This design comes from an exercise in tuning for small area, a short achievable clock period and few clock cycles on the open sky130 flow, not from production work.
RTL that was checked went through simulation tests only; none was proved equivalent to the original.
The series may have gaps, and a smaller design here may also do less where the tests do not look.
The RTL of runs 6 to 11 was laid out without a check of its function.

File: flow/design.v
module fifo # (
	parameter DATA_WIDTH = 8,
	parameter FIFO_DEPTH = 8
) 
(
	input                       clk,
	input                       rst_n,
	input      [DATA_WIDTH-1:0] idata,
	input                       ivalid,
	output reg                  iready,
	output reg [DATA_WIDTH-1:0] odata,
	output reg                  ovalid,
	input                       oready,
	output reg                  full,
	output                      almost_full
);
	wire [DATA_WIDTH-1:0] n_odata;
	wire n_almost_full, n_full, n_iready, n_ovalid;
	wire send, received;
	parameter PTR_WIDTH = $clog2(FIFO_DEPTH);   
	reg [DATA_WIDTH-1:0] fifo_data [FIFO_DEPTH-1:0];
	wire [DATA_WIDTH-1:0] n_fifo_data [FIFO_DEPTH-1:0];
	reg [ PTR_WIDTH-1:0] read_ptr, write_ptr;
	wire [ PTR_WIDTH-1:0] n_read_ptr, n_write_ptr;
	reg [PTR_WIDTH : 0] size, n_size;
	assign send = oready & ovalid;
	assign received = iready & ivalid;
	assign almost_full = n_full;
	assign n_full = (size >= FIFO_DEPTH-1 & received & ~send) | (full & ~send);
	assign n_iready = ~n_full;
	assign n_ovalid = ( size != 0 ) && ~send;
	assign n_odata = fifo_data[read_ptr];
	assign n_read_ptr = send ? (read_ptr == FIFO_DEPTH -1 ? 0 : read_ptr +1) : read_ptr;
	assign n_write_ptr = received ? (write_ptr == FIFO_DEPTH -1 ? 0 : write_ptr +1) : write_ptr;
	genvar idx;
	generate 
		for ( idx= 0;idx < FIFO_DEPTH ; idx = idx+1) begin
			assign n_fifo_data[idx] = (write_ptr == idx && received) ? idata : fifo_data[idx];
		end
	endgenerate
	always @(*) begin
		case({received, send})
			2'b10 : n_size = size +1;
			2'b01 : n_size = size -1;
			default : n_size = size;
		endcase
	end
	integer i;
	always @ (posedge clk or negedge rst_n) begin
		if (~rst_n) begin
			iready <= 1'd1;
			odata <= 0;
			ovalid <= 1'd0;
			full <= 1'd0;
			read_ptr <= 0;
			write_ptr <= 0;
			size <= 0;
			for (i = 0;i < FIFO_DEPTH ;i = i+1 )fifo_data[i] <= 0;
		end else begin
			iready <= n_iready;
			odata <= n_odata;
			ovalid <= n_ovalid;
			full <= n_full;
			read_ptr <= n_read_ptr;
			write_ptr <= n_write_ptr;
			size <= n_size;
			for (i = 0;i < FIFO_DEPTH ;i = i+1 )fifo_data[i] <= n_fifo_data[i];
		end
	end
endmodule
module MicroController #(parameter SWITCH = 8)(
    input clk,
    input rst_n,
    output reg m0_ready, m1_ready,
    input  m0_valid, m1_valid,
    output reg select,
    input fifo_iready,
    input fifo_almost_full, fifo_full
);
wire n_m0_ready, n_m1_ready;
wire n_select;
parameter SWITCH_BIT = $clog2(SWITCH);
reg [SWITCH_BIT-1 : 0] counter, n_counter;
assign n_m0_ready = ~fifo_almost_full & ~n_select;
assign n_m1_ready = ~fifo_almost_full &  n_select;
assign n_select = select ? ~(counter == SWITCH-1 && m1_ready && m1_valid) : (counter == SWITCH-1 && m0_ready && m0_valid);
always @(*) begin
    if ( (m0_ready & m0_valid) | (m1_ready & m1_valid) )n_counter = (counter == SWITCH-1) ? 0 : counter +1;
    else n_counter = counter;
end
always @(posedge clk or negedge rst_n) begin
    if (~rst_n) begin
        counter <= 0;
        m0_ready <= 1'b0;
        m1_ready <= 1'b0;
        select <= 1'b0;
    end else begin
        counter <= n_counter;
        m0_ready <= n_m0_ready;
        m1_ready <= n_m1_ready;
        select <= n_select;
    end
end
endmodule
module controller #(parameter SWITCH = 8)(
    input clk,
    input rst_n,
    output m0_awready, m1_awready, m0_wready, m1_wready,
    input  m0_awvalid, m1_awvalid, m0_wvalid, m1_wvalid,
    output aw_select, w_select,
    input awfifo_iready, wfifo_iready,
    input awfifo_almost_full, awfifo_full, wfifo_almost_full, wfifo_full
);
MicroController #(.SWITCH(SWITCH)) aw (.clk(clk), .rst_n(rst_n), .m0_ready(m0_awready), .m1_ready(m1_awready), 
    .m0_valid(m0_awvalid), .m1_valid(m1_awvalid), 
    .select(aw_select), .fifo_iready(awfifo_iready), .fifo_almost_full(awfifo_almost_full), .fifo_full(awfifo_full));
MicroController #(.SWITCH(SWITCH))  w(.clk(clk), .rst_n(rst_n), .m0_ready(m0_wready), .m1_ready(m1_wready), 
    .m0_valid(m0_wvalid), .m1_valid(m1_wvalid), 
    .select(w_select), .fifo_iready(wfifo_iready), .fifo_almost_full(wfifo_almost_full), .fifo_full(wfifo_full));
endmodule
module wr_interconnect #
(
    parameter DATA_WIDTH = 8,
    parameter ADDR_WIDTH = 16
)
(
	input         			clk,
	input         			rst_n,
	input  [ADDR_WIDTH-1:0] m0_awaddr,
	input         			m0_awvalid,
	output        			m0_awready,
	input  [DATA_WIDTH-1:0] m0_wdata,
	input         			m0_wvalid,
	output        			m0_wready,
	input  [ADDR_WIDTH-1:0] m1_awaddr,
	input         			m1_awvalid,
	output        			m1_awready,
	input  [DATA_WIDTH-1:0] m1_wdata,
	input         			m1_wvalid,
	output        			m1_wready,
	output [ADDR_WIDTH-1:0] mem_awaddr,
	output        			mem_awvalid,
	input         			mem_awready,
	output [DATA_WIDTH-1:0] mem_wdata,
	output        			mem_wvalid,
	input         			mem_wready
);
wire AWFIFO_iready, AWFIFO_full, AWFIFO_almost_full;
wire  WFIFO_iready,  WFIFO_full,  WFIFO_almost_full;
wire control_aw_sel, control_w_sel;
wire [ADDR_WIDTH-1 : 0] awaddr_sel;
wire [DATA_WIDTH-1 : 0] wdata_sel;
wire awvalid_sel, wvalid_sel;
assign awaddr_sel  = control_aw_sel ? m1_awaddr  : m0_awaddr;
assign awvalid_sel = (m0_awready & m0_awvalid) | (m1_awready & m1_awvalid);
assign  wdata_sel  = control_w_sel  ? m1_wdata   : m0_wdata;
assign  wvalid_sel = (m0_wready & m0_wvalid) | (m1_wready & m1_wvalid);
fifo #(.DATA_WIDTH(ADDR_WIDTH)) AWFIFO (.clk(clk), .rst_n(rst_n), .idata(awaddr_sel), .ivalid(awvalid_sel), 
	.iready(AWFIFO_iready), .odata(mem_awaddr), .ovalid(mem_awvalid), .oready(mem_awready), 
	.full(AWFIFO_full), .almost_full(AWFIFO_almost_full)); 
fifo #(.DATA_WIDTH(DATA_WIDTH)) WFIFO (.clk(clk), .rst_n(rst_n), .idata(wdata_sel), .ivalid(wvalid_sel), 
	.iready(WFIFO_iready), .odata(mem_wdata), .ovalid(mem_wvalid), .oready(mem_wready), 
	.full(WFIFO_full), .almost_full(WFIFO_almost_full));
controller Controller (.clk(clk), .rst_n(rst_n), .m0_awready(m0_awready), .m1_awready(m1_awready), 
	.m0_wready(m0_wready), .m1_wready(m1_wready), .m0_awvalid(m0_awvalid), .m1_awvalid(m1_awvalid), 
	.m0_wvalid(m0_wvalid), .m1_wvalid(m1_wvalid), .aw_select(control_aw_sel), .w_select(control_w_sel), 
	.awfifo_iready(AWFIFO_iready), .wfifo_iready(WFIFO_iready), .awfifo_almost_full(AWFIFO_almost_full), 
	.wfifo_almost_full(WFIFO_almost_full), .awfifo_full(AWFIFO_full), .wfifo_full(WFIFO_full)); 
endmodule
File: flow/constraint.sdc
create_clock -name core_clock -period 5.0 [get_ports {clk}]
set_input_delay 1.0000 -clock core_clock [delete_from_list [all_inputs] [get_ports {clk}]]
set_output_delay 1.0000 -clock core_clock [all_outputs]
set_load 0.01 [all_outputs]
File: flow/run.sh
#!/bin/bash
# synth_recipe.tcl (not shown) runs the flow's synth.tcl, then flattens the netlist and writes it again
# the make line also repeats each setting of config.mk as NAME=value (left out here)
make -C /OpenROAD-flow-scripts/flow DESIGN_CONFIG=/design/flow/config.mk WORK_HOME=/design/flow/orfs CLKGATE_MAP_FILE= SYNTH_SCRIPT=/design/flow/synth_recipe.tcl finish
File: flow/config.mk
export PLATFORM = sky130hd
export DESIGN_NAME = wr_interconnect
export DESIGN_NICKNAME = wr_interconnect
export VERILOG_FILES = /design/flow/design.v
export SDC_FILE = /design/flow/constraint.sdc
export NUM_CORES = 4
export LEC_CHECK = 0
export CAP_MARGIN = 20
export CORE_MARGIN = 2
export CORE_UTILIZATION = 40
export SLEW_MARGIN = 20
==> flow_metrics.py, run 1 <==
metrics = {
    "cells_and_area": {
        "highest_count_cells_in_the_layout_ignoring_fill_and_taps": "dfrtp_1, nand2_1, o21ai_0",
        "layout_commonest_cell": "dfrtp_1",
        "multiInputGateArea_sq_um": 4193,
        "multi_input_combinational_area_share": 0.3241,
        "finalCoreUtilization": 0.4787,
        "filler_cell_count": 2487,
        "layout-area-overhead-vs-synth_pct": 16.96,
        "post_layout_nonfiller_instances": 1472,
        "largest_reg_by_ff_count": "AWFIFO.fifo_data",
        "reg_top3": "AWFIFO.fifo_data: 128 flops, WFIFO.fifo_data: 64 flops, AWFIFO.odata: 16 flops",
        "layout.non_clock_inverters": 19,
        "n_all_buffers": 99,
        "largest_register_ff_count": 128,
        "final_area_sq_um": 12940,
        "post_layout_nets": 1199,
        "drive_gt1_frac": 0.07958,
        "comb.multi_input.count": 707,
    },
    "grt": {
        "largest_net_degree_at_the_start_of_global_routing": 122,
        "wire_length_of_the_first_global_routing_pass_um": 41870,
        "use_met2": 0.2807,
        "gr-usage-met1": 0.2793,
        "track_usage": 0.1832,
    },
    "floorplanning": {
        "die_area_sq_um": 29000,
        "die_width_um": 170.3,
        "nWellTaps": 341,
        "die_y_um": 170.3,
        "fp-row-count": 60,
    },
    "min_path": {
        "worst_hold_class": "reg -> reg",
    },
    "route": {
        "first_iter_violations": 501,
        "via_density": 5.271,
        "dr.max_layer_used": "met4",
        "vias": 7759,
        "met3RoutedLength_um": 1267,
        "avgRoutedWirePerCell_um": 17.72,
    },
    "setup_path": {
        "path_buf_inv": 2,
        "crit_path_top_delay_cell": "clkdlybuf4s50_1",
        "crit_end": "WFIFO.size[2]$_DFFE_PN0P_",
        "crit_type": "in -> reg",
        "worst-r2r-setup-slack_ns": 2.27,
        "register_to_register_path_depth": 7,
        "setup.worst_path.start": "m0_wvalid",
        "worstReg2RegStart": "AWFIFO.read_ptr[2]$_DFFE_PN0P_",
    },
    "synthesis": {
        "ys_top_cells_by_count": "dfrtp_1, nand2_1, o21ai_0",
        "synth_compound_area_frac": 0.1787,
        "synthSimpleGateAreaFrac": 0.1109,
        "area_share_of_the_largest_cell_type_after_synthesis": 0.5701,
        "synth_enable_flop_cells": 0,
        "synth.distinct_cells": 46,
        "synth_area_leaders": "dfrtp_1, o21ai_0, nand2_1",
        "synthesis_stage_register_bit_count": 254,
        "post_synth_instance_area_sq_um": 11060,
        "synth-main-ff-cell": "dfrtp_1",
        "synth-adder-area-share": 0.03846,
        "ys_seq_area_frac": 0.5749,
        "post-synth-top-count-cell": "dfrtp_1",
        "synthesis.area_per_instance_sq_um": 10.54,
    },
    "clock_tree": {
        "post-cts-setup-buffer-count": 0,
        "cts_max_path_buffers": 3,
        "clkSlewWorstSetupHoldPaths_ns": 0.06,
        "cts_buf_count": 28,
        "tritoncts": "done",
        "clk-insertion-delay-late_ns": 0.53,
        "number_of_gates_given_a_new_drive_strength_after_cts": 0,
    },
    "timing": {
        "finalSetupViolations": 0,
        "total_negative_setup_slack_ns": 0,
        "finalWorstSetupSlack_ns": 2.160,
        "post-route-period-util": 0.5680,
        "worst_pin_slew_ns": 0.9380,
        "finalWorstPathRequiredPeriod_ns": 2.840,
        "final_hold_viol_count": 0,
        "timing_max_transition_violations_final": 0,
    },
    "placement": {
        "post-place-ws_ns": 1.601,
        "post_dp_cell_area_sq_um": 12010,
        "detailedPlacementHpwl_um": 16350,
        "placement.io_buffers": 85,
    },
    "job": {
        "maxCapViolCount": 0,
    },
    "outcome": {
        "status": "timing/DRC/antenna clean",
    },
}
Testbench counts for the RTL of run 1, summed over its fixed seeds: cycles 2,064.
Figure 1. Power grid (run 1).
Drawn at 3 px/um. Pins as bars on the die edge.
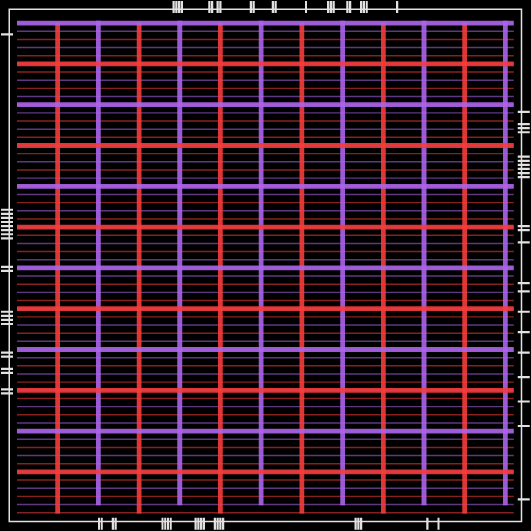
[VSS] red
[VDD] purple
signal pins: 86
met4 straps: 12

Figure 2. Cells colored by class (run 1).
Drawn at 3 px/um.
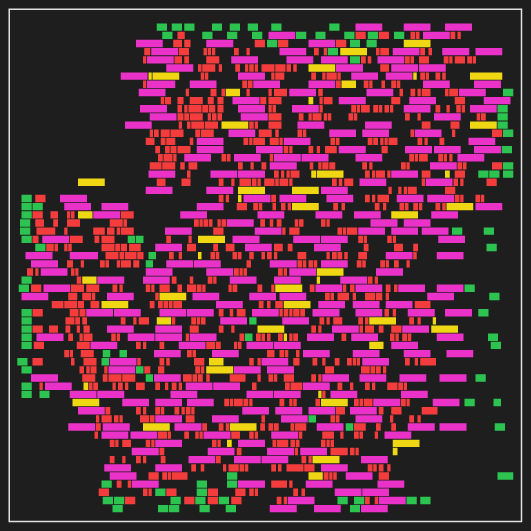
[remaining buffers and delay cells] green | cells: 99
[sequential cells] magenta | cells: 254
[combinational and other logic] red | cells: 726
[clock drivers and dummy loads] yellow | cells: 52

Figure 3. Clock wires, drivers and flops (run 1).
Drawn at 3 px/um.
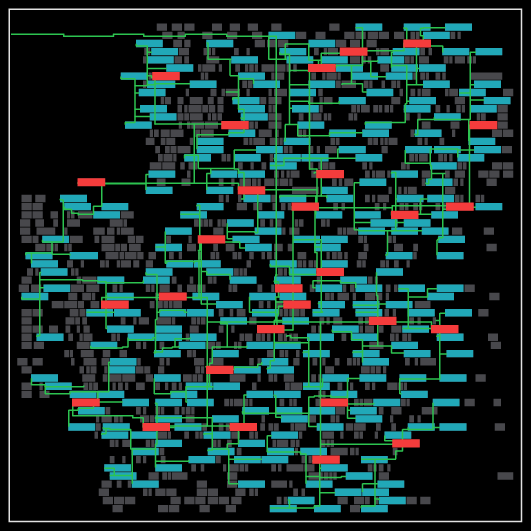
[clock drivers] red | count: 28
[flip-flops] cyan | count: 254
[clock wires] green | length: 3170 um
routed clock nets: 29

Figure 4. Signal wires by layer (run 1).
Drawn at 2 px/um.
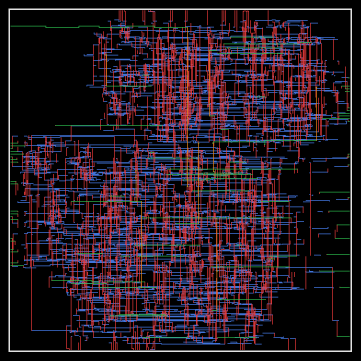
[metal 4] orange | wire length: 314 um
[metal 1] blue | wire length: 12900 um
[metal 3] green | wire length: 1270 um
[metal 2] red | wire length: 11600 um

Figure 5. Clock tree branches (run 1).
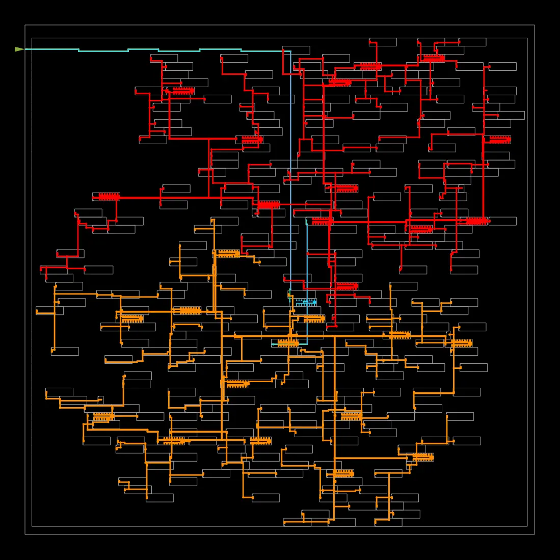

==> run 2, diff against run 1 <==
==> flow/design.v (replaced) <==
module fifo #(
	parameter DATA_WIDTH = 8,
	parameter FIFO_DEPTH = 8,
	parameter SWITCH     = 8
)
(
	input                       clk,
	input                       rst_n,
	input      [DATA_WIDTH-1:0] m0_data,
	input                       m0_valid,
	output reg                  m0_ready,
	input      [DATA_WIDTH-1:0] m1_data,
	input                       m1_valid,
	output reg                  m1_ready,
	output reg [DATA_WIDTH-1:0] odata,
	output reg                  ovalid,
	input                       oready
);
	localparam NQ = FIFO_DEPTH - 1;            
	localparam CW = $clog2(SWITCH);
	reg  [CW-1:0]         cnt;                 
	reg                   sel;                 
	reg                   full;                
	reg  [NQ:1]           qv;                  
	reg  [DATA_WIDTH-1:0] qd [1:NQ];
	wire [DATA_WIDTH-1:0] in_d = sel ? m1_data : m0_data;
	wire acc  = (m0_valid & m0_ready) | (m1_valid & m1_ready);
	wire pop  = ovalid & oready;
	wire q_empty = ~|qv;
	wire h_load  = ~ovalid | oready;           
	wire [NQ:0] hole;
	assign hole[0] = ~ovalid;
	genvar j;
	generate
		for (j = 1; j <= NQ; j = j + 1) begin : g_hole
			assign hole[j] = hole[j-1] | ~qv[j];
		end
	endgenerate
	wire [NQ:0] allv = {qv, ovalid};
	reg one_hole;
	integer k;
	always @(*) begin
		one_hole = 1'b0;
		for (k = 0; k <= NQ; k = k + 1)
			one_hole = one_hole | (~allv[k] & (&(allv | ({{NQ{1'b0}}, 1'b1} << k))));
	end
	wire to_head = acc & q_empty & h_load;
	wire to_tail = acc & ~to_head;
	wire turn_end = acc & (cnt == SWITCH - 1);
	wire n_sel  = sel ^ turn_end;
	wire n_full = ~pop & (full | (one_hole & acc));
	always @(posedge clk) begin
		if (h_load) odata <= q_empty ? in_d : qd[1];
		if (hole[NQ]) qd[NQ] <= in_d;
	end
	generate
		for (j = 1; j < NQ; j = j + 1) begin : g_stage
			always @(posedge clk)
				if (hole[j]) qd[j] <= qd[j+1];
		end
	endgenerate
	reg [NQ:1] n_qv;
	always @(*) begin
		for (k = 1; k < NQ; k = k + 1)
			n_qv[k] = hole[k] ? qv[k+1] : qv[k];
		n_qv[NQ] = hole[NQ] ? to_tail : qv[NQ];
		if (~hole[1] & h_load) n_qv[1] = 1'b0;
	end
	always @(posedge clk or negedge rst_n) begin
		if (~rst_n) begin
			cnt      <= 0;
			sel      <= 1'b0;
			full     <= 1'b0;
			m0_ready <= 1'b1;
			m1_ready <= 1'b0;
			ovalid   <= 1'b0;
			qv       <= 0;
		end else begin
			if (acc) cnt <= (cnt == SWITCH - 1) ? 0 : cnt + 1'b1;
			sel      <= n_sel;
			full     <= n_full;
			m0_ready <= ~n_full & ~n_sel;
			m1_ready <= ~n_full &  n_sel;
			if (h_load) ovalid <= q_empty ? to_head : qv[1];
			qv       <= n_qv;
		end
	end
endmodule
module wr_interconnect #
(
    parameter DATA_WIDTH = 8,
    parameter ADDR_WIDTH = 16
)
(
	input         			clk,
	input         			rst_n,
	input  [ADDR_WIDTH-1:0] m0_awaddr,
	input         			m0_awvalid,
	output        			m0_awready,
	input  [DATA_WIDTH-1:0] m0_wdata,
	input         			m0_wvalid,
	output        			m0_wready,
	input  [ADDR_WIDTH-1:0] m1_awaddr,
	input         			m1_awvalid,
	output        			m1_awready,
	input  [DATA_WIDTH-1:0] m1_wdata,
	input         			m1_wvalid,
	output        			m1_wready,
	output [ADDR_WIDTH-1:0] mem_awaddr,
	output        			mem_awvalid,
	input         			mem_awready,
	output [DATA_WIDTH-1:0] mem_wdata,
	output        			mem_wvalid,
	input         			mem_wready
);
fifo #(.DATA_WIDTH(ADDR_WIDTH)) AWFIFO (.clk(clk), .rst_n(rst_n),
	.m0_data(m0_awaddr), .m0_valid(m0_awvalid), .m0_ready(m0_awready),
	.m1_data(m1_awaddr), .m1_valid(m1_awvalid), .m1_ready(m1_awready),
	.odata(mem_awaddr), .ovalid(mem_awvalid), .oready(mem_awready));
fifo #(.DATA_WIDTH(DATA_WIDTH)) WFIFO (.clk(clk), .rst_n(rst_n),
	.m0_data(m0_wdata), .m0_valid(m0_wvalid), .m0_ready(m0_wready),
	.m1_data(m1_wdata), .m1_valid(m1_wvalid), .m1_ready(m1_wready),
	.odata(mem_wdata), .ovalid(mem_wvalid), .oready(mem_wready));
endmodule
--- a/flow/config.mk
+++ b/flow/config.mk
@@ -9,3 +9,4 @@
 export CORE_MARGIN = 2
 export CORE_UTILIZATION = 40
+export SETUP_SLACK_MARGIN = 3.0
 export SLEW_MARGIN = 20
Figure 6. Clock tree branches (run 2).
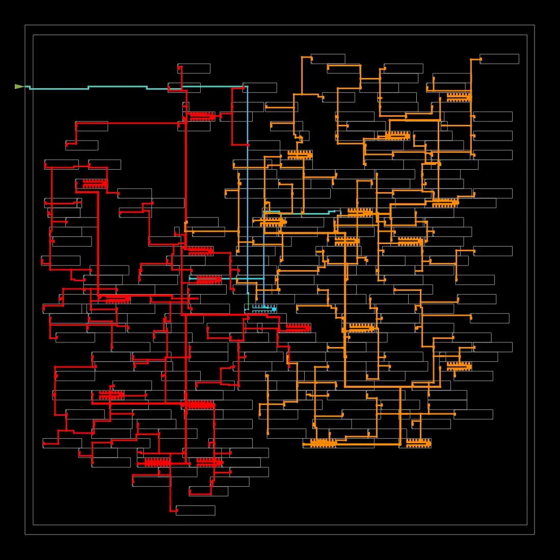
TritonCTS sink count: 222
num sequential: 222
library cell used as clock root buffer: clkbuf_16

Figure 7. Clock wires, drivers and flops (run 2).
Drawn at 4 px/um.
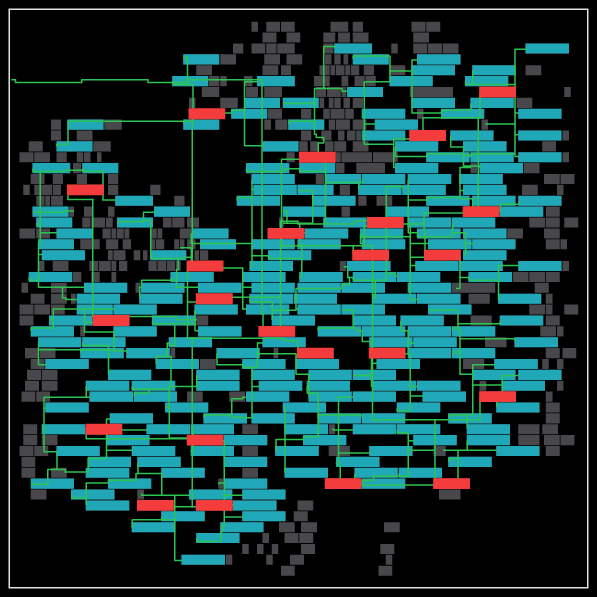
[clock wires] green | length: 2560 um
[clock drivers] red | count: 23
[flip-flops] cyan | count: 222
routed clock nets: 24

==> run 2 against run 1 <==
Against the previous run: critical path depth shrank 10; first-iteration DRC count is 52% lower; synthesized area decreased by 29%; sequential share of layout area up 17 points; clock skew up 0.0072 ns; synthesized cell count decreased by 63%; final cell count is 46% lower; design area fell by 24%; die area fell by 28%; critical path type is now reg -> out; critical endpoint is now m0_wready; highest routed layer unchanged.
==> flow_metrics.py, run 2 <==
metrics = {
    "outcome": {
        "status": "timing/DRC/antenna clean",
    },
    "floorplanning": {
        "die_y_um": 144.3,
        "nWellTaps": 265,
        "pin_count": 86,
        "die_width_um": 144.3,
        "fp.coreArea_sq_um": 19400,
        "die_area_sq_um": 20810,
        "fp-row-count": 51,
        "initial_core_util": 0.4056,
    },
    "synthesis": {
        "synth-main-ff-cell": "edfxtp_1",
        "synth.mux.area_fraction": 0.07680,
        "post_synth_instance_area_sq_um": 7869,
        "synth-adder-area-share": 0.006360,
        "synth.distinct_cells": 41,
        "post-synth-top-count-cell": "edfxtp_1",
        "synthArstFlopShare": 0.1351,
        "synthesis_stage_register_bit_count": 222,
        "synth_compound_area_frac": 0.02210,
        "synth_top_family_by_area": "multiplexers",
        "synth_enable_flop_cells": 192,
        "yosys_warnings": 4,
        "ys_seq_area_frac": 0.8284,
        "netlist_instances": 392,
        "synthSimpleGateAreaFrac": 0.05168,
        "mappedNetlistNets": 452,
        "synth_xor_area_frac": 0.004452,
        "synth_area_leaders": "edfxtp_1, dfrtp_1, mux2_2",
        "synth_largest_area_cell": "edfxtp_1",
        "area_share_of_the_largest_cell_type_after_synthesis": 0.7327,
        "synthesis.area_per_instance_sq_um": 20.07,
        "ys_top_cells_by_count": "edfxtp_1, mux2_2, dfrtp_1",
    },
    "cells_and_area": {
        "area_dominant_class": "registers",
        "largest_reg_by_ff_count": "AWFIFO.qd",
        "multi_input_combinational_area_share": 0.1346,
        "highest_count_cells_in_the_layout_ignoring_fill_and_taps": "edfxtp_1, clkdlybuf4s50_1, mux2_2",
        "n_clock_buffer": 27,
        "layout.buffer.nonclock.area_share": 0.08754,
        "final_area_sq_um": 9791,
        "comb.multi_input.count": 153,
        "filler_cell_count": 1630,
        "finalCoreUtilization": 0.5047,
        "multiInputGateArea_sq_um": 1318,
        "layout.area.seq_sq_um": 6521,
        "layout.non_clock_inverters": 8,
        "layout_commonest_cell": "edfxtp_1",
        "n_antenna_cell": 0,
        "largest_register_ff_count": 112,
        "seq_share": 0.6661,
        "post_layout_nonfiller_instances": 791,
        "n_all_buffers": 101,
        "clock_cell_share_of_area": 0.07374,
        "layout-area-overhead-vs-synth_pct": 24.42,
        "post_layout_nets": 569,
        "reg_top3": "AWFIFO.qd: 112 flops, WFIFO.qd: 56 flops, AWFIFO.odata: 16 flops",
        "drive_gt1_frac": 0.3061,
    },
    "clock_tree": {
        "tritoncts": "done",
        "cts_buf_count": 23,
        "cts_max_path_buffers": 3,
        "holdBufCountCts": 0,
        "post-cts-setup-buffer-count": 9,
        "clkSlewWorstSetupHoldPaths_ns": 0.06,
        "number_of_gates_given_a_new_drive_strength_after_cts": 133,
        "clk-insertion-delay-late_ns": 0.51,
        "cts.htree.levels": 1,
    },
    "timing": {
        "finalWorstPathRequiredPeriod_ns": 2.129,
        "rsz_0062_raised_after_global_routing": "yes",
        "fin_worst_skew_ns": 0.01430,
        "worst_pin_slew_ns": 0.8370,
        "total_negative_setup_slack_ns": 0,
        "timing.max_slew.rel_slack": 0.4406,
        "fmax_mhz": 469.6,
        "post-route-period-util": 0.4259,
        "timing_max_transition_violations_final": 0,
        "finalWorstSetupSlack_ns": 2.871,
        "holdWs_ns": 0.4084,
        "final_hold_viol_count": 0,
        "finalSetupViolations": 0,
    },
    "setup_path": {
        "crit_type": "reg -> out",
        "path_buf_inv": 1,
        "worst_path_dominant_cell_family": "flip-flops",
        "worstReg2RegStart": "AWFIFO.qv[1]$_DFFE_PN0P_",
        "setup.worst_path.start": "WFIFO.m0_ready$_DFF_PN1_",
        "crit_end": "m0_wready",
        "critical_path_required_ns": 4.00,
        "critical-path-max-stage-delay_ns": 0.54,
        "worst-r2r-setup-slack_ns": 3.09,
        "timing.critical_path.cells": "buf_6",
        "critPathMaxFanout": 2,
        "worstSetupStartpointType": "flop",
        "worst_r2r_endpoint": "AWFIFO.qd[7][14]$_DFFE_PP_",
        "crit_cells": 1,
        "endpoint_kind": "output port",
        "worstPathArrival_ns": 1.13,
        "crit_path_top_delay_cell": "dfstp_2",
        "register_to_register_path_depth": 3,
    },
    "grt": {
        "gr-usage-met1": 0.1784,
        "wire_length_of_the_first_global_routing_pass_um": 20550,
        "initial_antenna_violation_count": 0,
        "grt_most_used_layer": "met2",
        "groute.layer.met3.usage": 0.02781,
        "vias_in_the_first_global_route": 3753,
        "track_usage": 0.1311,
        "use_met2": 0.2130,
        "largest_net_degree_at_the_start_of_global_routing": 31,
        "grt.overflow.total": 0,
    },
    "route": {
        "avgRoutedWirePerCell_um": 16.92,
        "routedLengthMet1_um": 6066,
        "antenna_left": 0,
        "via_density": 4.723,
        "met3RoutedLength_um": 634,
        "drt-total-wl_um": 13380,
        "dr.max_layer_used": "met4",
        "post-route-drc-count": 0,
        "first_iter_violations": 238,
        "drt_pass1_iterations": 4,
        "vias": 3736,
        "met2RoutedLength_um": 6393,
    },
    "placement": {
        "post_dp_cell_area_sq_um": 9017,
        "post-place-ws_ns": 2.113,
        "detailedPlacementHpwl_um": 8649,
        "placement.io_buffers": 85,
        "place_inst": 734,
        "finalWeightedCongestion": 0.7504,
    },
    "min_path": {
        "hold_path_depth": 0,
        "worst_hold_class": "reg -> reg",
        "hold_path.startpoint": "AWFIFO.qd[6][10]$_DFFE_PP_",
        "hold_path_end": "AWFIFO.qd[5][10]$_DFFE_PP_",
    },
    "job": {
        "maxCapViolCount": 0,
    },
}
Testbench counts for the RTL of run 2, summed over its fixed seeds: cycles 1,032.
Figure 8. Power grid (run 2).
Drawn at 3 px/um. Pins as bars on the die edge.
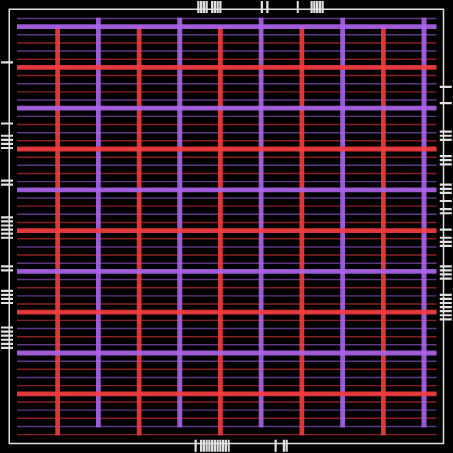
[VDD] purple
[VSS] red
rows: 51
met4 straps: 10

==> run 3, diff against run 2 <==
--- a/flow/config.mk
+++ b/flow/config.mk
@@ -9,4 +9,4 @@
 export CORE_MARGIN = 2
 export CORE_UTILIZATION = 40
-export SETUP_SLACK_MARGIN = 3.0
+export SETUP_SLACK_MARGIN = 3.4
 export SLEW_MARGIN = 20
Figure 9. Clock tree branches (run 3).
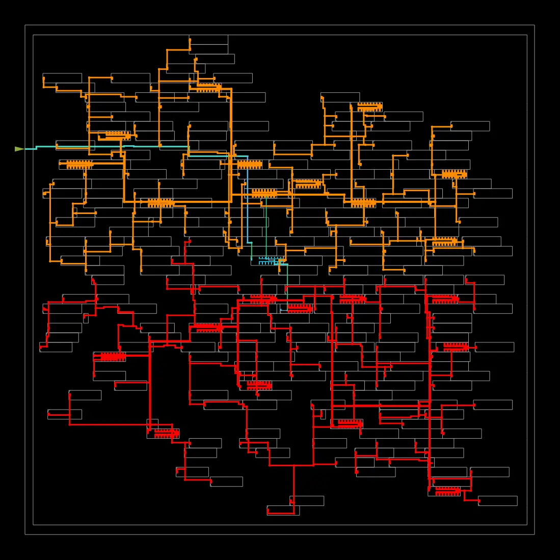
CTS Buf Count: 23
CTS HTree Levels: 1

Figure 10. Power grid (run 3).
Drawn at 3 px/um. Pins as bars on the die edge.
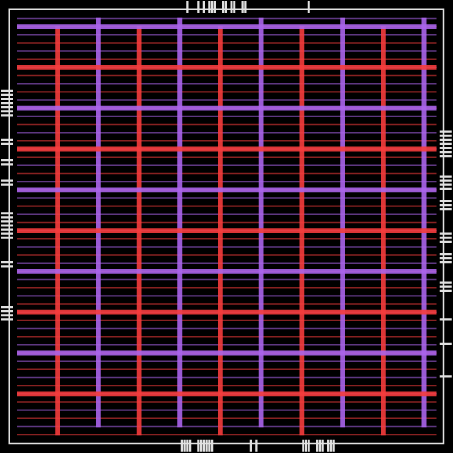
[VSS] red
[VDD] purple
met4 straps: 10
signal pins: 86
met5 straps: 10
rows: 51
met1 rails: 52

==> run 3 against run 2 <==
Against the previous run: still clean on timing, DRC and antenna; non-clock buffer count up 42; first-iteration DRC count decreased by 4.6%; setup slack improved by 0.0011 ns; register-to-register slack improved by 0.25 ns; sequential share of layout area decreased by 3.3 points; routed wire length up 11%; final cell count rose by 5.2%; via count up 7.3%.
==> flow_metrics.py, run 3 <==
metrics = {
    "outcome": {
        "status": "timing/DRC/antenna clean",
    },
    "timing": {
        "rsz_0062_raised_after_global_routing": "yes",
        "total_negative_setup_slack_ns": 0,
        "post-route-period-util": 0.4256,
        "timing.max_slew.rel_slack": 0.6677,
        "timing_max_transition_violations_final": 0,
        "fin_worst_skew_ns": 0.01412,
        "finalWorstPathRequiredPeriod_ns": 2.128,
        "fmax_mhz": 469.9,
        "worst_pin_slew_ns": 0.4968,
        "finalSetupViolations": 0,
        "finalWorstSetupSlack_ns": 2.872,
        "final_hold_viol_count": 0,
        "holdWs_ns": 0.4122,
    },
    "cells_and_area": {
        "n_all_buffers": 143,
        "largest_register_ff_count": 112,
        "multiInputGateArea_sq_um": 1618,
        "filler_cell_count": 1590,
        "n_antenna_cell": 0,
        "layout.area.seq_sq_um": 6540,
        "drive_gt1_frac": 0.4109,
        "reg_top3": "AWFIFO.qd: 112 flops, WFIFO.qd: 56 flops, AWFIFO.odata: 16 flops",
        "clock_cell_share_of_area": 0.06270,
        "n_clock_buffer": 27,
        "comb.multi_input.count": 154,
        "layout-area-overhead-vs-synth_pct": 31.36,
        "post_layout_nets": 612,
        "layout_commonest_cell": "edfxtp_1",
        "post_layout_nonfiller_instances": 832,
        "highest_count_cells_in_the_layout_ignoring_fill_and_taps": "edfxtp_1, mux2_4, buf_4",
        "area_dominant_class": "registers",
        "layout.buffer.nonclock.area_share": 0.1117,
        "finalCoreUtilization": 0.5328,
        "layout.non_clock_inverters": 8,
        "final_area_sq_um": 10340,
        "multi_input_combinational_area_share": 0.1565,
        "seq_share": 0.6327,
        "nFlopsAndLatches": 222,
        "largest_reg_by_ff_count": "AWFIFO.qd",
    },
    "route": {
        "avgRoutedWirePerCell_um": 17.90,
        "routedLengthMet1_um": 6189,
        "drt_pass1_iterations": 5,
        "first_iter_violations": 227,
        "drt-total-wl_um": 14890,
        "met3RoutedLength_um": 634,
        "post-route-drc-count": 0,
        "antenna_left": 0,
        "dr.max_layer_used": "met4",
        "met2RoutedLength_um": 7808,
        "via_density": 4.816,
        "vias": 4007,
    },
    "placement": {
        "placement.io_buffers": 85,
        "detailedPlacementHpwl_um": 8666,
        "post-place-ws_ns": 2.103,
        "finalWeightedCongestion": 0.7622,
        "place_inst": 734,
        "post_dp_cell_area_sq_um": 9046,
    },
    "synthesis": {
        "synth.distinct_cells": 41,
        "synth-main-ff-cell": "edfxtp_1",
        "synthesis.area_per_instance_sq_um": 20.07,
        "area_share_of_the_largest_cell_type_after_synthesis": 0.7327,
        "synth-adder-area-share": 0.006360,
        "synth_area_leaders": "edfxtp_1, dfrtp_1, mux2_2",
        "synthesis_stage_register_bit_count": 222,
        "synth_enable_flop_cells": 192,
        "synth_largest_area_cell": "edfxtp_1",
        "ys_top_cells_by_count": "edfxtp_1, mux2_2, dfrtp_1",
        "mappedNetlistNets": 452,
        "ys_seq_area_frac": 0.8284,
        "yosys_warnings": 4,
        "post_synth_instance_area_sq_um": 7869,
        "post-synth-top-count-cell": "edfxtp_1",
        "synth_xor_area_frac": 0.004452,
        "synthSimpleGateAreaFrac": 0.05168,
        "netlist_instances": 392,
        "synth.mux.area_fraction": 0.07680,
        "synth_compound_area_frac": 0.02210,
        "synth_top_family_by_area": "multiplexers",
        "synthArstFlopShare": 0.1351,
    },
    "setup_path": {
        "timing.critical_path.cells": "buf_6",
        "path_buf_inv": 1,
        "crit_cells": 1,
        "crit_end": "m0_awready",
        "worstReg2RegStart": "WFIFO.qv[4]$_DFFE_PN0P_",
        "critical_path_required_ns": 4.00,
        "crit_path_top_delay_cell": "dfstp_2",
        "worst_path_dominant_cell_family": "flip-flops",
        "endpoint_kind": "output port",
        "worstPathArrival_ns": 1.13,
        "register_to_register_path_depth": 3,
        "critPathMaxFanout": 2,
        "setup.worst_path.start": "AWFIFO.m0_ready$_DFF_PN1_",
        "worst-r2r-setup-slack_ns": 3.34,
        "crit_type": "reg -> out",
        "worst_r2r_endpoint": "WFIFO.odata[2]$_DFFE_PP_",
        "worstSetupStartpointType": "flop",
        "critical-path-max-stage-delay_ns": 0.54,
    },
    "floorplanning": {
        "die_width_um": 144.3,
        "die_y_um": 144.3,
        "die_area_sq_um": 20810,
        "pin_count": 86,
        "initial_core_util": 0.4056,
        "fp.coreArea_sq_um": 19400,
        "nWellTaps": 265,
        "fp-row-count": 51,
    },
    "job": {
        "maxCapViolCount": 0,
    },
    "clock_tree": {
        "cts_num_sinks": 222,
        "tritoncts": "done",
        "number_of_gates_given_a_new_drive_strength_after_cts": 265,
        "post-cts-setup-buffer-count": 42,
        "clk-insertion-delay-late_ns": 0.49,
        "holdBufCountCts": 0,
        "cts_max_path_buffers": 3,
        "clkSlewWorstSetupHoldPaths_ns": 0.06,
        "ctsRootBufferMaster": "clkbuf_16",
    },
    "min_path": {
        "hold_path_end": "WFIFO.qd[3][7]$_DFFE_PP_",
        "hold_path.startpoint": "WFIFO.qd[4][7]$_DFFE_PP_",
        "hold_path_depth": 0,
        "worst_hold_class": "reg -> reg",
    },
    "grt": {
        "gr-usage-met1": 0.1813,
        "groute.layer.met3.usage": 0.02119,
        "track_usage": 0.1411,
        "wire_length_of_the_first_global_routing_pass_um": 22250,
        "grt_most_used_layer": "met2",
        "largest_net_degree_at_the_start_of_global_routing": 31,
        "grt.overflow.total": 0,
        "initial_antenna_violation_count": 0,
        "use_met2": 0.2536,
        "vias_in_the_first_global_route": 4117,
    },
}
Figure 11. Signal wires by layer (run 3).
Drawn at 2 px/um.
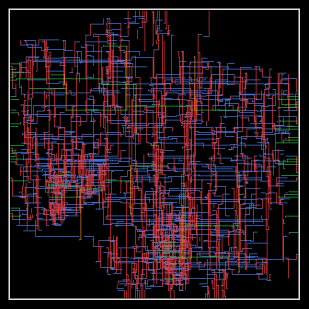
[metal 3] green | wire length: 634 um
[metal 1] blue | wire length: 6190 um
[metal 2] red | wire length: 7810 um
[metal 4] orange | wire length: 259 um

==> run 4, diff against run 3 <==
--- a/flow/config.mk
+++ b/flow/config.mk
@@ -9,4 +9,3 @@
 export CORE_MARGIN = 2
 export CORE_UTILIZATION = 40
-export SETUP_SLACK_MARGIN = 3.4
 export SLEW_MARGIN = 20
==> run 4 against run 3 <==
Against the previous run: still clean on timing, DRC and antenna; fmax decreased by 21%; global-route usage shrank 1.3 points; first-iteration DRC count is 10% lower; synthesized area stayed put; design area decreased by 5.3%; sequential share of layout area rose by 3.3 points; utilization down 2.8 points; final cell count decreased by 6.5%; critical endpoint is now AWFIFO.qd[5][4]$_DFFE_PP_.
==> flow_metrics.py, run 4 <==
metrics = {
    "setup_path": {
        "endpoint_kind": "flop",
        "worst_path_dominant_cell_family": "simple AND/OR/NAND/NOR gates",
        "worst-r2r-setup-slack_ns": 2.29,
        "timing.critical_path.cells": "nand3_1 > nor2_1 > nand2_1",
        "setup.worst_path.start": "AWFIFO.qv[1]$_DFFE_PN0P_",
        "path_buf_inv": 0,
        "worst_r2r_endpoint": "AWFIFO.qd[5][4]$_DFFE_PP_",
        "crit_path_top_delay_cell": "nand3_1",
        "crit_end": "AWFIFO.qd[5][4]$_DFFE_PP_",
        "worstPathArrival_ns": 2.78,
        "worstReg2RegStart": "AWFIFO.qv[1]$_DFFE_PN0P_",
        "crit_type": "reg -> reg",
        "worstSetupStartpointType": "flop",
        "critical_path_required_ns": 5.07,
        "crit_cells": 3,
    },
    "placement": {
        "place_inst": 734,
        "detailedPlacementHpwl_um": 8631,
        "post-place-ws_ns": 1.854,
        "post_dp_cell_area_sq_um": 9009,
        "placement.io_buffers": 85,
        "finalWeightedCongestion": 0.7680,
    },
    "cells_and_area": {
        "drive_gt1_frac": 0.2008,
        "n_all_buffers": 87,
        "highest_count_cells_in_the_layout_ignoring_fill_and_taps": "edfxtp_1, clkdlybuf4s50_1, mux2_2",
        "filler_cell_count": 1622,
        "finalCoreUtilization": 0.5046,
        "multiInputGateArea_sq_um": 1270,
        "seq_share": 0.6660,
        "largest_register_ff_count": 112,
        "reg_top3": "AWFIFO.qd: 112 flops, WFIFO.qd: 56 flops, AWFIFO.odata: 16 flops",
        "area_dominant_class": "registers",
        "final_area_sq_um": 9788,
        "largest_reg_by_ff_count": "AWFIFO.qd",
        "nFlopsAndLatches": 222,
        "layout-area-overhead-vs-synth_pct": 24.39,
        "n_antenna_cell": 0,
        "layout.buffer.nonclock.area_share": 0.08884,
        "multi_input_combinational_area_share": 0.1297,
        "layout_commonest_cell": "edfxtp_1",
        "n_clock_buffer": 32,
        "layout.area.seq_sq_um": 6519,
        "clock_cell_share_of_area": 0.07849,
        "layout.non_clock_inverters": 8,
    },
    "synthesis": {
        "synthArstFlopShare": 0.1351,
        "synth_enable_flop_cells": 192,
        "ys_seq_area_frac": 0.8284,
        "synth_xor_area_frac": 0.004452,
        "area_share_of_the_largest_cell_type_after_synthesis": 0.7327,
        "synth_area_leaders": "edfxtp_1, dfrtp_1, mux2_2",
        "synth.distinct_cells": 41,
        "post_synth_instance_area_sq_um": 7869,
        "synth_top_family_by_area": "multiplexers",
        "synth-main-ff-cell": "edfxtp_1",
        "synth_compound_area_frac": 0.02210,
        "synthSimpleGateAreaFrac": 0.05168,
        "synthesis.area_per_instance_sq_um": 20.07,
        "mappedNetlistNets": 452,
        "ys_top_cells_by_count": "edfxtp_1, mux2_2, dfrtp_1",
        "synth.mux.area_fraction": 0.07680,
        "post-synth-top-count-cell": "edfxtp_1",
        "synth-adder-area-share": 0.006360,
        "netlist_instances": 392,
        "yosys_warnings": 4,
    },
    "clock_tree": {
        "cts_num_sinks": 222,
        "clk-insertion-delay-late_ns": 0.51,
        "tritoncts": "done",
        "cts.htree.levels": 1,
        "ctsRootBufferMaster": "clkbuf_16",
        "post-cts-setup-buffer-count": 0,
        "clkSlewWorstSetupHoldPaths_ns": 0.06,
        "number_of_gates_given_a_new_drive_strength_after_cts": 0,
    },
    "floorplanning": {
        "nWellTaps": 265,
        "pin_count": 86,
        "fp-row-count": 51,
        "die_area_sq_um": 20810,
        "fp.coreArea_sq_um": 19400,
        "initial_core_util": 0.4056,
        "die_width_um": 144.3,
    },
    "timing": {
        "finalWorstSetupSlack_ns": 2.292,
        "fmax_mhz": 369.2,
        "worst_pin_slew_ns": 0.9944,
        "timing_max_transition_violations_final": 0,
        "post-route-period-util": 0.5416,
        "finalSetupViolations": 0,
        "rsz_0062_raised_after_global_routing": "no",
        "total_negative_setup_slack_ns": 0,
        "holdWs_ns": 0.4147,
    },
    "route": {
        "via_density": 4.712,
        "met2RoutedLength_um": 6340,
        "post-route-drc-count": 0,
        "antenna_left": 0,
        "avgRoutedWirePerCell_um": 16.79,
        "dr.max_layer_used": "met4",
        "vias": 3666,
        "drt_pass1_iterations": 4,
        "routedLengthMet1_um": 5799,
        "first_iter_violations": 204,
        "drt-total-wl_um": 13060,
        "met3RoutedLength_um": 623,
    },
    "job": {
        "maxCapViolCount": 0,
    },
    "min_path": {
        "hold_path.startpoint": "AWFIFO.qd[5][15]$_DFFE_PP_",
        "worst_hold_class": "reg -> reg",
        "hold_path_depth": 0,
    },
    "grt": {
        "vias_in_the_first_global_route": 3731,
        "grt_most_used_layer": "met2",
        "grt.overflow.total": 0,
        "initial_antenna_violation_count": 0,
        "use_met2": 0.2155,
        "wire_length_of_the_first_global_routing_pass_um": 19820,
        "track_usage": 0.1276,
        "gr-usage-met1": 0.1649,
    },
    "outcome": {
        "status": "timing/DRC/antenna clean",
    },
}
Figure 12. Signal wires by layer (run 4).
Drawn at 2 px/um.
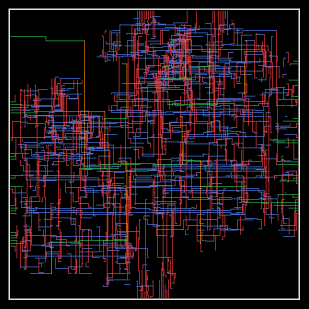
[metal 4] orange | wire length: 300 um
[metal 1] blue | wire length: 5800 um
[metal 2] red | wire length: 6340 um
[metal 3] green | wire length: 624 um

Figure 13. Clock tree branches (run 4).
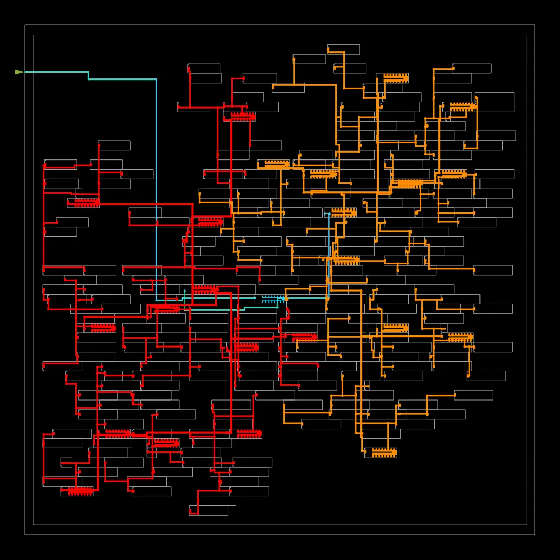
CTS Buf Count: 24

Figure 14. Power grid (run 4).
Drawn at 3 px/um. Pins as bars on the die edge.
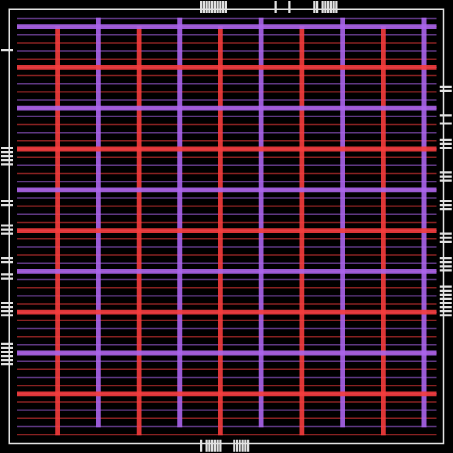
[VSS] red
[VDD] purple
met4 straps: 10
rows: 51

==> run 5, diff against run 4 <==
--- a/flow/config.mk
+++ b/flow/config.mk
@@ -9,3 +9,6 @@
 export CORE_MARGIN = 2
 export CORE_UTILIZATION = 40
+export CTS_BUF_LIST = sky130_fd_sc_hd__clkbuf_8
+export CTS_CLUSTER_SIZE = 30
+export SETUP_SLACK_MARGIN = 3.0
 export SLEW_MARGIN = 20
==> run 5 against run 4 <==
Against the previous run: non-clock buffer count grew 15; synthesized area is the same; critical endpoint is now m0_wready; critical path depth shrank 2; register-to-register slack gained 0.85 ns; setup slack gained 0.59 ns; die area is the same.
==> flow_metrics.py, run 5 <==
metrics = {
    "grt": {
        "use_met2": 0.2150,
        "initial_antenna_violation_count": 0,
        "gr-usage-met1": 0.1748,
        "groute.layer.met3.usage": 0.03411,
        "largest_net_degree_at_the_start_of_global_routing": 31,
        "vias_in_the_first_global_route": 3914,
        "grt_most_used_layer": "met2",
        "grt.overflow.total": 0,
        "track_usage": 0.1338,
        "wire_length_of_the_first_global_routing_pass_um": 20780,
    },
    "cells_and_area": {
        "comb.multi_input.count": 153,
        "area_dominant_class": "registers",
        "clock_cell_share_of_area": 0.06890,
        "multi_input_combinational_area_share": 0.1354,
        "post_layout_nonfiller_instances": 815,
        "layout.buffer.nonclock.area_share": 0.08866,
        "n_all_buffers": 102,
        "post_layout_nets": 583,
        "layout-area-overhead-vs-synth_pct": 23.93,
        "nFlopsAndLatches": 222,
        "final_area_sq_um": 9752,
        "largest_reg_by_ff_count": "AWFIFO.qd",
        "layout_commonest_cell": "edfxtp_1",
        "largest_register_ff_count": 112,
        "n_antenna_cell": 0,
        "n_clock_buffer": 39,
        "finalCoreUtilization": 0.5027,
        "layout.non_clock_inverters": 8,
        "layout.area.seq_sq_um": 6523,
        "seq_share": 0.6688,
        "drive_gt1_frac": 0.3127,
        "reg_top3": "AWFIFO.qd: 112 flops, WFIFO.qd: 56 flops, AWFIFO.odata: 16 flops",
    },
    "placement": {
        "post-place-ws_ns": 2.113,
        "detailedPlacementHpwl_um": 8649,
        "post_dp_cell_area_sq_um": 9017,
        "finalWeightedCongestion": 0.7504,
        "placement.io_buffers": 85,
    },
    "clock_tree": {
        "tritoncts": "done",
        "clkSlewWorstSetupHoldPaths_ns": 0.06,
        "post-cts-setup-buffer-count": 13,
        "cts_max_path_buffers": 3,
        "cts_num_sinks": 222,
        "clk-insertion-delay-late_ns": 0.51,
        "ctsRootBufferMaster": "clkbuf_8",
        "number_of_gates_given_a_new_drive_strength_after_cts": 134,
    },
    "synthesis": {
        "netlist_instances": 392,
        "synth_xor_area_frac": 0.004452,
        "synth_largest_area_cell": "edfxtp_1",
        "synthArstFlopShare": 0.1351,
        "synth_top_family_by_area": "multiplexers",
        "ys_seq_area_frac": 0.8284,
        "synthesis_stage_register_bit_count": 222,
        "ys_top_cells_by_count": "edfxtp_1, mux2_2, dfrtp_1",
        "synth_compound_area_frac": 0.02210,
        "synth.distinct_cells": 41,
        "post-synth-top-count-cell": "edfxtp_1",
        "synth-main-ff-cell": "edfxtp_1",
        "yosys_warnings": 4,
        "synth-adder-area-share": 0.006360,
        "synthesis.area_per_instance_sq_um": 20.07,
        "synth.mux.area_fraction": 0.07680,
        "synth_enable_flop_cells": 192,
        "post_synth_instance_area_sq_um": 7869,
        "mappedNetlistNets": 452,
        "synthSimpleGateAreaFrac": 0.05168,
        "area_share_of_the_largest_cell_type_after_synthesis": 0.7327,
    },
    "timing": {
        "fin_worst_skew_ns": 0.02724,
        "timing.max_slew.rel_slack": 0.4262,
        "total_negative_setup_slack_ns": 0,
        "timing_max_transition_violations_final": 0,
        "final_hold_viol_count": 0,
        "finalWorstSetupSlack_ns": 2.881,
        "finalSetupViolations": 0,
        "worst_pin_slew_ns": 0.8587,
        "holdWs_ns": 0.3962,
        "rsz_0062_raised_after_global_routing": "yes",
        "fmax_mhz": 471.8,
        "finalWorstPathRequiredPeriod_ns": 2.119,
    },
    "min_path": {
        "hold_path_end": "AWFIFO.qd[5][15]$_DFFE_PP_",
        "hold_path.startpoint": "AWFIFO.qd[6][15]$_DFFE_PP_",
        "hold_path_depth": 0,
    },
    "floorplanning": {
        "initial_core_util": 0.4056,
        "die_y_um": 144.3,
        "die_area_sq_um": 20810,
        "fp.coreArea_sq_um": 19400,
        "die_width_um": 144.3,
        "pin_count": 86,
        "fp-row-count": 51,
        "nWellTaps": 265,
    },
    "setup_path": {
        "timing.critical_path.cells": "buf_6",
        "setup.worst_path.start": "WFIFO.m0_ready$_DFF_PN1_",
        "endpoint_kind": "output port",
        "path_buf_inv": 1,
        "crit_cells": 1,
        "crit_path_top_delay_cell": "dfstp_2",
        "worst_r2r_endpoint": "WFIFO.qd[7][5]$_DFFE_PP_",
        "crit_end": "m0_wready",
        "critPathMaxFanout": 2,
        "worstReg2RegStart": "WFIFO.ovalid$_DFFE_PN0P_",
        "critical-path-max-stage-delay_ns": 0.54,
        "worstPathArrival_ns": 1.12,
        "worstSetupStartpointType": "flop",
        "worst_path_dominant_cell_family": "flip-flops",
        "register_to_register_path_depth": 5,
        "worst-r2r-setup-slack_ns": 3.14,
    },
    "route": {
        "avgRoutedWirePerCell_um": 16.70,
        "routedLengthMet1_um": 5990,
        "first_iter_violations": 218,
        "antenna_left": 0,
        "post-route-drc-count": 0,
        "vias": 3820,
        "via_density": 4.687,
        "drt_pass1_iterations": 4,
        "dr.max_layer_used": "met4",
        "drt-total-wl_um": 13610,
        "met2RoutedLength_um": 6482,
        "met3RoutedLength_um": 801,
    },
    "outcome": {
        "status": "timing/DRC/antenna clean",
    },
    "job": {
        "maxCapViolCount": 0,
    },
}
Figure 15. Clock wires, drivers and flops (run 5).
Drawn at 4 px/um.
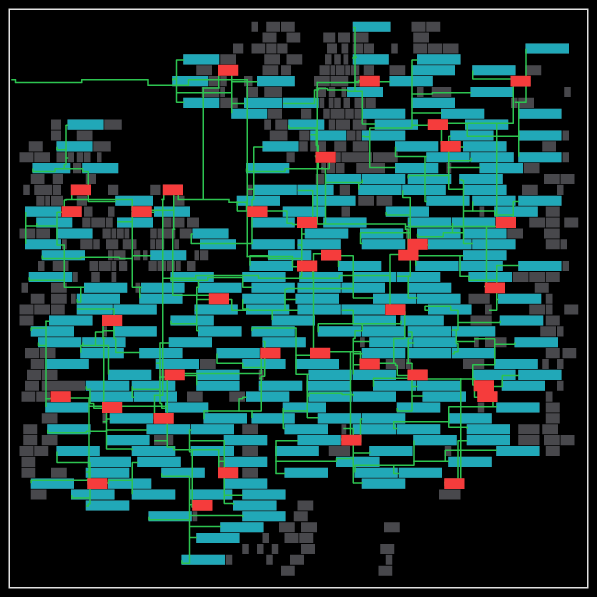
[flip-flops] cyan | count: 222
[clock drivers] red | count: 36
[clock wires] green | length: 2720 um
routed clock nets: 37

Figure 16. Clock tree branches (run 5).
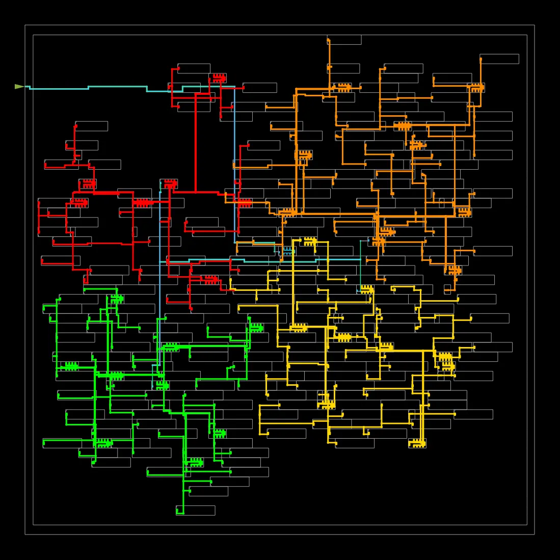
CTS Buf Count: 36
CTS HTree Levels: 2

Figure 17. Signal wires by layer (run 5).
Drawn at 2 px/um.
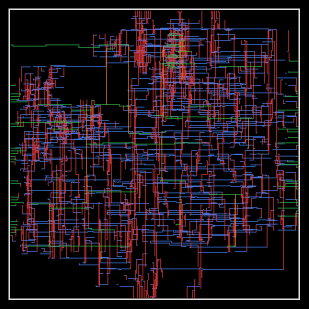
[metal 2] red | wire length: 6480 um
[metal 3] green | wire length: 802 um
[metal 4] orange | wire length: 334 um
[metal 1] blue | wire length: 5990 um

==> run 6, diff against run 5 <==
--- a/flow/design.v
+++ b/flow/design.v
@@ -9,8 +9,8 @@
 	input      [DATA_WIDTH-1:0] m0_data,
 	input                       m0_valid,
-	output reg                  m0_ready,
+	output                      m0_ready,
 	input      [DATA_WIDTH-1:0] m1_data,
 	input                       m1_valid,
-	output reg                  m1_ready,
+	output                      m1_ready,
 	output reg [DATA_WIDTH-1:0] odata,
 	output reg                  ovalid,
@@ -21,7 +21,10 @@
 	reg  [CW-1:0]         cnt;                 
 	reg                   sel;                 
-	reg                   full;                
+	reg                   m0_nrdy, m1_nrdy;    
 	reg  [NQ:1]           qv;                  
 	reg  [DATA_WIDTH-1:0] qd [1:NQ];
+	assign m0_ready = ~m0_nrdy;
+	assign m1_ready = ~m1_nrdy;
+	wire full = m0_nrdy & m1_nrdy;             
 	wire [DATA_WIDTH-1:0] in_d = sel ? m1_data : m0_data;
 	wire acc  = (m0_valid & m0_ready) | (m1_valid & m1_ready);
@@ -71,7 +74,6 @@
 			cnt      <= 0;
 			sel      <= 1'b0;
-			full     <= 1'b0;
-			m0_ready <= 1'b1;
-			m1_ready <= 1'b0;
+			m0_nrdy  <= 1'b0;
+			m1_nrdy  <= 1'b1;
 			ovalid   <= 1'b0;
 			qv       <= 0;
@@ -79,7 +81,6 @@
 			if (acc) cnt <= (cnt == SWITCH - 1) ? 0 : cnt + 1'b1;
 			sel      <= n_sel;
-			full     <= n_full;
-			m0_ready <= ~n_full & ~n_sel;
-			m1_ready <= ~n_full &  n_sel;
+			m0_nrdy  <= n_full |  n_sel;
+			m1_nrdy  <= n_full | ~n_sel;
 			if (h_load) ovalid <= q_empty ? to_head : qv[1];
 			qv       <= n_qv;
--- a/flow/config.mk
+++ b/flow/config.mk
@@ -9,5 +9,6 @@
 export CORE_MARGIN = 2
 export CORE_UTILIZATION = 40
-export CTS_BUF_LIST = sky130_fd_sc_hd__clkbuf_8
+export CTS_BUF_LIST = sky130_fd_sc_hd__clkbuf_4 sky130_fd_sc_hd__clkbuf_8 sky130_fd_sc_hd__clkbuf_16
+export CTS_CLUSTER_DIAMETER = 100
 export CTS_CLUSTER_SIZE = 30
 export SETUP_SLACK_MARGIN = 3.0
Figure 18. Clock wires, drivers and flops (run 6).
Drawn at 4 px/um.
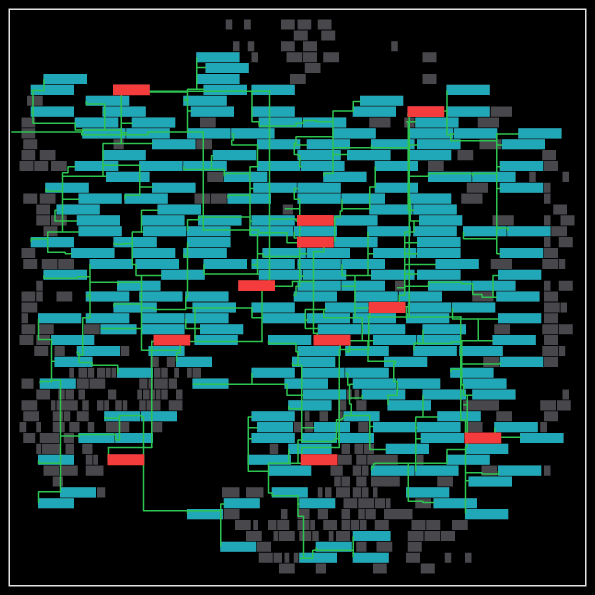
[clock wires] green | length: 2180 um
[clock drivers] red | count: 11
[flip-flops] cyan | count: 220
routed clock nets: 12

Figure 19. Clock tree branches (run 6).
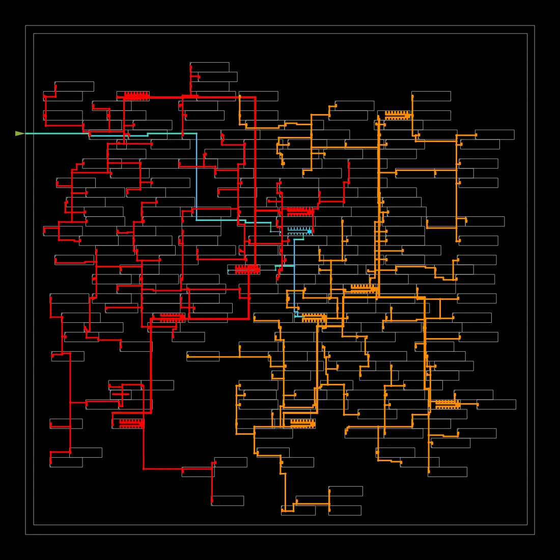
CTS Buf Count: 11
TritonCTS sink count: 220
num sequential: 220
CTS HTree Levels: 1

==> run 6 against run 5 <==
Against the previous run: still clean; first-iteration DRC count is 15% lower; critical path depth is 1 higher; count of clock-buffer cells in the layout fell by 23; critical path type unchanged.
==> flow_metrics.py, run 6 <==
metrics = {
    "setup_path": {
        "register_to_register_path_depth": 2,
        "crit_cells": 2,
        "critical-path-max-stage-delay_ns": 0.56,
        "critical_path_required_ns": 4.00,
        "timing.critical_path.cells": "inv_2 > buf_6",
        "critPathMaxFanout": 2,
        "crit_path_top_delay_cell": "dfstp_2",
        "worst_r2r_endpoint": "AWFIFO.odata[13]$_DFFE_PP_",
        "worstReg2RegStart": "AWFIFO.sel$_DFF_PN0_",
    },
    "cells_and_area": {
        "largest_register_ff_count": 112,
        "multi_input_combinational_area_share": 0.1366,
        "post_layout_nonfiller_instances": 762,
        "final_area_sq_um": 9325,
        "comb.multi_input.count": 150,
        "drive_gt1_frac": 0.2676,
        "layout.area.seq_sq_um": 6471,
        "layout-area-overhead-vs-synth_pct": 19.42,
        "area_dominant_class": "registers",
        "n_all_buffers": 100,
        "n_clock_buffer": 16,
        "seq_share": 0.6939,
        "clock_cell_share_of_area": 0.03717,
        "layout.buffer.nonclock.area_share": 0.09231,
    },
    "clock_tree": {
        "clk-insertion-delay-late_ns": 0.47,
        "tritoncts": "done",
        "cts_max_path_buffers": 3,
        "clkSlewWorstSetupHoldPaths_ns": 0.11,
        "ctsRootBufferMaster": "clkbuf_16",
        "number_of_gates_given_a_new_drive_strength_after_cts": 128,
    },
    "placement": {
        "place_inst": 731,
        "post-place-ws_ns": 2.413,
        "post_dp_cell_area_sq_um": 8942,
    },
    "route": {
        "first_iter_violations": 186,
        "met2RoutedLength_um": 5965,
        "met3RoutedLength_um": 513,
        "dr.max_layer_used": "met4",
        "drt_pass1_iterations": 6,
        "via_density": 4.707,
        "drt-total-wl_um": 12520,
        "avgRoutedWirePerCell_um": 16.43,
        "vias": 3587,
        "antenna_left": 0,
    },
    "synthesis": {
        "post_synth_instance_area_sq_um": 7809,
        "synth_enable_flop_cells": 192,
        "synth-adder-area-share": 0.008973,
        "ys_top_cells_by_count": "edfxtp_1, mux2_2, dfrtp_1",
        "synth_area_leaders": "edfxtp_1, dfrtp_1, mux2_2",
        "mappedNetlistNets": 449,
        "synth_xor_area_frac": 0.004486,
        "synth_compound_area_frac": 0.01875,
        "synthSimpleGateAreaFrac": 0.04615,
        "synth_largest_area_cell": "edfxtp_1",
        "synth_top_family_by_area": "multiplexers",
        "synthesis_stage_register_bit_count": 220,
        "synth.distinct_cells": 41,
        "area_share_of_the_largest_cell_type_after_synthesis": 0.7383,
        "post-synth-top-count-cell": "edfxtp_1",
        "synthesis.area_per_instance_sq_um": 20.07,
        "synth.mux.area_fraction": 0.08060,
    },
    "floorplanning": {
        "pin_count": 86,
        "fp-row-count": 51,
        "initial_core_util": 0.4039,
        "die_area_sq_um": 20660,
    },
    "timing": {
        "finalWorstSetupSlack_ns": 2.837,
        "rsz_0062_raised_after_global_routing": "yes",
        "fmax_mhz": 462.3,
        "final_hold_viol_count": 0,
        "timing_max_transition_violations_final": 0,
        "finalWorstPathRequiredPeriod_ns": 2.163,
        "finalSetupViolations": 0,
        "fin_worst_skew_ns": 0.01573,
    },
    "outcome": {
        "status": "timing/DRC/antenna clean",
    },
    "grt": {
        "gr-usage-met1": 0.1687,
        "groute.layer.met3.usage": 0.01966,
        "grt_most_used_layer": "met2",
        "initial_antenna_violation_count": 0,
        "vias_in_the_first_global_route": 3609,
        "largest_net_degree_at_the_start_of_global_routing": 32,
        "use_met2": 0.2070,
        "wire_length_of_the_first_global_routing_pass_um": 19250,
    },
    "min_path": {
        "worst_hold_class": "reg -> reg",
        "hold_path_depth": 0,
    },
}
Figure 20. Cells colored by class (run 6).
Drawn at 3 px/um.
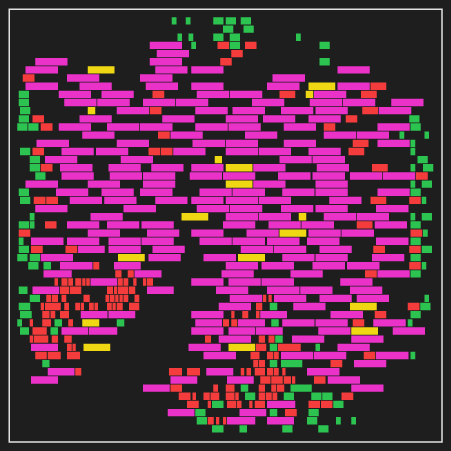
[combinational and other logic] red | cells: 160
[remaining buffers and delay cells] green | cells: 100
[clock drivers and dummy loads] yellow | cells: 17
[sequential cells] magenta | cells: 220

==> run 7, diff against run 6 <==
--- a/flow/config.mk
+++ b/flow/config.mk
@@ -9,7 +9,7 @@
 export CORE_MARGIN = 2
 export CORE_UTILIZATION = 40
-export CTS_BUF_LIST = sky130_fd_sc_hd__clkbuf_4 sky130_fd_sc_hd__clkbuf_8 sky130_fd_sc_hd__clkbuf_16
-export CTS_CLUSTER_DIAMETER = 100
-export CTS_CLUSTER_SIZE = 30
+export CTS_BUF_LIST = sky130_fd_sc_hd__clkbuf_8 sky130_fd_sc_hd__clkbuf_16
+export CTS_CLUSTER_DIAMETER = 80
+export CTS_CLUSTER_SIZE = 24
 export SETUP_SLACK_MARGIN = 3.0
 export SLEW_MARGIN = 20
Figure 21. Signal wires by layer (run 7).
Drawn at 2 px/um.
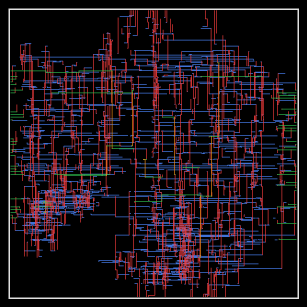
[metal 1] blue | wire length: 5810 um
[metal 3] green | wire length: 519 um
[metal 2] red | wire length: 5930 um
[metal 4] orange | wire length: 221 um

Figure 22. Power grid (run 7).
Drawn at 3 px/um. Pins as bars on the die edge.
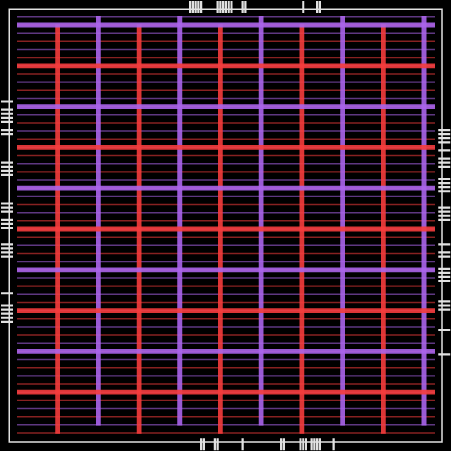
[VSS] red
[VDD] purple
met1 rails: 52
met4 straps: 10
signal pins: 86

==> run 7 against run 6 <==
Against the previous run: critical path type unchanged; sequential cell count stayed put; synthesized area stayed put; synthesized cell count stayed put; critical path depth stayed put; utilization is 0.17 points higher; largest cell class unchanged.
==> flow_metrics.py, run 7 <==
metrics = {
    "outcome": {
        "status": "timing/DRC/antenna clean",
    },
    "grt": {
        "groute.layer.met3.usage": 0.01766,
        "gr-usage-met1": 0.1701,
        "largest_net_degree_at_the_start_of_global_routing": 29,
        "use_met2": 0.2048,
        "track_usage": 0.1221,
        "initial_antenna_violation_count": 0,
        "grt.overflow.total": 0,
        "wire_length_of_the_first_global_routing_pass_um": 19290,
    },
    "timing": {
        "worst_pin_slew_ns": 0.7894,
        "post-route-period-util": 0.4345,
        "holdWs_ns": 0.4084,
        "total_negative_setup_slack_ns": 0,
        "finalWorstPathRequiredPeriod_ns": 2.173,
        "final_hold_viol_count": 0,
        "finalWorstSetupSlack_ns": 2.827,
        "fmax_mhz": 460.3,
        "timing.max_slew.rel_slack": 0.4722,
        "finalSetupViolations": 0,
        "fin_worst_skew_ns": 0.02382,
    },
    "setup_path": {
        "worst_path_dominant_cell_family": "flip-flops",
        "worst-r2r-setup-slack_ns": 3.13,
        "critical_path_required_ns": 4.00,
        "crit_path_top_delay_cell": "dfstp_2",
        "path_buf_inv": 2,
        "setup.worst_path.start": "AWFIFO.m1_nrdy$_DFF_PN1_",
        "register_to_register_path_depth": 2,
        "critPathMaxFanout": 2,
        "worstSetupStartpointType": "flop",
        "timing.critical_path.cells": "inv_2 > buf_6",
        "crit_cells": 2,
        "endpoint_kind": "output port",
        "worstReg2RegStart": "AWFIFO.sel$_DFF_PN0_",
        "worstPathArrival_ns": 1.17,
        "crit_end": "m1_awready",
        "worst_r2r_endpoint": "AWFIFO.odata[13]$_DFFE_PP_",
    },
    "cells_and_area": {
        "filler_cell_count": 1648,
        "n_all_buffers": 99,
        "n_clock_buffer": 14,
        "n_antenna_cell": 0,
        "layout_commonest_cell": "edfxtp_1",
        "final_area_sq_um": 9359,
        "multiInputGateArea_sq_um": 1274,
        "highest_count_cells_in_the_layout_ignoring_fill_and_taps": "edfxtp_1, clkdlybuf4s50_1, mux2_2",
        "seq_share": 0.6914,
        "post_layout_nonfiller_instances": 766,
        "layout.non_clock_inverters": 10,
        "area_dominant_class": "registers",
        "largest_register_ff_count": 112,
        "layout.buffer.nonclock.area_share": 0.09118,
        "largest_reg_by_ff_count": "AWFIFO.qd",
        "comb.multi_input.count": 150,
        "layout-area-overhead-vs-synth_pct": 19.85,
        "nFlopsAndLatches": 220,
        "clock_cell_share_of_area": 0.04144,
        "post_layout_nets": 554,
    },
    "route": {
        "avgRoutedWirePerCell_um": 16.28,
        "first_iter_violations": 160,
        "routedLengthMet1_um": 5806,
        "drt-total-wl_um": 12470,
        "via_density": 4.685,
        "dr.max_layer_used": "met4",
        "antenna_left": 0,
        "vias": 3589,
    },
    "min_path": {
        "hold_path.startpoint": "AWFIFO.qd[6][1]$_DFFE_PP_",
        "hold_path_end": "AWFIFO.qd[5][1]$_DFFE_PP_",
    },
    "clock_tree": {
        "post-cts-setup-buffer-count": 7,
        "clkSlewWorstSetupHoldPaths_ns": 0.10,
        "number_of_gates_given_a_new_drive_strength_after_cts": 128,
        "holdBufCountCts": 0,
        "clk-insertion-delay-late_ns": 0.48,
        "cts.htree.levels": 1,
        "cts_num_sinks": 220,
        "cts_max_path_buffers": 3,
        "tritoncts": "done",
    },
    "floorplanning": {
        "die_width_um": 143.7,
        "nWellTaps": 265,
        "die_area_sq_um": 20660,
        "fp-row-count": 51,
        "pin_count": 86,
    },
    "placement": {
        "placement.io_buffers": 85,
        "place_inst": 731,
        "finalWeightedCongestion": 0.7464,
        "post_dp_cell_area_sq_um": 8942,
        "detailedPlacementHpwl_um": 8527,
        "post-place-ws_ns": 2.413,
    },
    "synthesis": {
        "yosys_warnings": 4,
        "post-synth-top-count-cell": "edfxtp_1",
        "ys_seq_area_frac": 0.8284,
        "netlist_instances": 389,
        "synth_compound_area_frac": 0.01875,
        "mappedNetlistNets": 449,
        "synth_area_leaders": "edfxtp_1, dfrtp_1, mux2_2",
        "synthesis_stage_register_bit_count": 220,
        "synth.distinct_cells": 41,
        "synthesis.area_per_instance_sq_um": 20.07,
        "synth_xor_area_frac": 0.004486,
        "synth_largest_area_cell": "edfxtp_1",
        "synth-main-ff-cell": "edfxtp_1",
        "area_share_of_the_largest_cell_type_after_synthesis": 0.7383,
        "synthArstFlopShare": 0.1273,
    },
    "job": {
        "maxCapViolCount": 0,
    },
}
Figure 23. Clock wires, drivers and flops (run 7).
Drawn at 4 px/um.
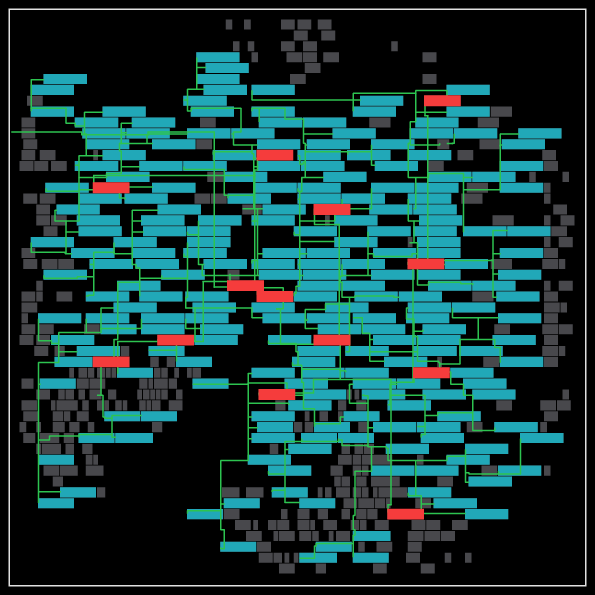
[clock drivers] red | count: 13
[flip-flops] cyan | count: 220
[clock wires] green | length: 2240 um
routed clock nets: 14

==> run 8, diff against run 7 <==
==> flow/flow/run.sh (new file) <==
#!/bin/bash
# The standard ORFS layout (standard.sh) with a few knobs the flow
# settings do not reach:
#  - port buffers are plain buffers instead of the delay cell buffer_ports picks;
#  - repair may swap a cell for one of another footprint;
#  - CTS uses larger sink clusters and no dummy loads.
set -euo pipefail
bash standard.sh \
  MATCH_CELL_FOOTPRINT=0 \
  "BUFFER_PORTS_ARGS=-buffer_cell sky130_fd_sc_hd__buf_2" \
  finish > flow_standard.log 2>&1
==> flow/standard.sh (new file) <==
#!/bin/bash
# synth_recipe.tcl (not shown) runs the flow's synth.tcl, then flattens the netlist and writes it again
# the make line also repeats each setting of config.mk as NAME=value (left out here)
make -C /OpenROAD-flow-scripts/flow DESIGN_CONFIG=/design/flow/config.mk WORK_HOME=/design/flow/orfs CLKGATE_MAP_FILE= SYNTH_SCRIPT=/design/flow/synth_recipe.tcl "${@:-finish}"
--- a/flow/config.mk
+++ b/flow/config.mk
@@ -9,7 +9,7 @@
 export CORE_MARGIN = 2
 export CORE_UTILIZATION = 40
-export CTS_BUF_LIST = sky130_fd_sc_hd__clkbuf_8 sky130_fd_sc_hd__clkbuf_16
-export CTS_CLUSTER_DIAMETER = 80
-export CTS_CLUSTER_SIZE = 24
+export CTS_BUF_LIST = sky130_fd_sc_hd__clkbuf_4 sky130_fd_sc_hd__clkbuf_8 sky130_fd_sc_hd__clkbuf_16
+export CTS_CLUSTER_DIAMETER = 100
+export CTS_CLUSTER_SIZE = 30
 export SETUP_SLACK_MARGIN = 3.0
 export SLEW_MARGIN = 20
removed: flow/run.sh
Figure 24. Clock tree branches (run 8).
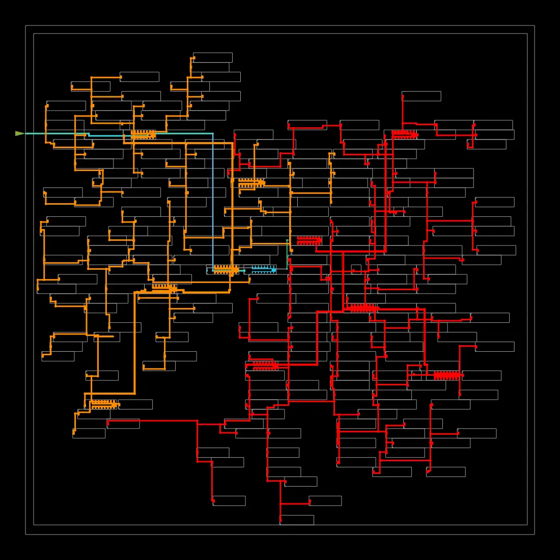

Figure 25. Cells colored by class (run 8).
Drawn at 3 px/um.
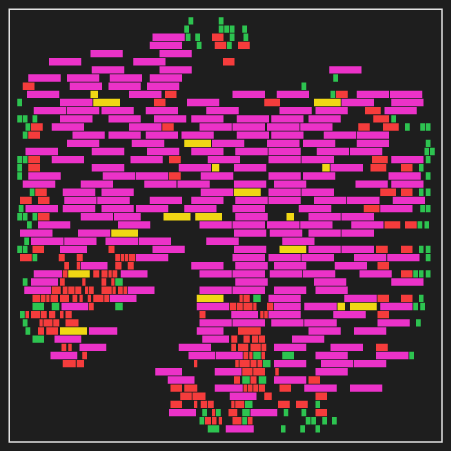
[remaining buffers and delay cells] green | cells: 95
[combinational and other logic] red | cells: 160
[sequential cells] magenta | cells: 220
[clock drivers and dummy loads] yellow | cells: 17

==> run 8 against run 7 <==
Against the previous run: largest cell class unchanged; critical path depth did not move; critical path type unchanged; via count fell by 2.0%; still clean.
==> flow_metrics.py, run 8 <==
metrics = {
    "outcome": {
        "status": "timing/DRC/antenna clean",
    },
    "cells_and_area": {
        "drive_gt1_frac": 0.3598,
        "highest_count_cells_in_the_layout_ignoring_fill_and_taps": "edfxtp_1, buf_2, mux2_2",
        "post_layout_nets": 548,
        "clock_cell_share_of_area": 0.03721,
        "filler_cell_count": 1649,
        "seq_share": 0.7235,
        "largest_register_ff_count": 112,
        "n_antenna_cell": 0,
        "layout-area-overhead-vs-synth_pct": 14.55,
        "multi_input_combinational_area_share": 0.1393,
        "layout.non_clock_inverters": 10,
        "n_all_buffers": 95,
        "layout.area.seq_sq_um": 6471,
        "nFlopsAndLatches": 220,
        "post_layout_nonfiller_instances": 757,
        "layout.buffer.nonclock.area_share": 0.05875,
        "finalCoreUtilization": 0.4626,
        "final_area_sq_um": 8945,
        "area_dominant_class": "registers",
        "layout_commonest_cell": "edfxtp_1",
        "largest_reg_by_ff_count": "AWFIFO.qd",
        "multiInputGateArea_sq_um": 1246,
    },
    "grt": {
        "grt_most_used_layer": "met2",
        "groute.layer.met3.usage": 0.01766,
        "use_met2": 0.1950,
        "vias_in_the_first_global_route": 3449,
        "wire_length_of_the_first_global_routing_pass_um": 18270,
        "gr-usage-met1": 0.1615,
        "largest_net_degree_at_the_start_of_global_routing": 32,
        "track_usage": 0.1163,
        "initial_antenna_violation_count": 0,
        "grt.overflow.total": 0,
    },
    "setup_path": {
        "crit_path_top_delay_cell": "dfstp_2",
        "critPathMaxFanout": 2,
        "worst_r2r_endpoint": "AWFIFO.odata[8]$_DFFE_PP_",
        "setup.worst_path.start": "AWFIFO.m1_nrdy$_DFF_PN1_",
        "endpoint_kind": "output port",
        "worst_path_dominant_cell_family": "flip-flops",
        "worstReg2RegStart": "AWFIFO.sel$_DFF_PN0_",
        "path_buf_inv": 2,
        "critical_path_required_ns": 4.00,
        "timing.critical_path.cells": "inv_2 > buf_6",
        "worst-r2r-setup-slack_ns": 3.15,
        "crit_cells": 2,
        "crit_type": "reg -> out",
        "register_to_register_path_depth": 2,
        "worstPathArrival_ns": 1.16,
    },
    "synthesis": {
        "mappedNetlistNets": 449,
        "synth_top_family_by_area": "multiplexers",
        "synthArstFlopShare": 0.1273,
        "synth_xor_area_frac": 0.004486,
        "ys_top_cells_by_count": "edfxtp_1, mux2_2, dfrtp_1",
        "synth-adder-area-share": 0.008973,
        "netlist_instances": 389,
        "synth_largest_area_cell": "edfxtp_1",
        "synth.mux.area_fraction": 0.08060,
        "synthSimpleGateAreaFrac": 0.04615,
        "synthesis.area_per_instance_sq_um": 20.07,
        "area_share_of_the_largest_cell_type_after_synthesis": 0.7383,
        "synth_area_leaders": "edfxtp_1, dfrtp_1, mux2_2",
        "synth-main-ff-cell": "edfxtp_1",
        "post-synth-top-count-cell": "edfxtp_1",
        "yosys_warnings": 4,
        "synth_enable_flop_cells": 192,
        "post_synth_instance_area_sq_um": 7809,
        "synth.distinct_cells": 41,
        "ys_seq_area_frac": 0.8284,
    },
    "route": {
        "dr.max_layer_used": "met4",
        "routedLengthMet1_um": 5510,
        "first_iter_violations": 203,
        "avgRoutedWirePerCell_um": 15.81,
        "vias": 3518,
        "drt-total-wl_um": 11970,
        "drt_pass1_iterations": 4,
        "met3RoutedLength_um": 520,
        "antenna_left": 0,
        "post-route-drc-count": 0,
        "met2RoutedLength_um": 5758,
        "via_density": 4.647,
    },
    "timing": {
        "fin_worst_skew_ns": 0.02004,
        "fmax_mhz": 462.3,
        "rsz_0062_raised_after_global_routing": "yes",
        "total_negative_setup_slack_ns": 0,
        "timing_max_transition_violations_final": 0,
        "finalSetupViolations": 0,
        "finalWorstSetupSlack_ns": 2.837,
        "worst_pin_slew_ns": 0.8529,
        "finalWorstPathRequiredPeriod_ns": 2.163,
        "post-route-period-util": 0.4326,
        "timing.max_slew.rel_slack": 0.4298,
        "holdWs_ns": 0.4170,
        "final_hold_viol_count": 0,
    },
    "clock_tree": {
        "clkSlewWorstSetupHoldPaths_ns": 0.11,
        "holdBufCountCts": 0,
        "post-cts-setup-buffer-count": 10,
        "cts_num_sinks": 220,
        "cts_buf_count": 11,
        "cts.htree.levels": 1,
        "ctsRootBufferMaster": "clkbuf_16",
        "clk-insertion-delay-late_ns": 0.46,
        "number_of_gates_given_a_new_drive_strength_after_cts": 5,
        "cts_max_path_buffers": 3,
    },
    "placement": {
        "post-place-ws_ns": 2.606,
        "detailedPlacementHpwl_um": 8286,
        "place_inst": 730,
        "placement.io_buffers": 85,
        "post_dp_cell_area_sq_um": 8509,
        "finalWeightedCongestion": 0.7450,
    },
    "floorplanning": {
        "die_width_um": 143.7,
        "fp-row-count": 51,
        "die_y_um": 143.7,
        "nWellTaps": 265,
        "fp.coreArea_sq_um": 19330,
        "die_area_sq_um": 20660,
        "pin_count": 86,
        "initial_core_util": 0.4039,
    },
    "min_path": {
        "hold_path_depth": 0,
        "hold_path_end": "WFIFO.qd[5][3]$_DFFE_PP_",
        "worst_hold_class": "reg -> reg",
        "hold_path.startpoint": "WFIFO.qd[6][3]$_DFFE_PP_",
    },
    "job": {
        "maxCapViolCount": 0,
    },
}
Figure 26. Clock wires, drivers and flops (run 8).
Drawn at 4 px/um.
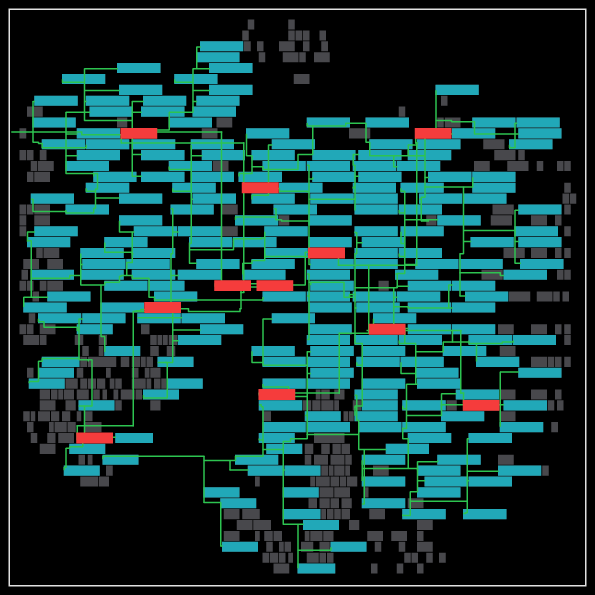
[clock wires] green | length: 2130 um
[flip-flops] cyan | count: 220
[clock drivers] red | count: 11
routed clock nets: 12

==> run 9, diff against run 8 <==
--- a/flow/design.v
+++ b/flow/design.v
@@ -12,5 +12,5 @@
 	input      [DATA_WIDTH-1:0] m1_data,
 	input                       m1_valid,
-	output                      m1_ready,
+	output reg                  m1_ready,
 	output reg [DATA_WIDTH-1:0] odata,
 	output reg                  ovalid,
@@ -21,10 +21,9 @@
 	reg  [CW-1:0]         cnt;                 
 	reg                   sel;                 
-	reg                   m0_nrdy, m1_nrdy;    
+	reg                   m0_nrdy;             
 	reg  [NQ:1]           qv;                  
 	reg  [DATA_WIDTH-1:0] qd [1:NQ];
 	assign m0_ready = ~m0_nrdy;
-	assign m1_ready = ~m1_nrdy;
-	wire full = m0_nrdy & m1_nrdy;             
+	wire full = m0_nrdy & ~m1_ready;             
 	wire [DATA_WIDTH-1:0] in_d = sel ? m1_data : m0_data;
 	wire acc  = (m0_valid & m0_ready) | (m1_valid & m1_ready);
@@ -75,5 +74,5 @@
 			sel      <= 1'b0;
 			m0_nrdy  <= 1'b0;
-			m1_nrdy  <= 1'b1;
+			m1_ready <= 1'b0;
 			ovalid   <= 1'b0;
 			qv       <= 0;
@@ -82,5 +81,5 @@
 			sel      <= n_sel;
 			m0_nrdy  <= n_full |  n_sel;
-			m1_nrdy  <= n_full | ~n_sel;
+			m1_ready <= ~n_full & n_sel;
 			if (h_load) ovalid <= q_empty ? to_head : qv[1];
 			qv       <= n_qv;
Figure 27. Cells colored by class (run 9).
Drawn at 3 px/um.
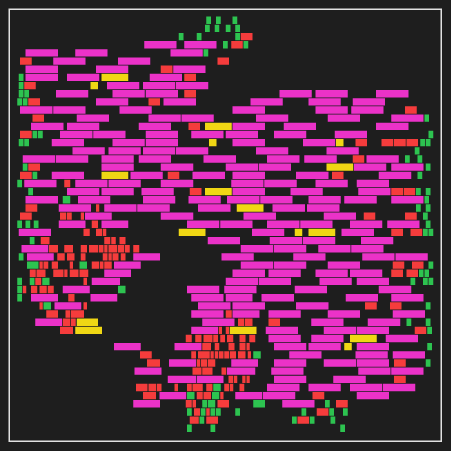
[sequential cells] magenta | cells: 220
[remaining buffers and delay cells] green | cells: 95
[combinational and other logic] red | cells: 164
[clock drivers and dummy loads] yellow | cells: 17

Figure 28. Power grid (run 9).
Drawn at 3 px/um. Pins as bars on the die edge.
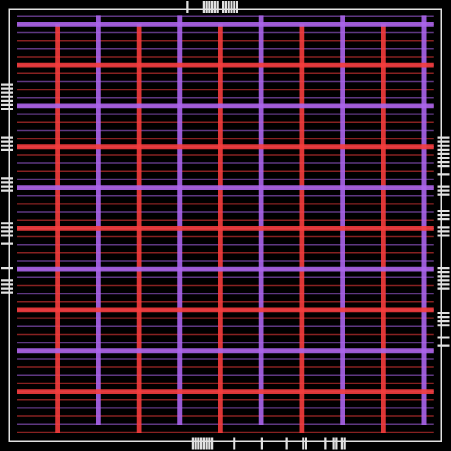
[VDD] purple
[VSS] red
signal pins: 86
met1 rails: 52
met4 straps: 10
met5 straps: 10
rows: 51

==> run 9 against run 8 <==
Against the previous run: via count rose by 3.7%; first-iteration DRC count rose by 5.4%; final cell count rose by 0.53%; global-route usage rose by 0.23 points; non-clock buffer count did not move; fmax rose by 4.5%; hold slack improved by 0.0084 ns; synthesized area fell by 0.30%; design area fell by 0.32%; count of clock-buffer cells in the layout did not move.
==> flow_metrics.py, run 9 <==
metrics = {
    "outcome": {
        "status": "timing/DRC/antenna clean",
    },
    "synthesis": {
        "synth.mux.area_fraction": 0.07377,
        "synthSimpleGateAreaFrac": 0.04356,
        "yosys_warnings": 4,
        "synth_top_family_by_area": "multiplexers",
        "synthArstFlopShare": 0.1273,
        "synth_xor_area_frac": 0.005625,
        "netlist_instances": 394,
        "synth_area_leaders": "edfxtp_1, dfrtp_1, mux2_2",
        "post_synth_instance_area_sq_um": 7785,
        "synth_largest_area_cell": "edfxtp_1",
        "area_share_of_the_largest_cell_type_after_synthesis": 0.7406,
        "synth-main-ff-cell": "edfxtp_1",
        "mappedNetlistNets": 454,
        "ys_top_cells_by_count": "edfxtp_1, mux2_2, dfrtp_1",
        "synthesis_stage_register_bit_count": 220,
        "ys_seq_area_frac": 0.8306,
        "synthesis.area_per_instance_sq_um": 19.76,
    },
    "timing": {
        "post-route-period-util": 0.4139,
        "fmax_mhz": 483.2,
        "total_negative_setup_slack_ns": 0,
        "finalWorstPathRequiredPeriod_ns": 2.069,
        "holdWs_ns": 0.4254,
        "final_hold_viol_count": 0,
        "rsz_0062_raised_after_global_routing": "yes",
        "finalWorstSetupSlack_ns": 2.931,
        "fin_worst_skew_ns": 0.01958,
        "finalSetupViolations": 0,
    },
    "clock_tree": {
        "tritoncts": "done",
        "cts.htree.levels": 1,
        "post-cts-setup-buffer-count": 7,
        "cts_buf_count": 11,
        "cts_max_path_buffers": 3,
        "ctsRootBufferMaster": "clkbuf_16",
        "cts_num_sinks": 220,
        "clk-insertion-delay-late_ns": 0.46,
        "number_of_gates_given_a_new_drive_strength_after_cts": 4,
        "clkSlewWorstSetupHoldPaths_ns": 0.10,
    },
    "min_path": {
        "hold_path_end": "WFIFO.qd[2][6]$_DFFE_PP_",
        "hold_path_depth": 0,
        "hold_path.startpoint": "WFIFO.qd[3][6]$_DFFE_PP_",
        "worst_hold_class": "reg -> reg",
    },
    "placement": {
        "detailedPlacementHpwl_um": 8233,
        "place_inst": 734,
        "post_dp_cell_area_sq_um": 8481,
        "placement.io_buffers": 85,
        "finalWeightedCongestion": 0.8127,
        "post-place-ws_ns": 2.760,
    },
    "cells_and_area": {
        "n_clock_buffer": 16,
        "multi_input_combinational_area_share": 0.1368,
        "n_antenna_cell": 0,
        "layout_commonest_cell": "edfxtp_1",
        "comb.multi_input.count": 152,
        "layout.buffer.nonclock.area_share": 0.05754,
        "drive_gt1_frac": 0.3548,
        "layout-area-overhead-vs-synth_pct": 14.53,
        "seq_share": 0.7257,
        "clock_cell_share_of_area": 0.03733,
        "largest_reg_by_ff_count": "AWFIFO.qd",
        "filler_cell_count": 1687,
        "multiInputGateArea_sq_um": 1220,
        "post_layout_nonfiller_instances": 761,
        "layout.area.seq_sq_um": 6470,
        "layout.non_clock_inverters": 12,
        "post_layout_nets": 552,
        "n_all_buffers": 95,
        "finalCoreUtilization": 0.4627,
        "highest_count_cells_in_the_layout_ignoring_fill_and_taps": "edfxtp_1, buf_2, mux2_2",
        "final_area_sq_um": 8916,
        "largest_register_ff_count": 112,
    },
    "route": {
        "met2RoutedLength_um": 5921,
        "avgRoutedWirePerCell_um": 16.14,
        "vias": 3648,
        "post-route-drc-count": 0,
        "drt-total-wl_um": 12280,
        "dr.max_layer_used": "met4",
        "drt_pass1_iterations": 4,
        "via_density": 4.794,
        "met3RoutedLength_um": 505,
        "antenna_left": 0,
        "routedLengthMet1_um": 5456,
    },
    "floorplanning": {
        "die_y_um": 143.5,
        "fp-row-count": 51,
        "nWellTaps": 265,
        "pin_count": 86,
        "die_area_sq_um": 20590,
        "initial_core_util": 0.4040,
    },
    "setup_path": {
        "endpoint_kind": "output port",
        "setup.worst_path.start": "WFIFO.odata[4]$_DFFE_PP_",
        "path_buf_inv": 1,
        "critical_path_required_ns": 4.00,
        "crit_cells": 1,
        "crit_path_top_delay_cell": "edfxtp_1",
        "worst-r2r-setup-slack_ns": 3.15,
        "critPathMaxFanout": 1,
        "worst_path_dominant_cell_family": "flip-flops",
        "worstSetupStartpointType": "flop",
        "timing.critical_path.cells": "buf_2",
        "critical-path-max-stage-delay_ns": 0.44,
        "register_to_register_path_depth": 3,
        "crit_end": "mem_wdata[4]",
        "worst_r2r_endpoint": "AWFIFO.odata[2]$_DFFE_PP_",
    },
    "grt": {
        "largest_net_degree_at_the_start_of_global_routing": 32,
        "gr-usage-met1": 0.1618,
        "use_met2": 0.1992,
        "groute.layer.met3.usage": 0.01533,
        "initial_antenna_violation_count": 0,
        "grt.overflow.total": 0,
    },
    "job": {
        "maxCapViolCount": 0,
    },
}
Figure 29. Clock wires, drivers and flops (run 9).
Drawn at 4 px/um.
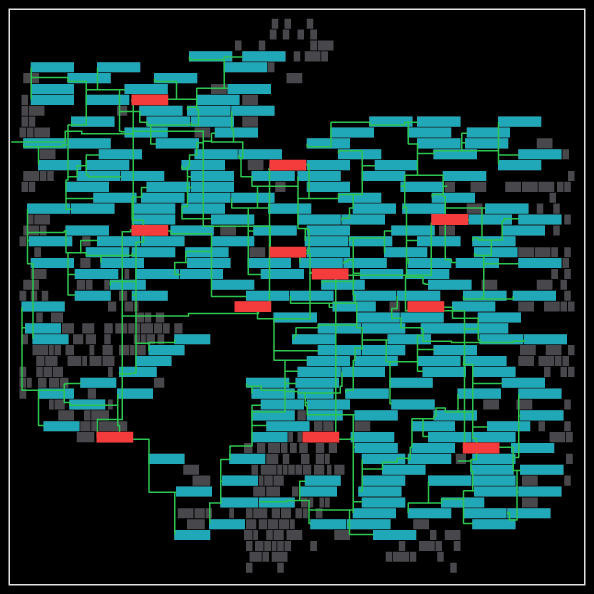
[flip-flops] cyan | count: 220
[clock wires] green | length: 2160 um
[clock drivers] red | count: 11
flops lie: all over the die
routed clock nets: 12

Figure 30. Signal wires by layer (run 9).
Drawn at 2 px/um.
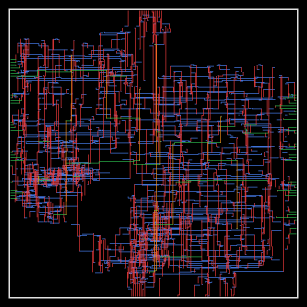

==> run 10, diff against run 9 <==
==> flow/flow/run.sh (replaced) <==
#!/bin/bash
set -euo pipefail
bash standard.sh MATCH_CELL_FOOTPRINT=0 "BUFFER_PORTS_ARGS=-buffer_cell sky130_fd_sc_hd__buf_2" "CTS_ARGS=-sink_clustering_enable -repair_clock_nets -dont_use_dummy_load -sink_clustering_size 30 -sink_clustering_max_diameter 100 -buf_list sky130_fd_sc_hd__clkbuf_16" finish > flow_standard.log 2>&1
Figure 31. Signal wires by layer (run 10).
Drawn at 2 px/um.
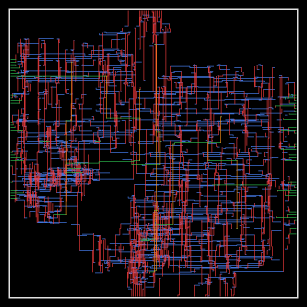
[metal 2] red | wire length: 5970 um
[metal 4] orange | wire length: 388 um
[metal 1] blue | wire length: 5520 um
[metal 3] green | wire length: 434 um

Figure 32. Cells colored by class (run 10).
Drawn at 3 px/um.
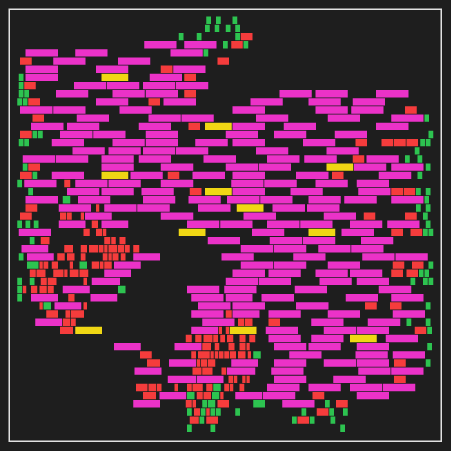
[remaining buffers and delay cells] green | cells: 94
[sequential cells] magenta | cells: 220
[combinational and other logic] red | cells: 164
[clock drivers] yellow | cells: 11

Figure 33. Clock wires, drivers and flops (run 10).
Drawn at 4 px/um.
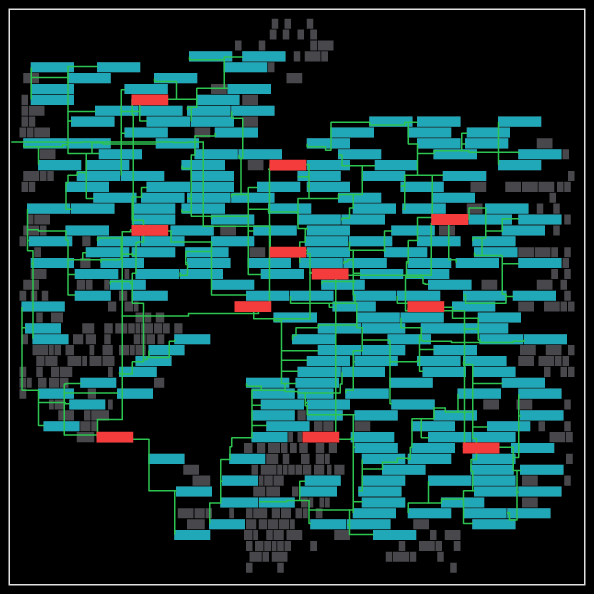
[clock drivers] red | count: 11
[flip-flops] cyan | count: 220
[clock wires] green | length: 2140 um
routed clock nets: 12
flops lie: all over the die

==> run 10 against run 9 <==
Against the previous run: setup slack improved by 0.0031 ns; global-route usage barely moved; count of clock-buffer cells in the layout fell by 5; largest cell class unchanged; highest routed layer unchanged.
==> flow_metrics.py, run 10 <==
metrics = {
    "outcome": {
        "status": "timing/DRC/antenna clean",
    },
    "synthesis": {
        "synth_top_family_by_area": "multiplexers",
        "ys_seq_area_frac": 0.8306,
        "mappedNetlistNets": 454,
        "synth_largest_area_cell": "edfxtp_1",
        "synth_area_leaders": "edfxtp_1, dfrtp_1, mux2_2",
        "synthesis_stage_register_bit_count": 220,
        "synth.mux.area_fraction": 0.07377,
        "synth_compound_area_frac": 0.02636,
        "synth_enable_flop_cells": 192,
        "synthSimpleGateAreaFrac": 0.04356,
        "synth.distinct_cells": 45,
        "synth_xor_area_frac": 0.005625,
        "synthesis.area_per_instance_sq_um": 19.76,
        "synth-adder-area-share": 0.006429,
        "post-synth-top-count-cell": "edfxtp_1",
        "yosys_warnings": 4,
        "synthArstFlopShare": 0.1273,
        "netlist_instances": 394,
        "synth-main-ff-cell": "edfxtp_1",
        "post_synth_instance_area_sq_um": 7785,
    },
    "timing": {
        "finalSetupViolations": 0,
        "holdWs_ns": 0.4260,
        "rsz_0062_raised_after_global_routing": "yes",
        "fin_worst_skew_ns": 0.04250,
        "finalWorstSetupSlack_ns": 2.934,
        "final_hold_viol_count": 0,
        "total_negative_setup_slack_ns": 0,
        "worst_pin_slew_ns": 0.8452,
        "finalWorstPathRequiredPeriod_ns": 2.066,
        "fmax_mhz": 483.9,
        "timing.max_slew.rel_slack": 0.4352,
    },
    "setup_path": {
        "critical-path-max-stage-delay_ns": 0.44,
        "worstSetupStartpointType": "flop",
        "worstReg2RegStart": "AWFIFO.qv[1]$_DFFE_PN0P_",
        "setup.worst_path.start": "WFIFO.odata[4]$_DFFE_PP_",
        "worst_path_dominant_cell_family": "flip-flops",
        "endpoint_kind": "output port",
        "worstPathArrival_ns": 1.07,
        "crit_end": "mem_wdata[4]",
        "crit_cells": 1,
        "crit_path_top_delay_cell": "edfxtp_1",
        "crit_type": "reg -> out",
        "worst_r2r_endpoint": "AWFIFO.odata[2]$_DFFE_PP_",
        "timing.critical_path.cells": "buf_2",
        "worst-r2r-setup-slack_ns": 3.15,
        "critical_path_required_ns": 4.00,
        "register_to_register_path_depth": 3,
    },
    "placement": {
        "finalWeightedCongestion": 0.8127,
        "placement.io_buffers": 85,
        "post-place-ws_ns": 2.760,
        "post_dp_cell_area_sq_um": 8481,
        "place_inst": 734,
        "detailedPlacementHpwl_um": 8233,
    },
    "cells_and_area": {
        "layout.non_clock_inverters": 12,
        "n_antenna_cell": 0,
        "filler_cell_count": 1688,
        "n_clock_buffer": 11,
        "n_all_buffers": 94,
        "reg_top3": "AWFIFO.qd: 112 flops, WFIFO.qd: 56 flops, AWFIFO.odata: 16 flops",
        "layout_commonest_cell": "edfxtp_1",
        "post_layout_nonfiller_instances": 754,
        "final_area_sq_um": 8851,
        "layout.buffer.nonclock.area_share": 0.05711,
        "highest_count_cells_in_the_layout_ignoring_fill_and_taps": "edfxtp_1, buf_2, mux2_2",
        "finalCoreUtilization": 0.4593,
        "post_layout_nets": 551,
        "multi_input_combinational_area_share": 0.1378,
        "multiInputGateArea_sq_um": 1220,
        "layout.area.seq_sq_um": 6470,
        "seq_share": 0.7310,
        "layout-area-overhead-vs-synth_pct": 13.69,
        "nFlopsAndLatches": 220,
        "largest_reg_by_ff_count": "AWFIFO.qd",
        "drive_gt1_frac": 0.3456,
        "clock_cell_share_of_area": 0.03110,
        "area_dominant_class": "registers",
        "largest_register_ff_count": 112,
    },
    "route": {
        "routedLengthMet1_um": 5517,
        "vias": 3632,
        "drt-total-wl_um": 12310,
        "antenna_left": 0,
        "post-route-drc-count": 0,
        "drt_pass1_iterations": 5,
        "met2RoutedLength_um": 5969,
        "avgRoutedWirePerCell_um": 16.32,
        "via_density": 4.817,
    },
    "grt": {
        "gr-usage-met1": 0.1607,
        "track_usage": 0.1182,
        "grt_most_used_layer": "met2",
        "initial_antenna_violation_count": 0,
        "groute.layer.met3.usage": 0.01533,
        "vias_in_the_first_global_route": 3490,
        "use_met2": 0.1992,
        "largest_net_degree_at_the_start_of_global_routing": 31,
    },
    "job": {
        "maxCapViolCount": 0,
    },
    "min_path": {
        "hold_path.startpoint": "AWFIFO.qd[4][2]$_DFFE_PP_",
        "hold_path_depth": 0,
        "hold_path_end": "AWFIFO.qd[3][2]$_DFFE_PP_",
        "worst_hold_class": "reg -> reg",
    },
    "floorplanning": {
        "initial_core_util": 0.4040,
        "die_width_um": 143.5,
        "fp.coreArea_sq_um": 19270,
        "fp-row-count": 51,
        "pin_count": 86,
        "nWellTaps": 265,
        "die_y_um": 143.5,
        "die_area_sq_um": 20590,
    },
    "clock_tree": {
        "number_of_gates_given_a_new_drive_strength_after_cts": 4,
        "cts_max_path_buffers": 3,
        "clk-insertion-delay-late_ns": 0.46,
        "ctsRootBufferMaster": "clkbuf_16",
        "post-cts-setup-buffer-count": 6,
        "tritoncts": "done",
        "cts_buf_count": 11,
        "cts_num_sinks": 220,
        "clkSlewWorstSetupHoldPaths_ns": 0.11,
        "cts.htree.levels": 1,
    },
}
==> run 11, diff against run 10 <==
--- a/flow/config.mk
+++ b/flow/config.mk
@@ -6,4 +6,5 @@
 export NUM_CORES = 4
 export LEC_CHECK = 0
+export ABC_CLOCK_PERIOD_IN_PS = 1000
 export CAP_MARGIN = 20
 export CORE_MARGIN = 2
Figure 34. Clock tree branches (run 11).
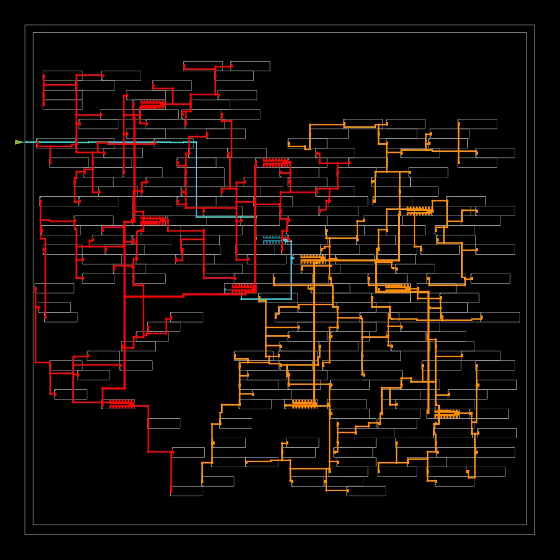

==> run 11 against run 10 <==
Against the previous run: global-route usage unchanged; first-iteration DRC count unchanged; design area unchanged; sequential cell count unchanged; critical path depth unchanged; sequential share of layout area unchanged; largest cell class unchanged.
==> flow_metrics.py, run 11 <==
metrics = {
    "route": {
        "post-route-drc-count": 0,
        "met3RoutedLength_um": 433,
        "dr.max_layer_used": "met4",
        "avgRoutedWirePerCell_um": 16.32,
        "drt-total-wl_um": 12310,
        "via_density": 4.817,
        "drt_pass1_iterations": 5,
        "routedLengthMet1_um": 5517,
    },
    "placement": {
        "placement.io_buffers": 85,
        "place_inst": 734,
        "detailedPlacementHpwl_um": 8233,
    },
    "synthesis": {
        "ys_top_cells_by_count": "edfxtp_1, mux2_2, dfrtp_1",
        "synth.mux.area_fraction": 0.07377,
        "post-synth-top-count-cell": "edfxtp_1",
        "post_synth_instance_area_sq_um": 7785,
        "synth_compound_area_frac": 0.02636,
        "synth_xor_area_frac": 0.005625,
        "synth-main-ff-cell": "edfxtp_1",
        "synthesis.area_per_instance_sq_um": 19.76,
        "synth_area_leaders": "edfxtp_1, dfrtp_1, mux2_2",
        "synth_top_family_by_area": "multiplexers",
    },
    "cells_and_area": {
        "finalCoreUtilization": 0.4593,
        "n_clock_buffer": 11,
        "largest_register_ff_count": 112,
        "nFlopsAndLatches": 220,
        "seq_share": 0.7310,
        "clock_cell_share_of_area": 0.03110,
        "post_layout_nets": 551,
        "area_dominant_class": "registers",
        "layout.non_clock_inverters": 12,
        "largest_reg_by_ff_count": "AWFIFO.qd",
        "layout.buffer.nonclock.area_share": 0.05711,
        "n_antenna_cell": 0,
        "post_layout_nonfiller_instances": 754,
        "layout-area-overhead-vs-synth_pct": 13.69,
        "drive_gt1_frac": 0.3456,
        "filler_cell_count": 1688,
    },
    "clock_tree": {
        "holdBufCountCts": 0,
        "ctsRootBufferMaster": "clkbuf_16",
        "number_of_gates_given_a_new_drive_strength_after_cts": 4,
        "cts_buf_count": 11,
        "clkSlewWorstSetupHoldPaths_ns": 0.11,
        "cts_num_sinks": 220,
    },
    "timing": {
        "final_hold_viol_count": 0,
        "timing_max_transition_violations_final": 0,
        "timing.max_slew.rel_slack": 0.4352,
        "post-route-period-util": 0.4133,
        "fin_worst_skew_ns": 0.04250,
        "fmax_mhz": 483.9,
        "finalSetupViolations": 0,
    },
    "min_path": {
        "hold_path_depth": 0,
        "hold_path_end": "AWFIFO.qd[3][2]$_DFFE_PP_",
    },
    "floorplanning": {
        "die_area_sq_um": 20590,
        "fp.coreArea_sq_um": 19270,
        "pin_count": 86,
        "initial_core_util": 0.4040,
        "nWellTaps": 265,
    },
    "setup_path": {
        "crit_type": "reg -> out",
        "worst_path_dominant_cell_family": "flip-flops",
        "crit_cells": 1,
        "worst-r2r-setup-slack_ns": 3.15,
    },
    "grt": {
        "track_usage": 0.1182,
        "use_met2": 0.1992,
        "gr-usage-met1": 0.1607,
    },
    "outcome": {
        "status": "timing/DRC/antenna clean",
    },
}
==> run 12, diff against run 11 <==
--- a/flow/design.v
+++ b/flow/design.v
@@ -23,4 +23,5 @@
 	reg                   m0_nrdy;             
 	reg  [NQ:1]           qv;                  
+	reg                   q_empty;             
 	reg  [DATA_WIDTH-1:0] qd [1:NQ];
 	assign m0_ready = ~m0_nrdy;
@@ -29,15 +30,13 @@
 	wire acc  = (m0_valid & m0_ready) | (m1_valid & m1_ready);
 	wire pop  = ovalid & oready;
-	wire q_empty = ~|qv;
 	wire h_load  = ~ovalid | oready;           
+	wire [NQ:0] allv = {qv, ovalid};
 	wire [NQ:0] hole;
-	assign hole[0] = ~ovalid;
 	genvar j;
 	generate
-		for (j = 1; j <= NQ; j = j + 1) begin : g_hole
-			assign hole[j] = hole[j-1] | ~qv[j];
+		for (j = 0; j <= NQ; j = j + 1) begin : g_hole
+			assign hole[j] = ~&allv[j:0];
 		end
 	endgenerate
-	wire [NQ:0] allv = {qv, ovalid};
 	reg one_hole;
 	integer k;
@@ -49,7 +48,11 @@
 	wire to_head = acc & q_empty & h_load;
 	wire to_tail = acc & ~to_head;
-	wire turn_end = acc & (cnt == SWITCH - 1);
-	wire n_sel  = sel ^ turn_end;
-	wire n_full = ~pop & (full | (one_hole & acc));
+	wire sel_acc = sel ^ (cnt == SWITCH - 1);     
+	wire ful_acc = full | one_hole;               
+	wire n_m0_nrdy = acc ? (pop ? sel_acc : (sel_acc | ful_acc))
+	                     : (pop ? sel     : (sel     | full));
+	wire n_m1_rdy  = acc ? (pop ? sel_acc : (sel_acc & ~ful_acc))
+	                     : (pop ? sel     : (sel     & ~full));
+	wire n_sel     = acc ? sel_acc : sel;
 	always @(posedge clk) begin
 		if (h_load) odata <= q_empty ? in_d : qd[1];
@@ -77,9 +80,11 @@
 			ovalid   <= 1'b0;
 			qv       <= 0;
+			q_empty  <= 1'b1;
 		end else begin
 			if (acc) cnt <= (cnt == SWITCH - 1) ? 0 : cnt + 1'b1;
 			sel      <= n_sel;
-			m0_nrdy  <= n_full |  n_sel;
-			m1_ready <= ~n_full & n_sel;
+			m0_nrdy  <= n_m0_nrdy;
+			m1_ready <= n_m1_rdy;
+			q_empty  <= ~|n_qv;
 			if (h_load) ovalid <= q_empty ? to_head : qv[1];
 			qv       <= n_qv;
==> flow/flow/run.sh (replaced) <==
#!/bin/bash
set -euo pipefail
bash standard.sh MATCH_CELL_FOOTPRINT=0 "BUFFER_PORTS_ARGS=-buffer_cell sky130_fd_sc_hd__buf_1" "CTS_ARGS=-sink_clustering_enable -repair_clock_nets -dont_use_dummy_load -sink_clustering_size 30 -sink_clustering_max_diameter 100 -buf_list sky130_fd_sc_hd__clkbuf_16" finish > flow_standard.log 2>&1
--- a/flow/config.mk
+++ b/flow/config.mk
@@ -6,5 +6,4 @@
 export NUM_CORES = 4
 export LEC_CHECK = 0
-export ABC_CLOCK_PERIOD_IN_PS = 1000
 export CAP_MARGIN = 20
 export CORE_MARGIN = 2
Figure 35. Clock tree branches (run 12).
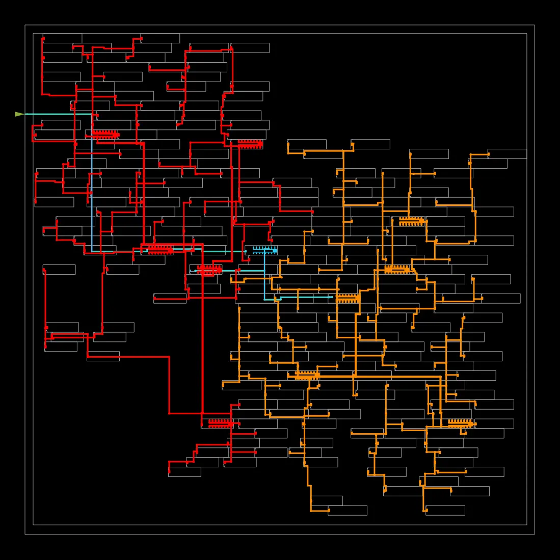
TritonCTS sink count: 222
num sequential: 222

Figure 36. Cells colored by class (run 12).
Drawn at 3 px/um.
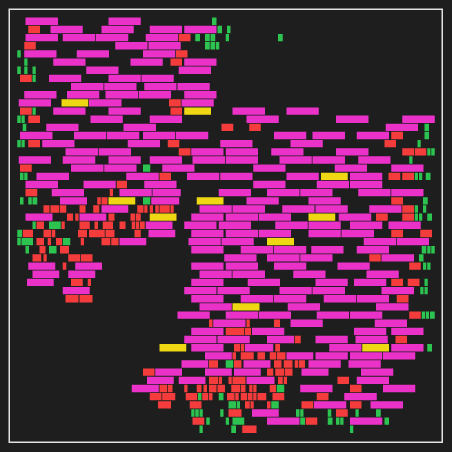
[sequential cells] magenta | cells: 222
[clock drivers] yellow | cells: 11
[remaining buffers and delay cells] green | cells: 93
[combinational and other logic] red | cells: 159

==> run 12 against run 11 <==
Against the previous run: utilization fell by 0.10 points; first-iteration DRC count decreased by 13%; via count decreased by 2.3%; die area is 0.47% higher; hold slack worse by 0.038 ns; sequential cell count is 2 higher; final cell count is 0.53% lower; clock skew is 0.0036 ns lower.
==> flow_metrics.py, run 12 <==
metrics = {
    "timing": {
        "holdWs_ns": 0.3878,
        "finalWorstPathRequiredPeriod_ns": 2.037,
        "fin_worst_skew_ns": 0.03890,
        "timing_max_transition_violations_final": 0,
        "finalWorstSetupSlack_ns": 2.963,
        "timing.max_slew.rel_slack": 0.4059,
        "post-route-period-util": 0.4074,
        "total_negative_setup_slack_ns": 0,
        "fmax_mhz": 490.9,
        "worst_pin_slew_ns": 0.8912,
        "rsz_0062_raised_after_global_routing": "yes",
    },
    "cells_and_area": {
        "n_clock_buffer": 11,
        "comb.multi_input.count": 151,
        "layout.non_clock_inverters": 8,
        "largest_register_ff_count": 112,
        "layout-area-overhead-vs-synth_pct": 13.28,
        "drive_gt1_frac": 0.2495,
        "area_dominant_class": "registers",
        "multiInputGateArea_sq_um": 1266,
        "post_layout_nets": 547,
        "largest_reg_by_ff_count": "AWFIFO.qd",
        "finalCoreUtilization": 0.4583,
        "final_area_sq_um": 8861,
        "clock_cell_share_of_area": 0.03106,
        "seq_share": 0.7359,
        "layout_commonest_cell": "edfxtp_1",
        "multi_input_combinational_area_share": 0.1429,
        "n_all_buffers": 93,
        "n_antenna_cell": 0,
        "layout.buffer.nonclock.area_share": 0.04886,
    },
    "clock_tree": {
        "post-cts-setup-buffer-count": 4,
        "holdBufCountCts": 0,
        "ctsRootBufferMaster": "clkbuf_16",
        "cts_buf_count": 11,
        "clk-insertion-delay-late_ns": 0.46,
        "number_of_gates_given_a_new_drive_strength_after_cts": 25,
        "cts.htree.levels": 1,
    },
    "synthesis": {
        "synthSimpleGateAreaFrac": 0.04527,
        "synth.distinct_cells": 42,
        "mappedNetlistNets": 449,
        "synthesis.area_per_instance_sq_um": 20.11,
        "synth_area_leaders": "edfxtp_1, dfrtp_1, mux2_2",
        "ys_top_cells_by_count": "edfxtp_1, mux2_2, dfrtp_1",
        "synth-adder-area-share": 0.006398,
        "synth_top_family_by_area": "multiplexers",
        "yosys_warnings": 4,
        "synthesis_stage_register_bit_count": 222,
        "synth_largest_area_cell": "edfxtp_1",
        "synth.mux.area_fraction": 0.07758,
        "synth_enable_flop_cells": 192,
        "synth_xor_area_frac": 0.007837,
        "synthArstFlopShare": 0.1351,
        "ys_seq_area_frac": 0.8333,
        "post-synth-top-count-cell": "edfxtp_1",
        "synth_compound_area_frac": 0.02079,
    },
    "route": {
        "routedLengthMet1_um": 5464,
        "drt-total-wl_um": 12120,
        "antenna_left": 0,
        "via_density": 4.733,
        "dr.max_layer_used": "met4",
        "vias": 3550,
        "first_iter_violations": 178,
        "avgRoutedWirePerCell_um": 16.16,
        "drt_pass1_iterations": 4,
        "post-route-drc-count": 0,
        "met3RoutedLength_um": 487,
    },
    "grt": {
        "wire_length_of_the_first_global_routing_pass_um": 18650,
        "vias_in_the_first_global_route": 3416,
        "use_met2": 0.1957,
        "initial_antenna_violation_count": 0,
        "groute.layer.met3.usage": 0.02066,
        "largest_net_degree_at_the_start_of_global_routing": 31,
        "grt_most_used_layer": "met2",
        "track_usage": 0.1195,
        "grt.overflow.total": 0,
    },
    "setup_path": {
        "worstPathArrival_ns": 1.04,
        "crit_type": "reg -> out",
        "crit_end": "mem_wvalid",
        "critPathMaxFanout": 2,
        "worstSetupStartpointType": "flop",
        "setup.worst_path.start": "WFIFO.ovalid$_DFFE_PN0N_",
        "critical_path_required_ns": 4.00,
        "worst_path_dominant_cell_family": "flip-flops",
        "worst-r2r-setup-slack_ns": 3.11,
        "timing.critical_path.cells": "buf_6",
        "crit_path_top_delay_cell": "dfrtp_2",
        "worstReg2RegStart": "AWFIFO.sel$_DFFE_PN0N_",
        "register_to_register_path_depth": 2,
        "endpoint_kind": "output port",
    },
    "min_path": {
        "hold_path_end": "AWFIFO.qd[6][10]$_DFFE_PN_",
        "hold_path.startpoint": "AWFIFO.qd[7][10]$_DFFE_PN_",
        "hold_path_depth": 0,
    },
    "floorplanning": {
        "die_y_um": 143.8,
        "nWellTaps": 265,
        "die_area_sq_um": 20690,
        "pin_count": 86,
        "die_width_um": 143.8,
        "initial_core_util": 0.4046,
    },
    "placement": {
        "detailedPlacementHpwl_um": 8480,
        "finalWeightedCongestion": 0.7608,
        "placement.io_buffers": 85,
    },
    "outcome": {
        "status": "timing/DRC/antenna clean",
    },
}
Testbench counts for the RTL of run 12, summed over its fixed seeds: cycles 1,032.
Figure 37. Clock wires, drivers and flops (run 12).
Drawn at 4 px/um.
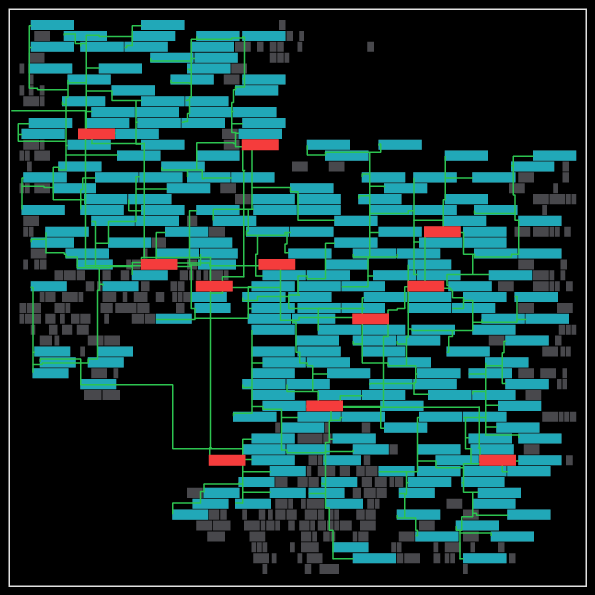
[flip-flops] cyan | count: 222
[clock drivers] red | count: 11
[clock wires] green | length: 2150 um
routed clock nets: 12
flops lie: all over the die

==> run 13, diff against run 12 <==
--- a/flow/config.mk
+++ b/flow/config.mk
@@ -8,8 +8,9 @@
 export CAP_MARGIN = 20
 export CORE_MARGIN = 2
-export CORE_UTILIZATION = 40
+export CORE_UTILIZATION = 65
 export CTS_BUF_LIST = sky130_fd_sc_hd__clkbuf_4 sky130_fd_sc_hd__clkbuf_8 sky130_fd_sc_hd__clkbuf_16
 export CTS_CLUSTER_DIAMETER = 100
 export CTS_CLUSTER_SIZE = 30
+export PLACE_DENSITY = 0.75
 export SETUP_SLACK_MARGIN = 3.0
 export SLEW_MARGIN = 20
Figure 38. Cells colored by class (run 13).
Drawn at 4 px/um.
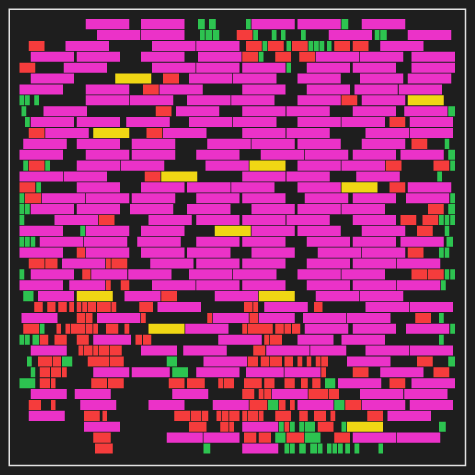
[combinational and other logic] red | cells: 159
[remaining buffers and delay cells] green | cells: 93
[clock drivers] yellow | cells: 11
[sequential cells] magenta | cells: 222

Figure 39. Power grid (run 13).
Drawn at 4 px/um. Pins as bars on the die edge.
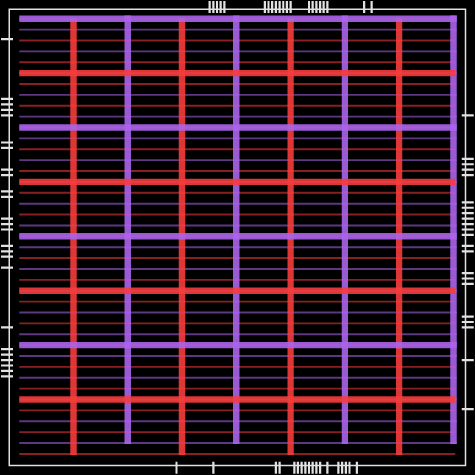
[VSS] red
[VDD] purple
signal pins: 86
rows: 40
met5 straps: 8
met4 straps: 8

==> run 13 against run 12 <==
Against the previous run: setup slack better by 0.00066 ns; first-iteration DRC count is 57% higher; register-to-register slack worse by 0.02 ns; global-route usage is 6.3 points higher; utilization is 28 points higher; clock skew is 0.0033 ns higher; sequential cell count stayed put; critical path type unchanged; design area is 1.8% lower; non-clock buffer count stayed put; synthesized area stayed put; final cell count is 16% lower.
==> flow_metrics.py, run 13 <==
metrics = {
    "outcome": {
        "status": "timing/DRC/antenna clean",
    },
    "synthesis": {
        "synth-adder-area-share": 0.006398,
        "post_synth_instance_area_sq_um": 7823,
        "synth.mux.area_fraction": 0.07758,
        "synth_enable_flop_cells": 192,
        "yosys_warnings": 4,
        "synth_largest_area_cell": "edfxtp_1",
        "synthesis.area_per_instance_sq_um": 20.11,
        "ys_seq_area_frac": 0.8333,
        "synth-main-ff-cell": "edfxtp_1",
        "ys_top_cells_by_count": "edfxtp_1, mux2_2, dfrtp_1",
        "synth_xor_area_frac": 0.007837,
        "area_share_of_the_largest_cell_type_after_synthesis": 0.7370,
        "synthesis_stage_register_bit_count": 222,
        "synthSimpleGateAreaFrac": 0.04527,
    },
    "min_path": {
        "hold_path_end": "WFIFO.qd[5][3]$_DFFE_PN_",
        "worst_hold_class": "reg -> reg",
    },
    "grt": {
        "grt.overflow.total": 0,
        "wire_length_of_the_first_global_routing_pass_um": 18020,
        "gr-usage-met1": 0.2607,
        "initial_antenna_violation_count": 0,
        "groute.layer.met3.usage": 0.02657,
    },
    "clock_tree": {
        "cts.htree.levels": 1,
        "tritoncts": "done",
        "ctsRootBufferMaster": "clkbuf_16",
        "cts_num_sinks": 222,
        "number_of_gates_given_a_new_drive_strength_after_cts": 17,
        "clk-insertion-delay-late_ns": 0.45,
    },
    "setup_path": {
        "crit_cells": 2,
        "crit_path_top_delay_cell": "dfrtp_1",
        "worst-r2r-setup-slack_ns": 3.09,
        "worstSetupStartpointType": "flop",
        "crit_end": "m0_wready",
        "setup.worst_path.start": "WFIFO.m0_nrdy$_DFF_PN0_",
        "worstReg2RegStart": "AWFIFO.sel$_DFFE_PN0N_",
        "worst_path_dominant_cell_family": "flip-flops",
        "endpoint_kind": "output port",
        "critical_path_required_ns": 4.00,
        "critPathMaxFanout": 3,
        "worstPathArrival_ns": 1.04,
        "path_buf_inv": 2,
        "register_to_register_path_depth": 2,
        "worst_r2r_endpoint": "AWFIFO.odata[3]$_DFFE_PN_",
    },
    "timing": {
        "timing_max_transition_violations_final": 0,
        "fin_worst_skew_ns": 0.04219,
        "post-route-period-util": 0.4072,
        "final_hold_viol_count": 0,
        "finalWorstSetupSlack_ns": 2.964,
        "total_negative_setup_slack_ns": 0,
        "finalWorstPathRequiredPeriod_ns": 2.036,
        "fmax_mhz": 491.1,
        "worst_pin_slew_ns": 0.8451,
        "rsz_0062_raised_after_global_routing": "yes",
    },
    "cells_and_area": {
        "filler_cell_count": 691,
        "layout.buffer.nonclock.area_share": 0.04846,
        "finalCoreUtilization": 0.7335,
        "drive_gt1_frac": 0.2289,
        "nFlopsAndLatches": 222,
        "seq_share": 0.7494,
        "layout.area.seq_sq_um": 6520,
        "n_all_buffers": 93,
        "post_layout_nonfiller_instances": 632,
        "post_layout_nets": 547,
        "clock_cell_share_of_area": 0.03164,
        "area_dominant_class": "registers",
        "layout.non_clock_inverters": 8,
        "multi_input_combinational_area_share": 0.1455,
        "n_antenna_cell": 0,
        "highest_count_cells_in_the_layout_ignoring_fill_and_taps": "edfxtp_1, buf_1, mux2_2",
        "reg_top3": "AWFIFO.qd: 112 flops, WFIFO.qd: 56 flops, AWFIFO.odata: 16 flops",
        "comb.multi_input.count": 151,
        "multiInputGateArea_sq_um": 1266,
    },
    "route": {
        "dr.max_layer_used": "met4",
        "first_iter_violations": 279,
        "drt_pass1_iterations": 4,
        "post-route-drc-count": 0,
        "via_density": 5.639,
        "drt-total-wl_um": 11540,
        "routedLengthMet1_um": 5206,
        "vias": 3564,
        "antenna_left": 0,
    },
    "placement": {
        "finalWeightedCongestion": 0.8109,
        "place_inst": 614,
        "placement.io_buffers": 85,
        "post_dp_cell_area_sq_um": 8308,
        "detailedPlacementHpwl_um": 8040,
    },
    "floorplanning": {
        "fp-row-count": 40,
        "fp.coreArea_sq_um": 11860,
        "die_y_um": 113.7,
        "nWellTaps": 147,
    },
    "job": {
        "maxCapViolCount": 0,
    },
}
Figure 40. Clock wires, drivers and flops (run 13).
Drawn at 4 px/um.
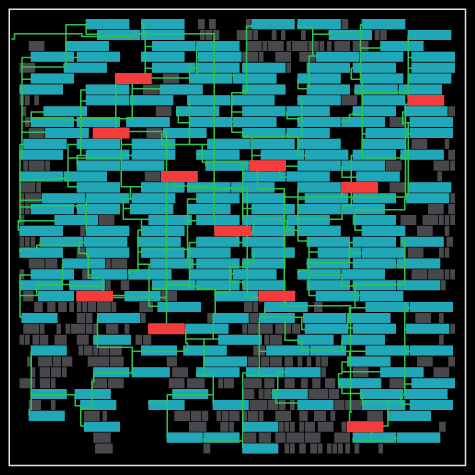
[clock drivers] red | count: 11
[clock wires] green | length: 1940 um
[flip-flops] cyan | count: 222
routed clock nets: 12

[separate check: timing with driven ports]
In the flow no input, the clock included, has a driving cell. The finished layouts below were timed again as built, in two steps.
Step 1 sets driving cells, clkbuf_16 on the clock port and buf_2 on the other inputs (assumed; they add their load-dependent delay and slew).
Step 2 also shifts input and output timing later by t, the mid clock arrival at the registers, as if the neighbouring blocks saw the same clock.
a / b / c = ideal / step 1 / step 2; a / b = the first two.
run	t, ns	setup WS [ns]	worst hold slack (ns)
run 1	0.573	2.160 / 2.188 / 1.614	0.469 / 0.469 / 0.469
run 2	0.540	2.871 / 2.827 / 2.521	0.408 / 0.408 / 0.408
run 3	0.521	2.872 / 2.835 / 2.853	0.412 / 0.412 / 0.412
run 4	0.541	2.292 / 2.292 / 1.868	0.415 / 0.415 / 0.415
run 5	0.532	2.881 / 2.843 / 2.543	0.396 / 0.396 / 0.396
run 6	0.496	2.837 / 2.799 / 2.658	0.419 / 0.419 / 0.419
run 7	0.502	2.827 / 2.789 / 2.635	0.408 / 0.408 / 0.408
run 8	0.485	2.837 / 2.799 / 2.809	0.417 / 0.417 / 0.417
run 9	0.492	2.931 / 2.892 / 2.711	0.425 / 0.425 / 0.425
run 10	0.479	2.934 / 2.896 / 2.712	0.426 / 0.426 / 0.426
run 11	0.479	2.934 / 2.896 / 2.712	0.426 / 0.426 / 0.426
run 12	0.481	2.963 / 2.924 / 2.701	0.388 / 0.388 / 0.388
run 13	0.477	2.964 / 2.927 / 2.742	0.375 / 0.375 / 0.375
After both steps setup and hold are still met in every run listed. The setup slack of run 1, which loses most, moves by +0.028 ns with the drivers and by -0.546 ns with both steps.
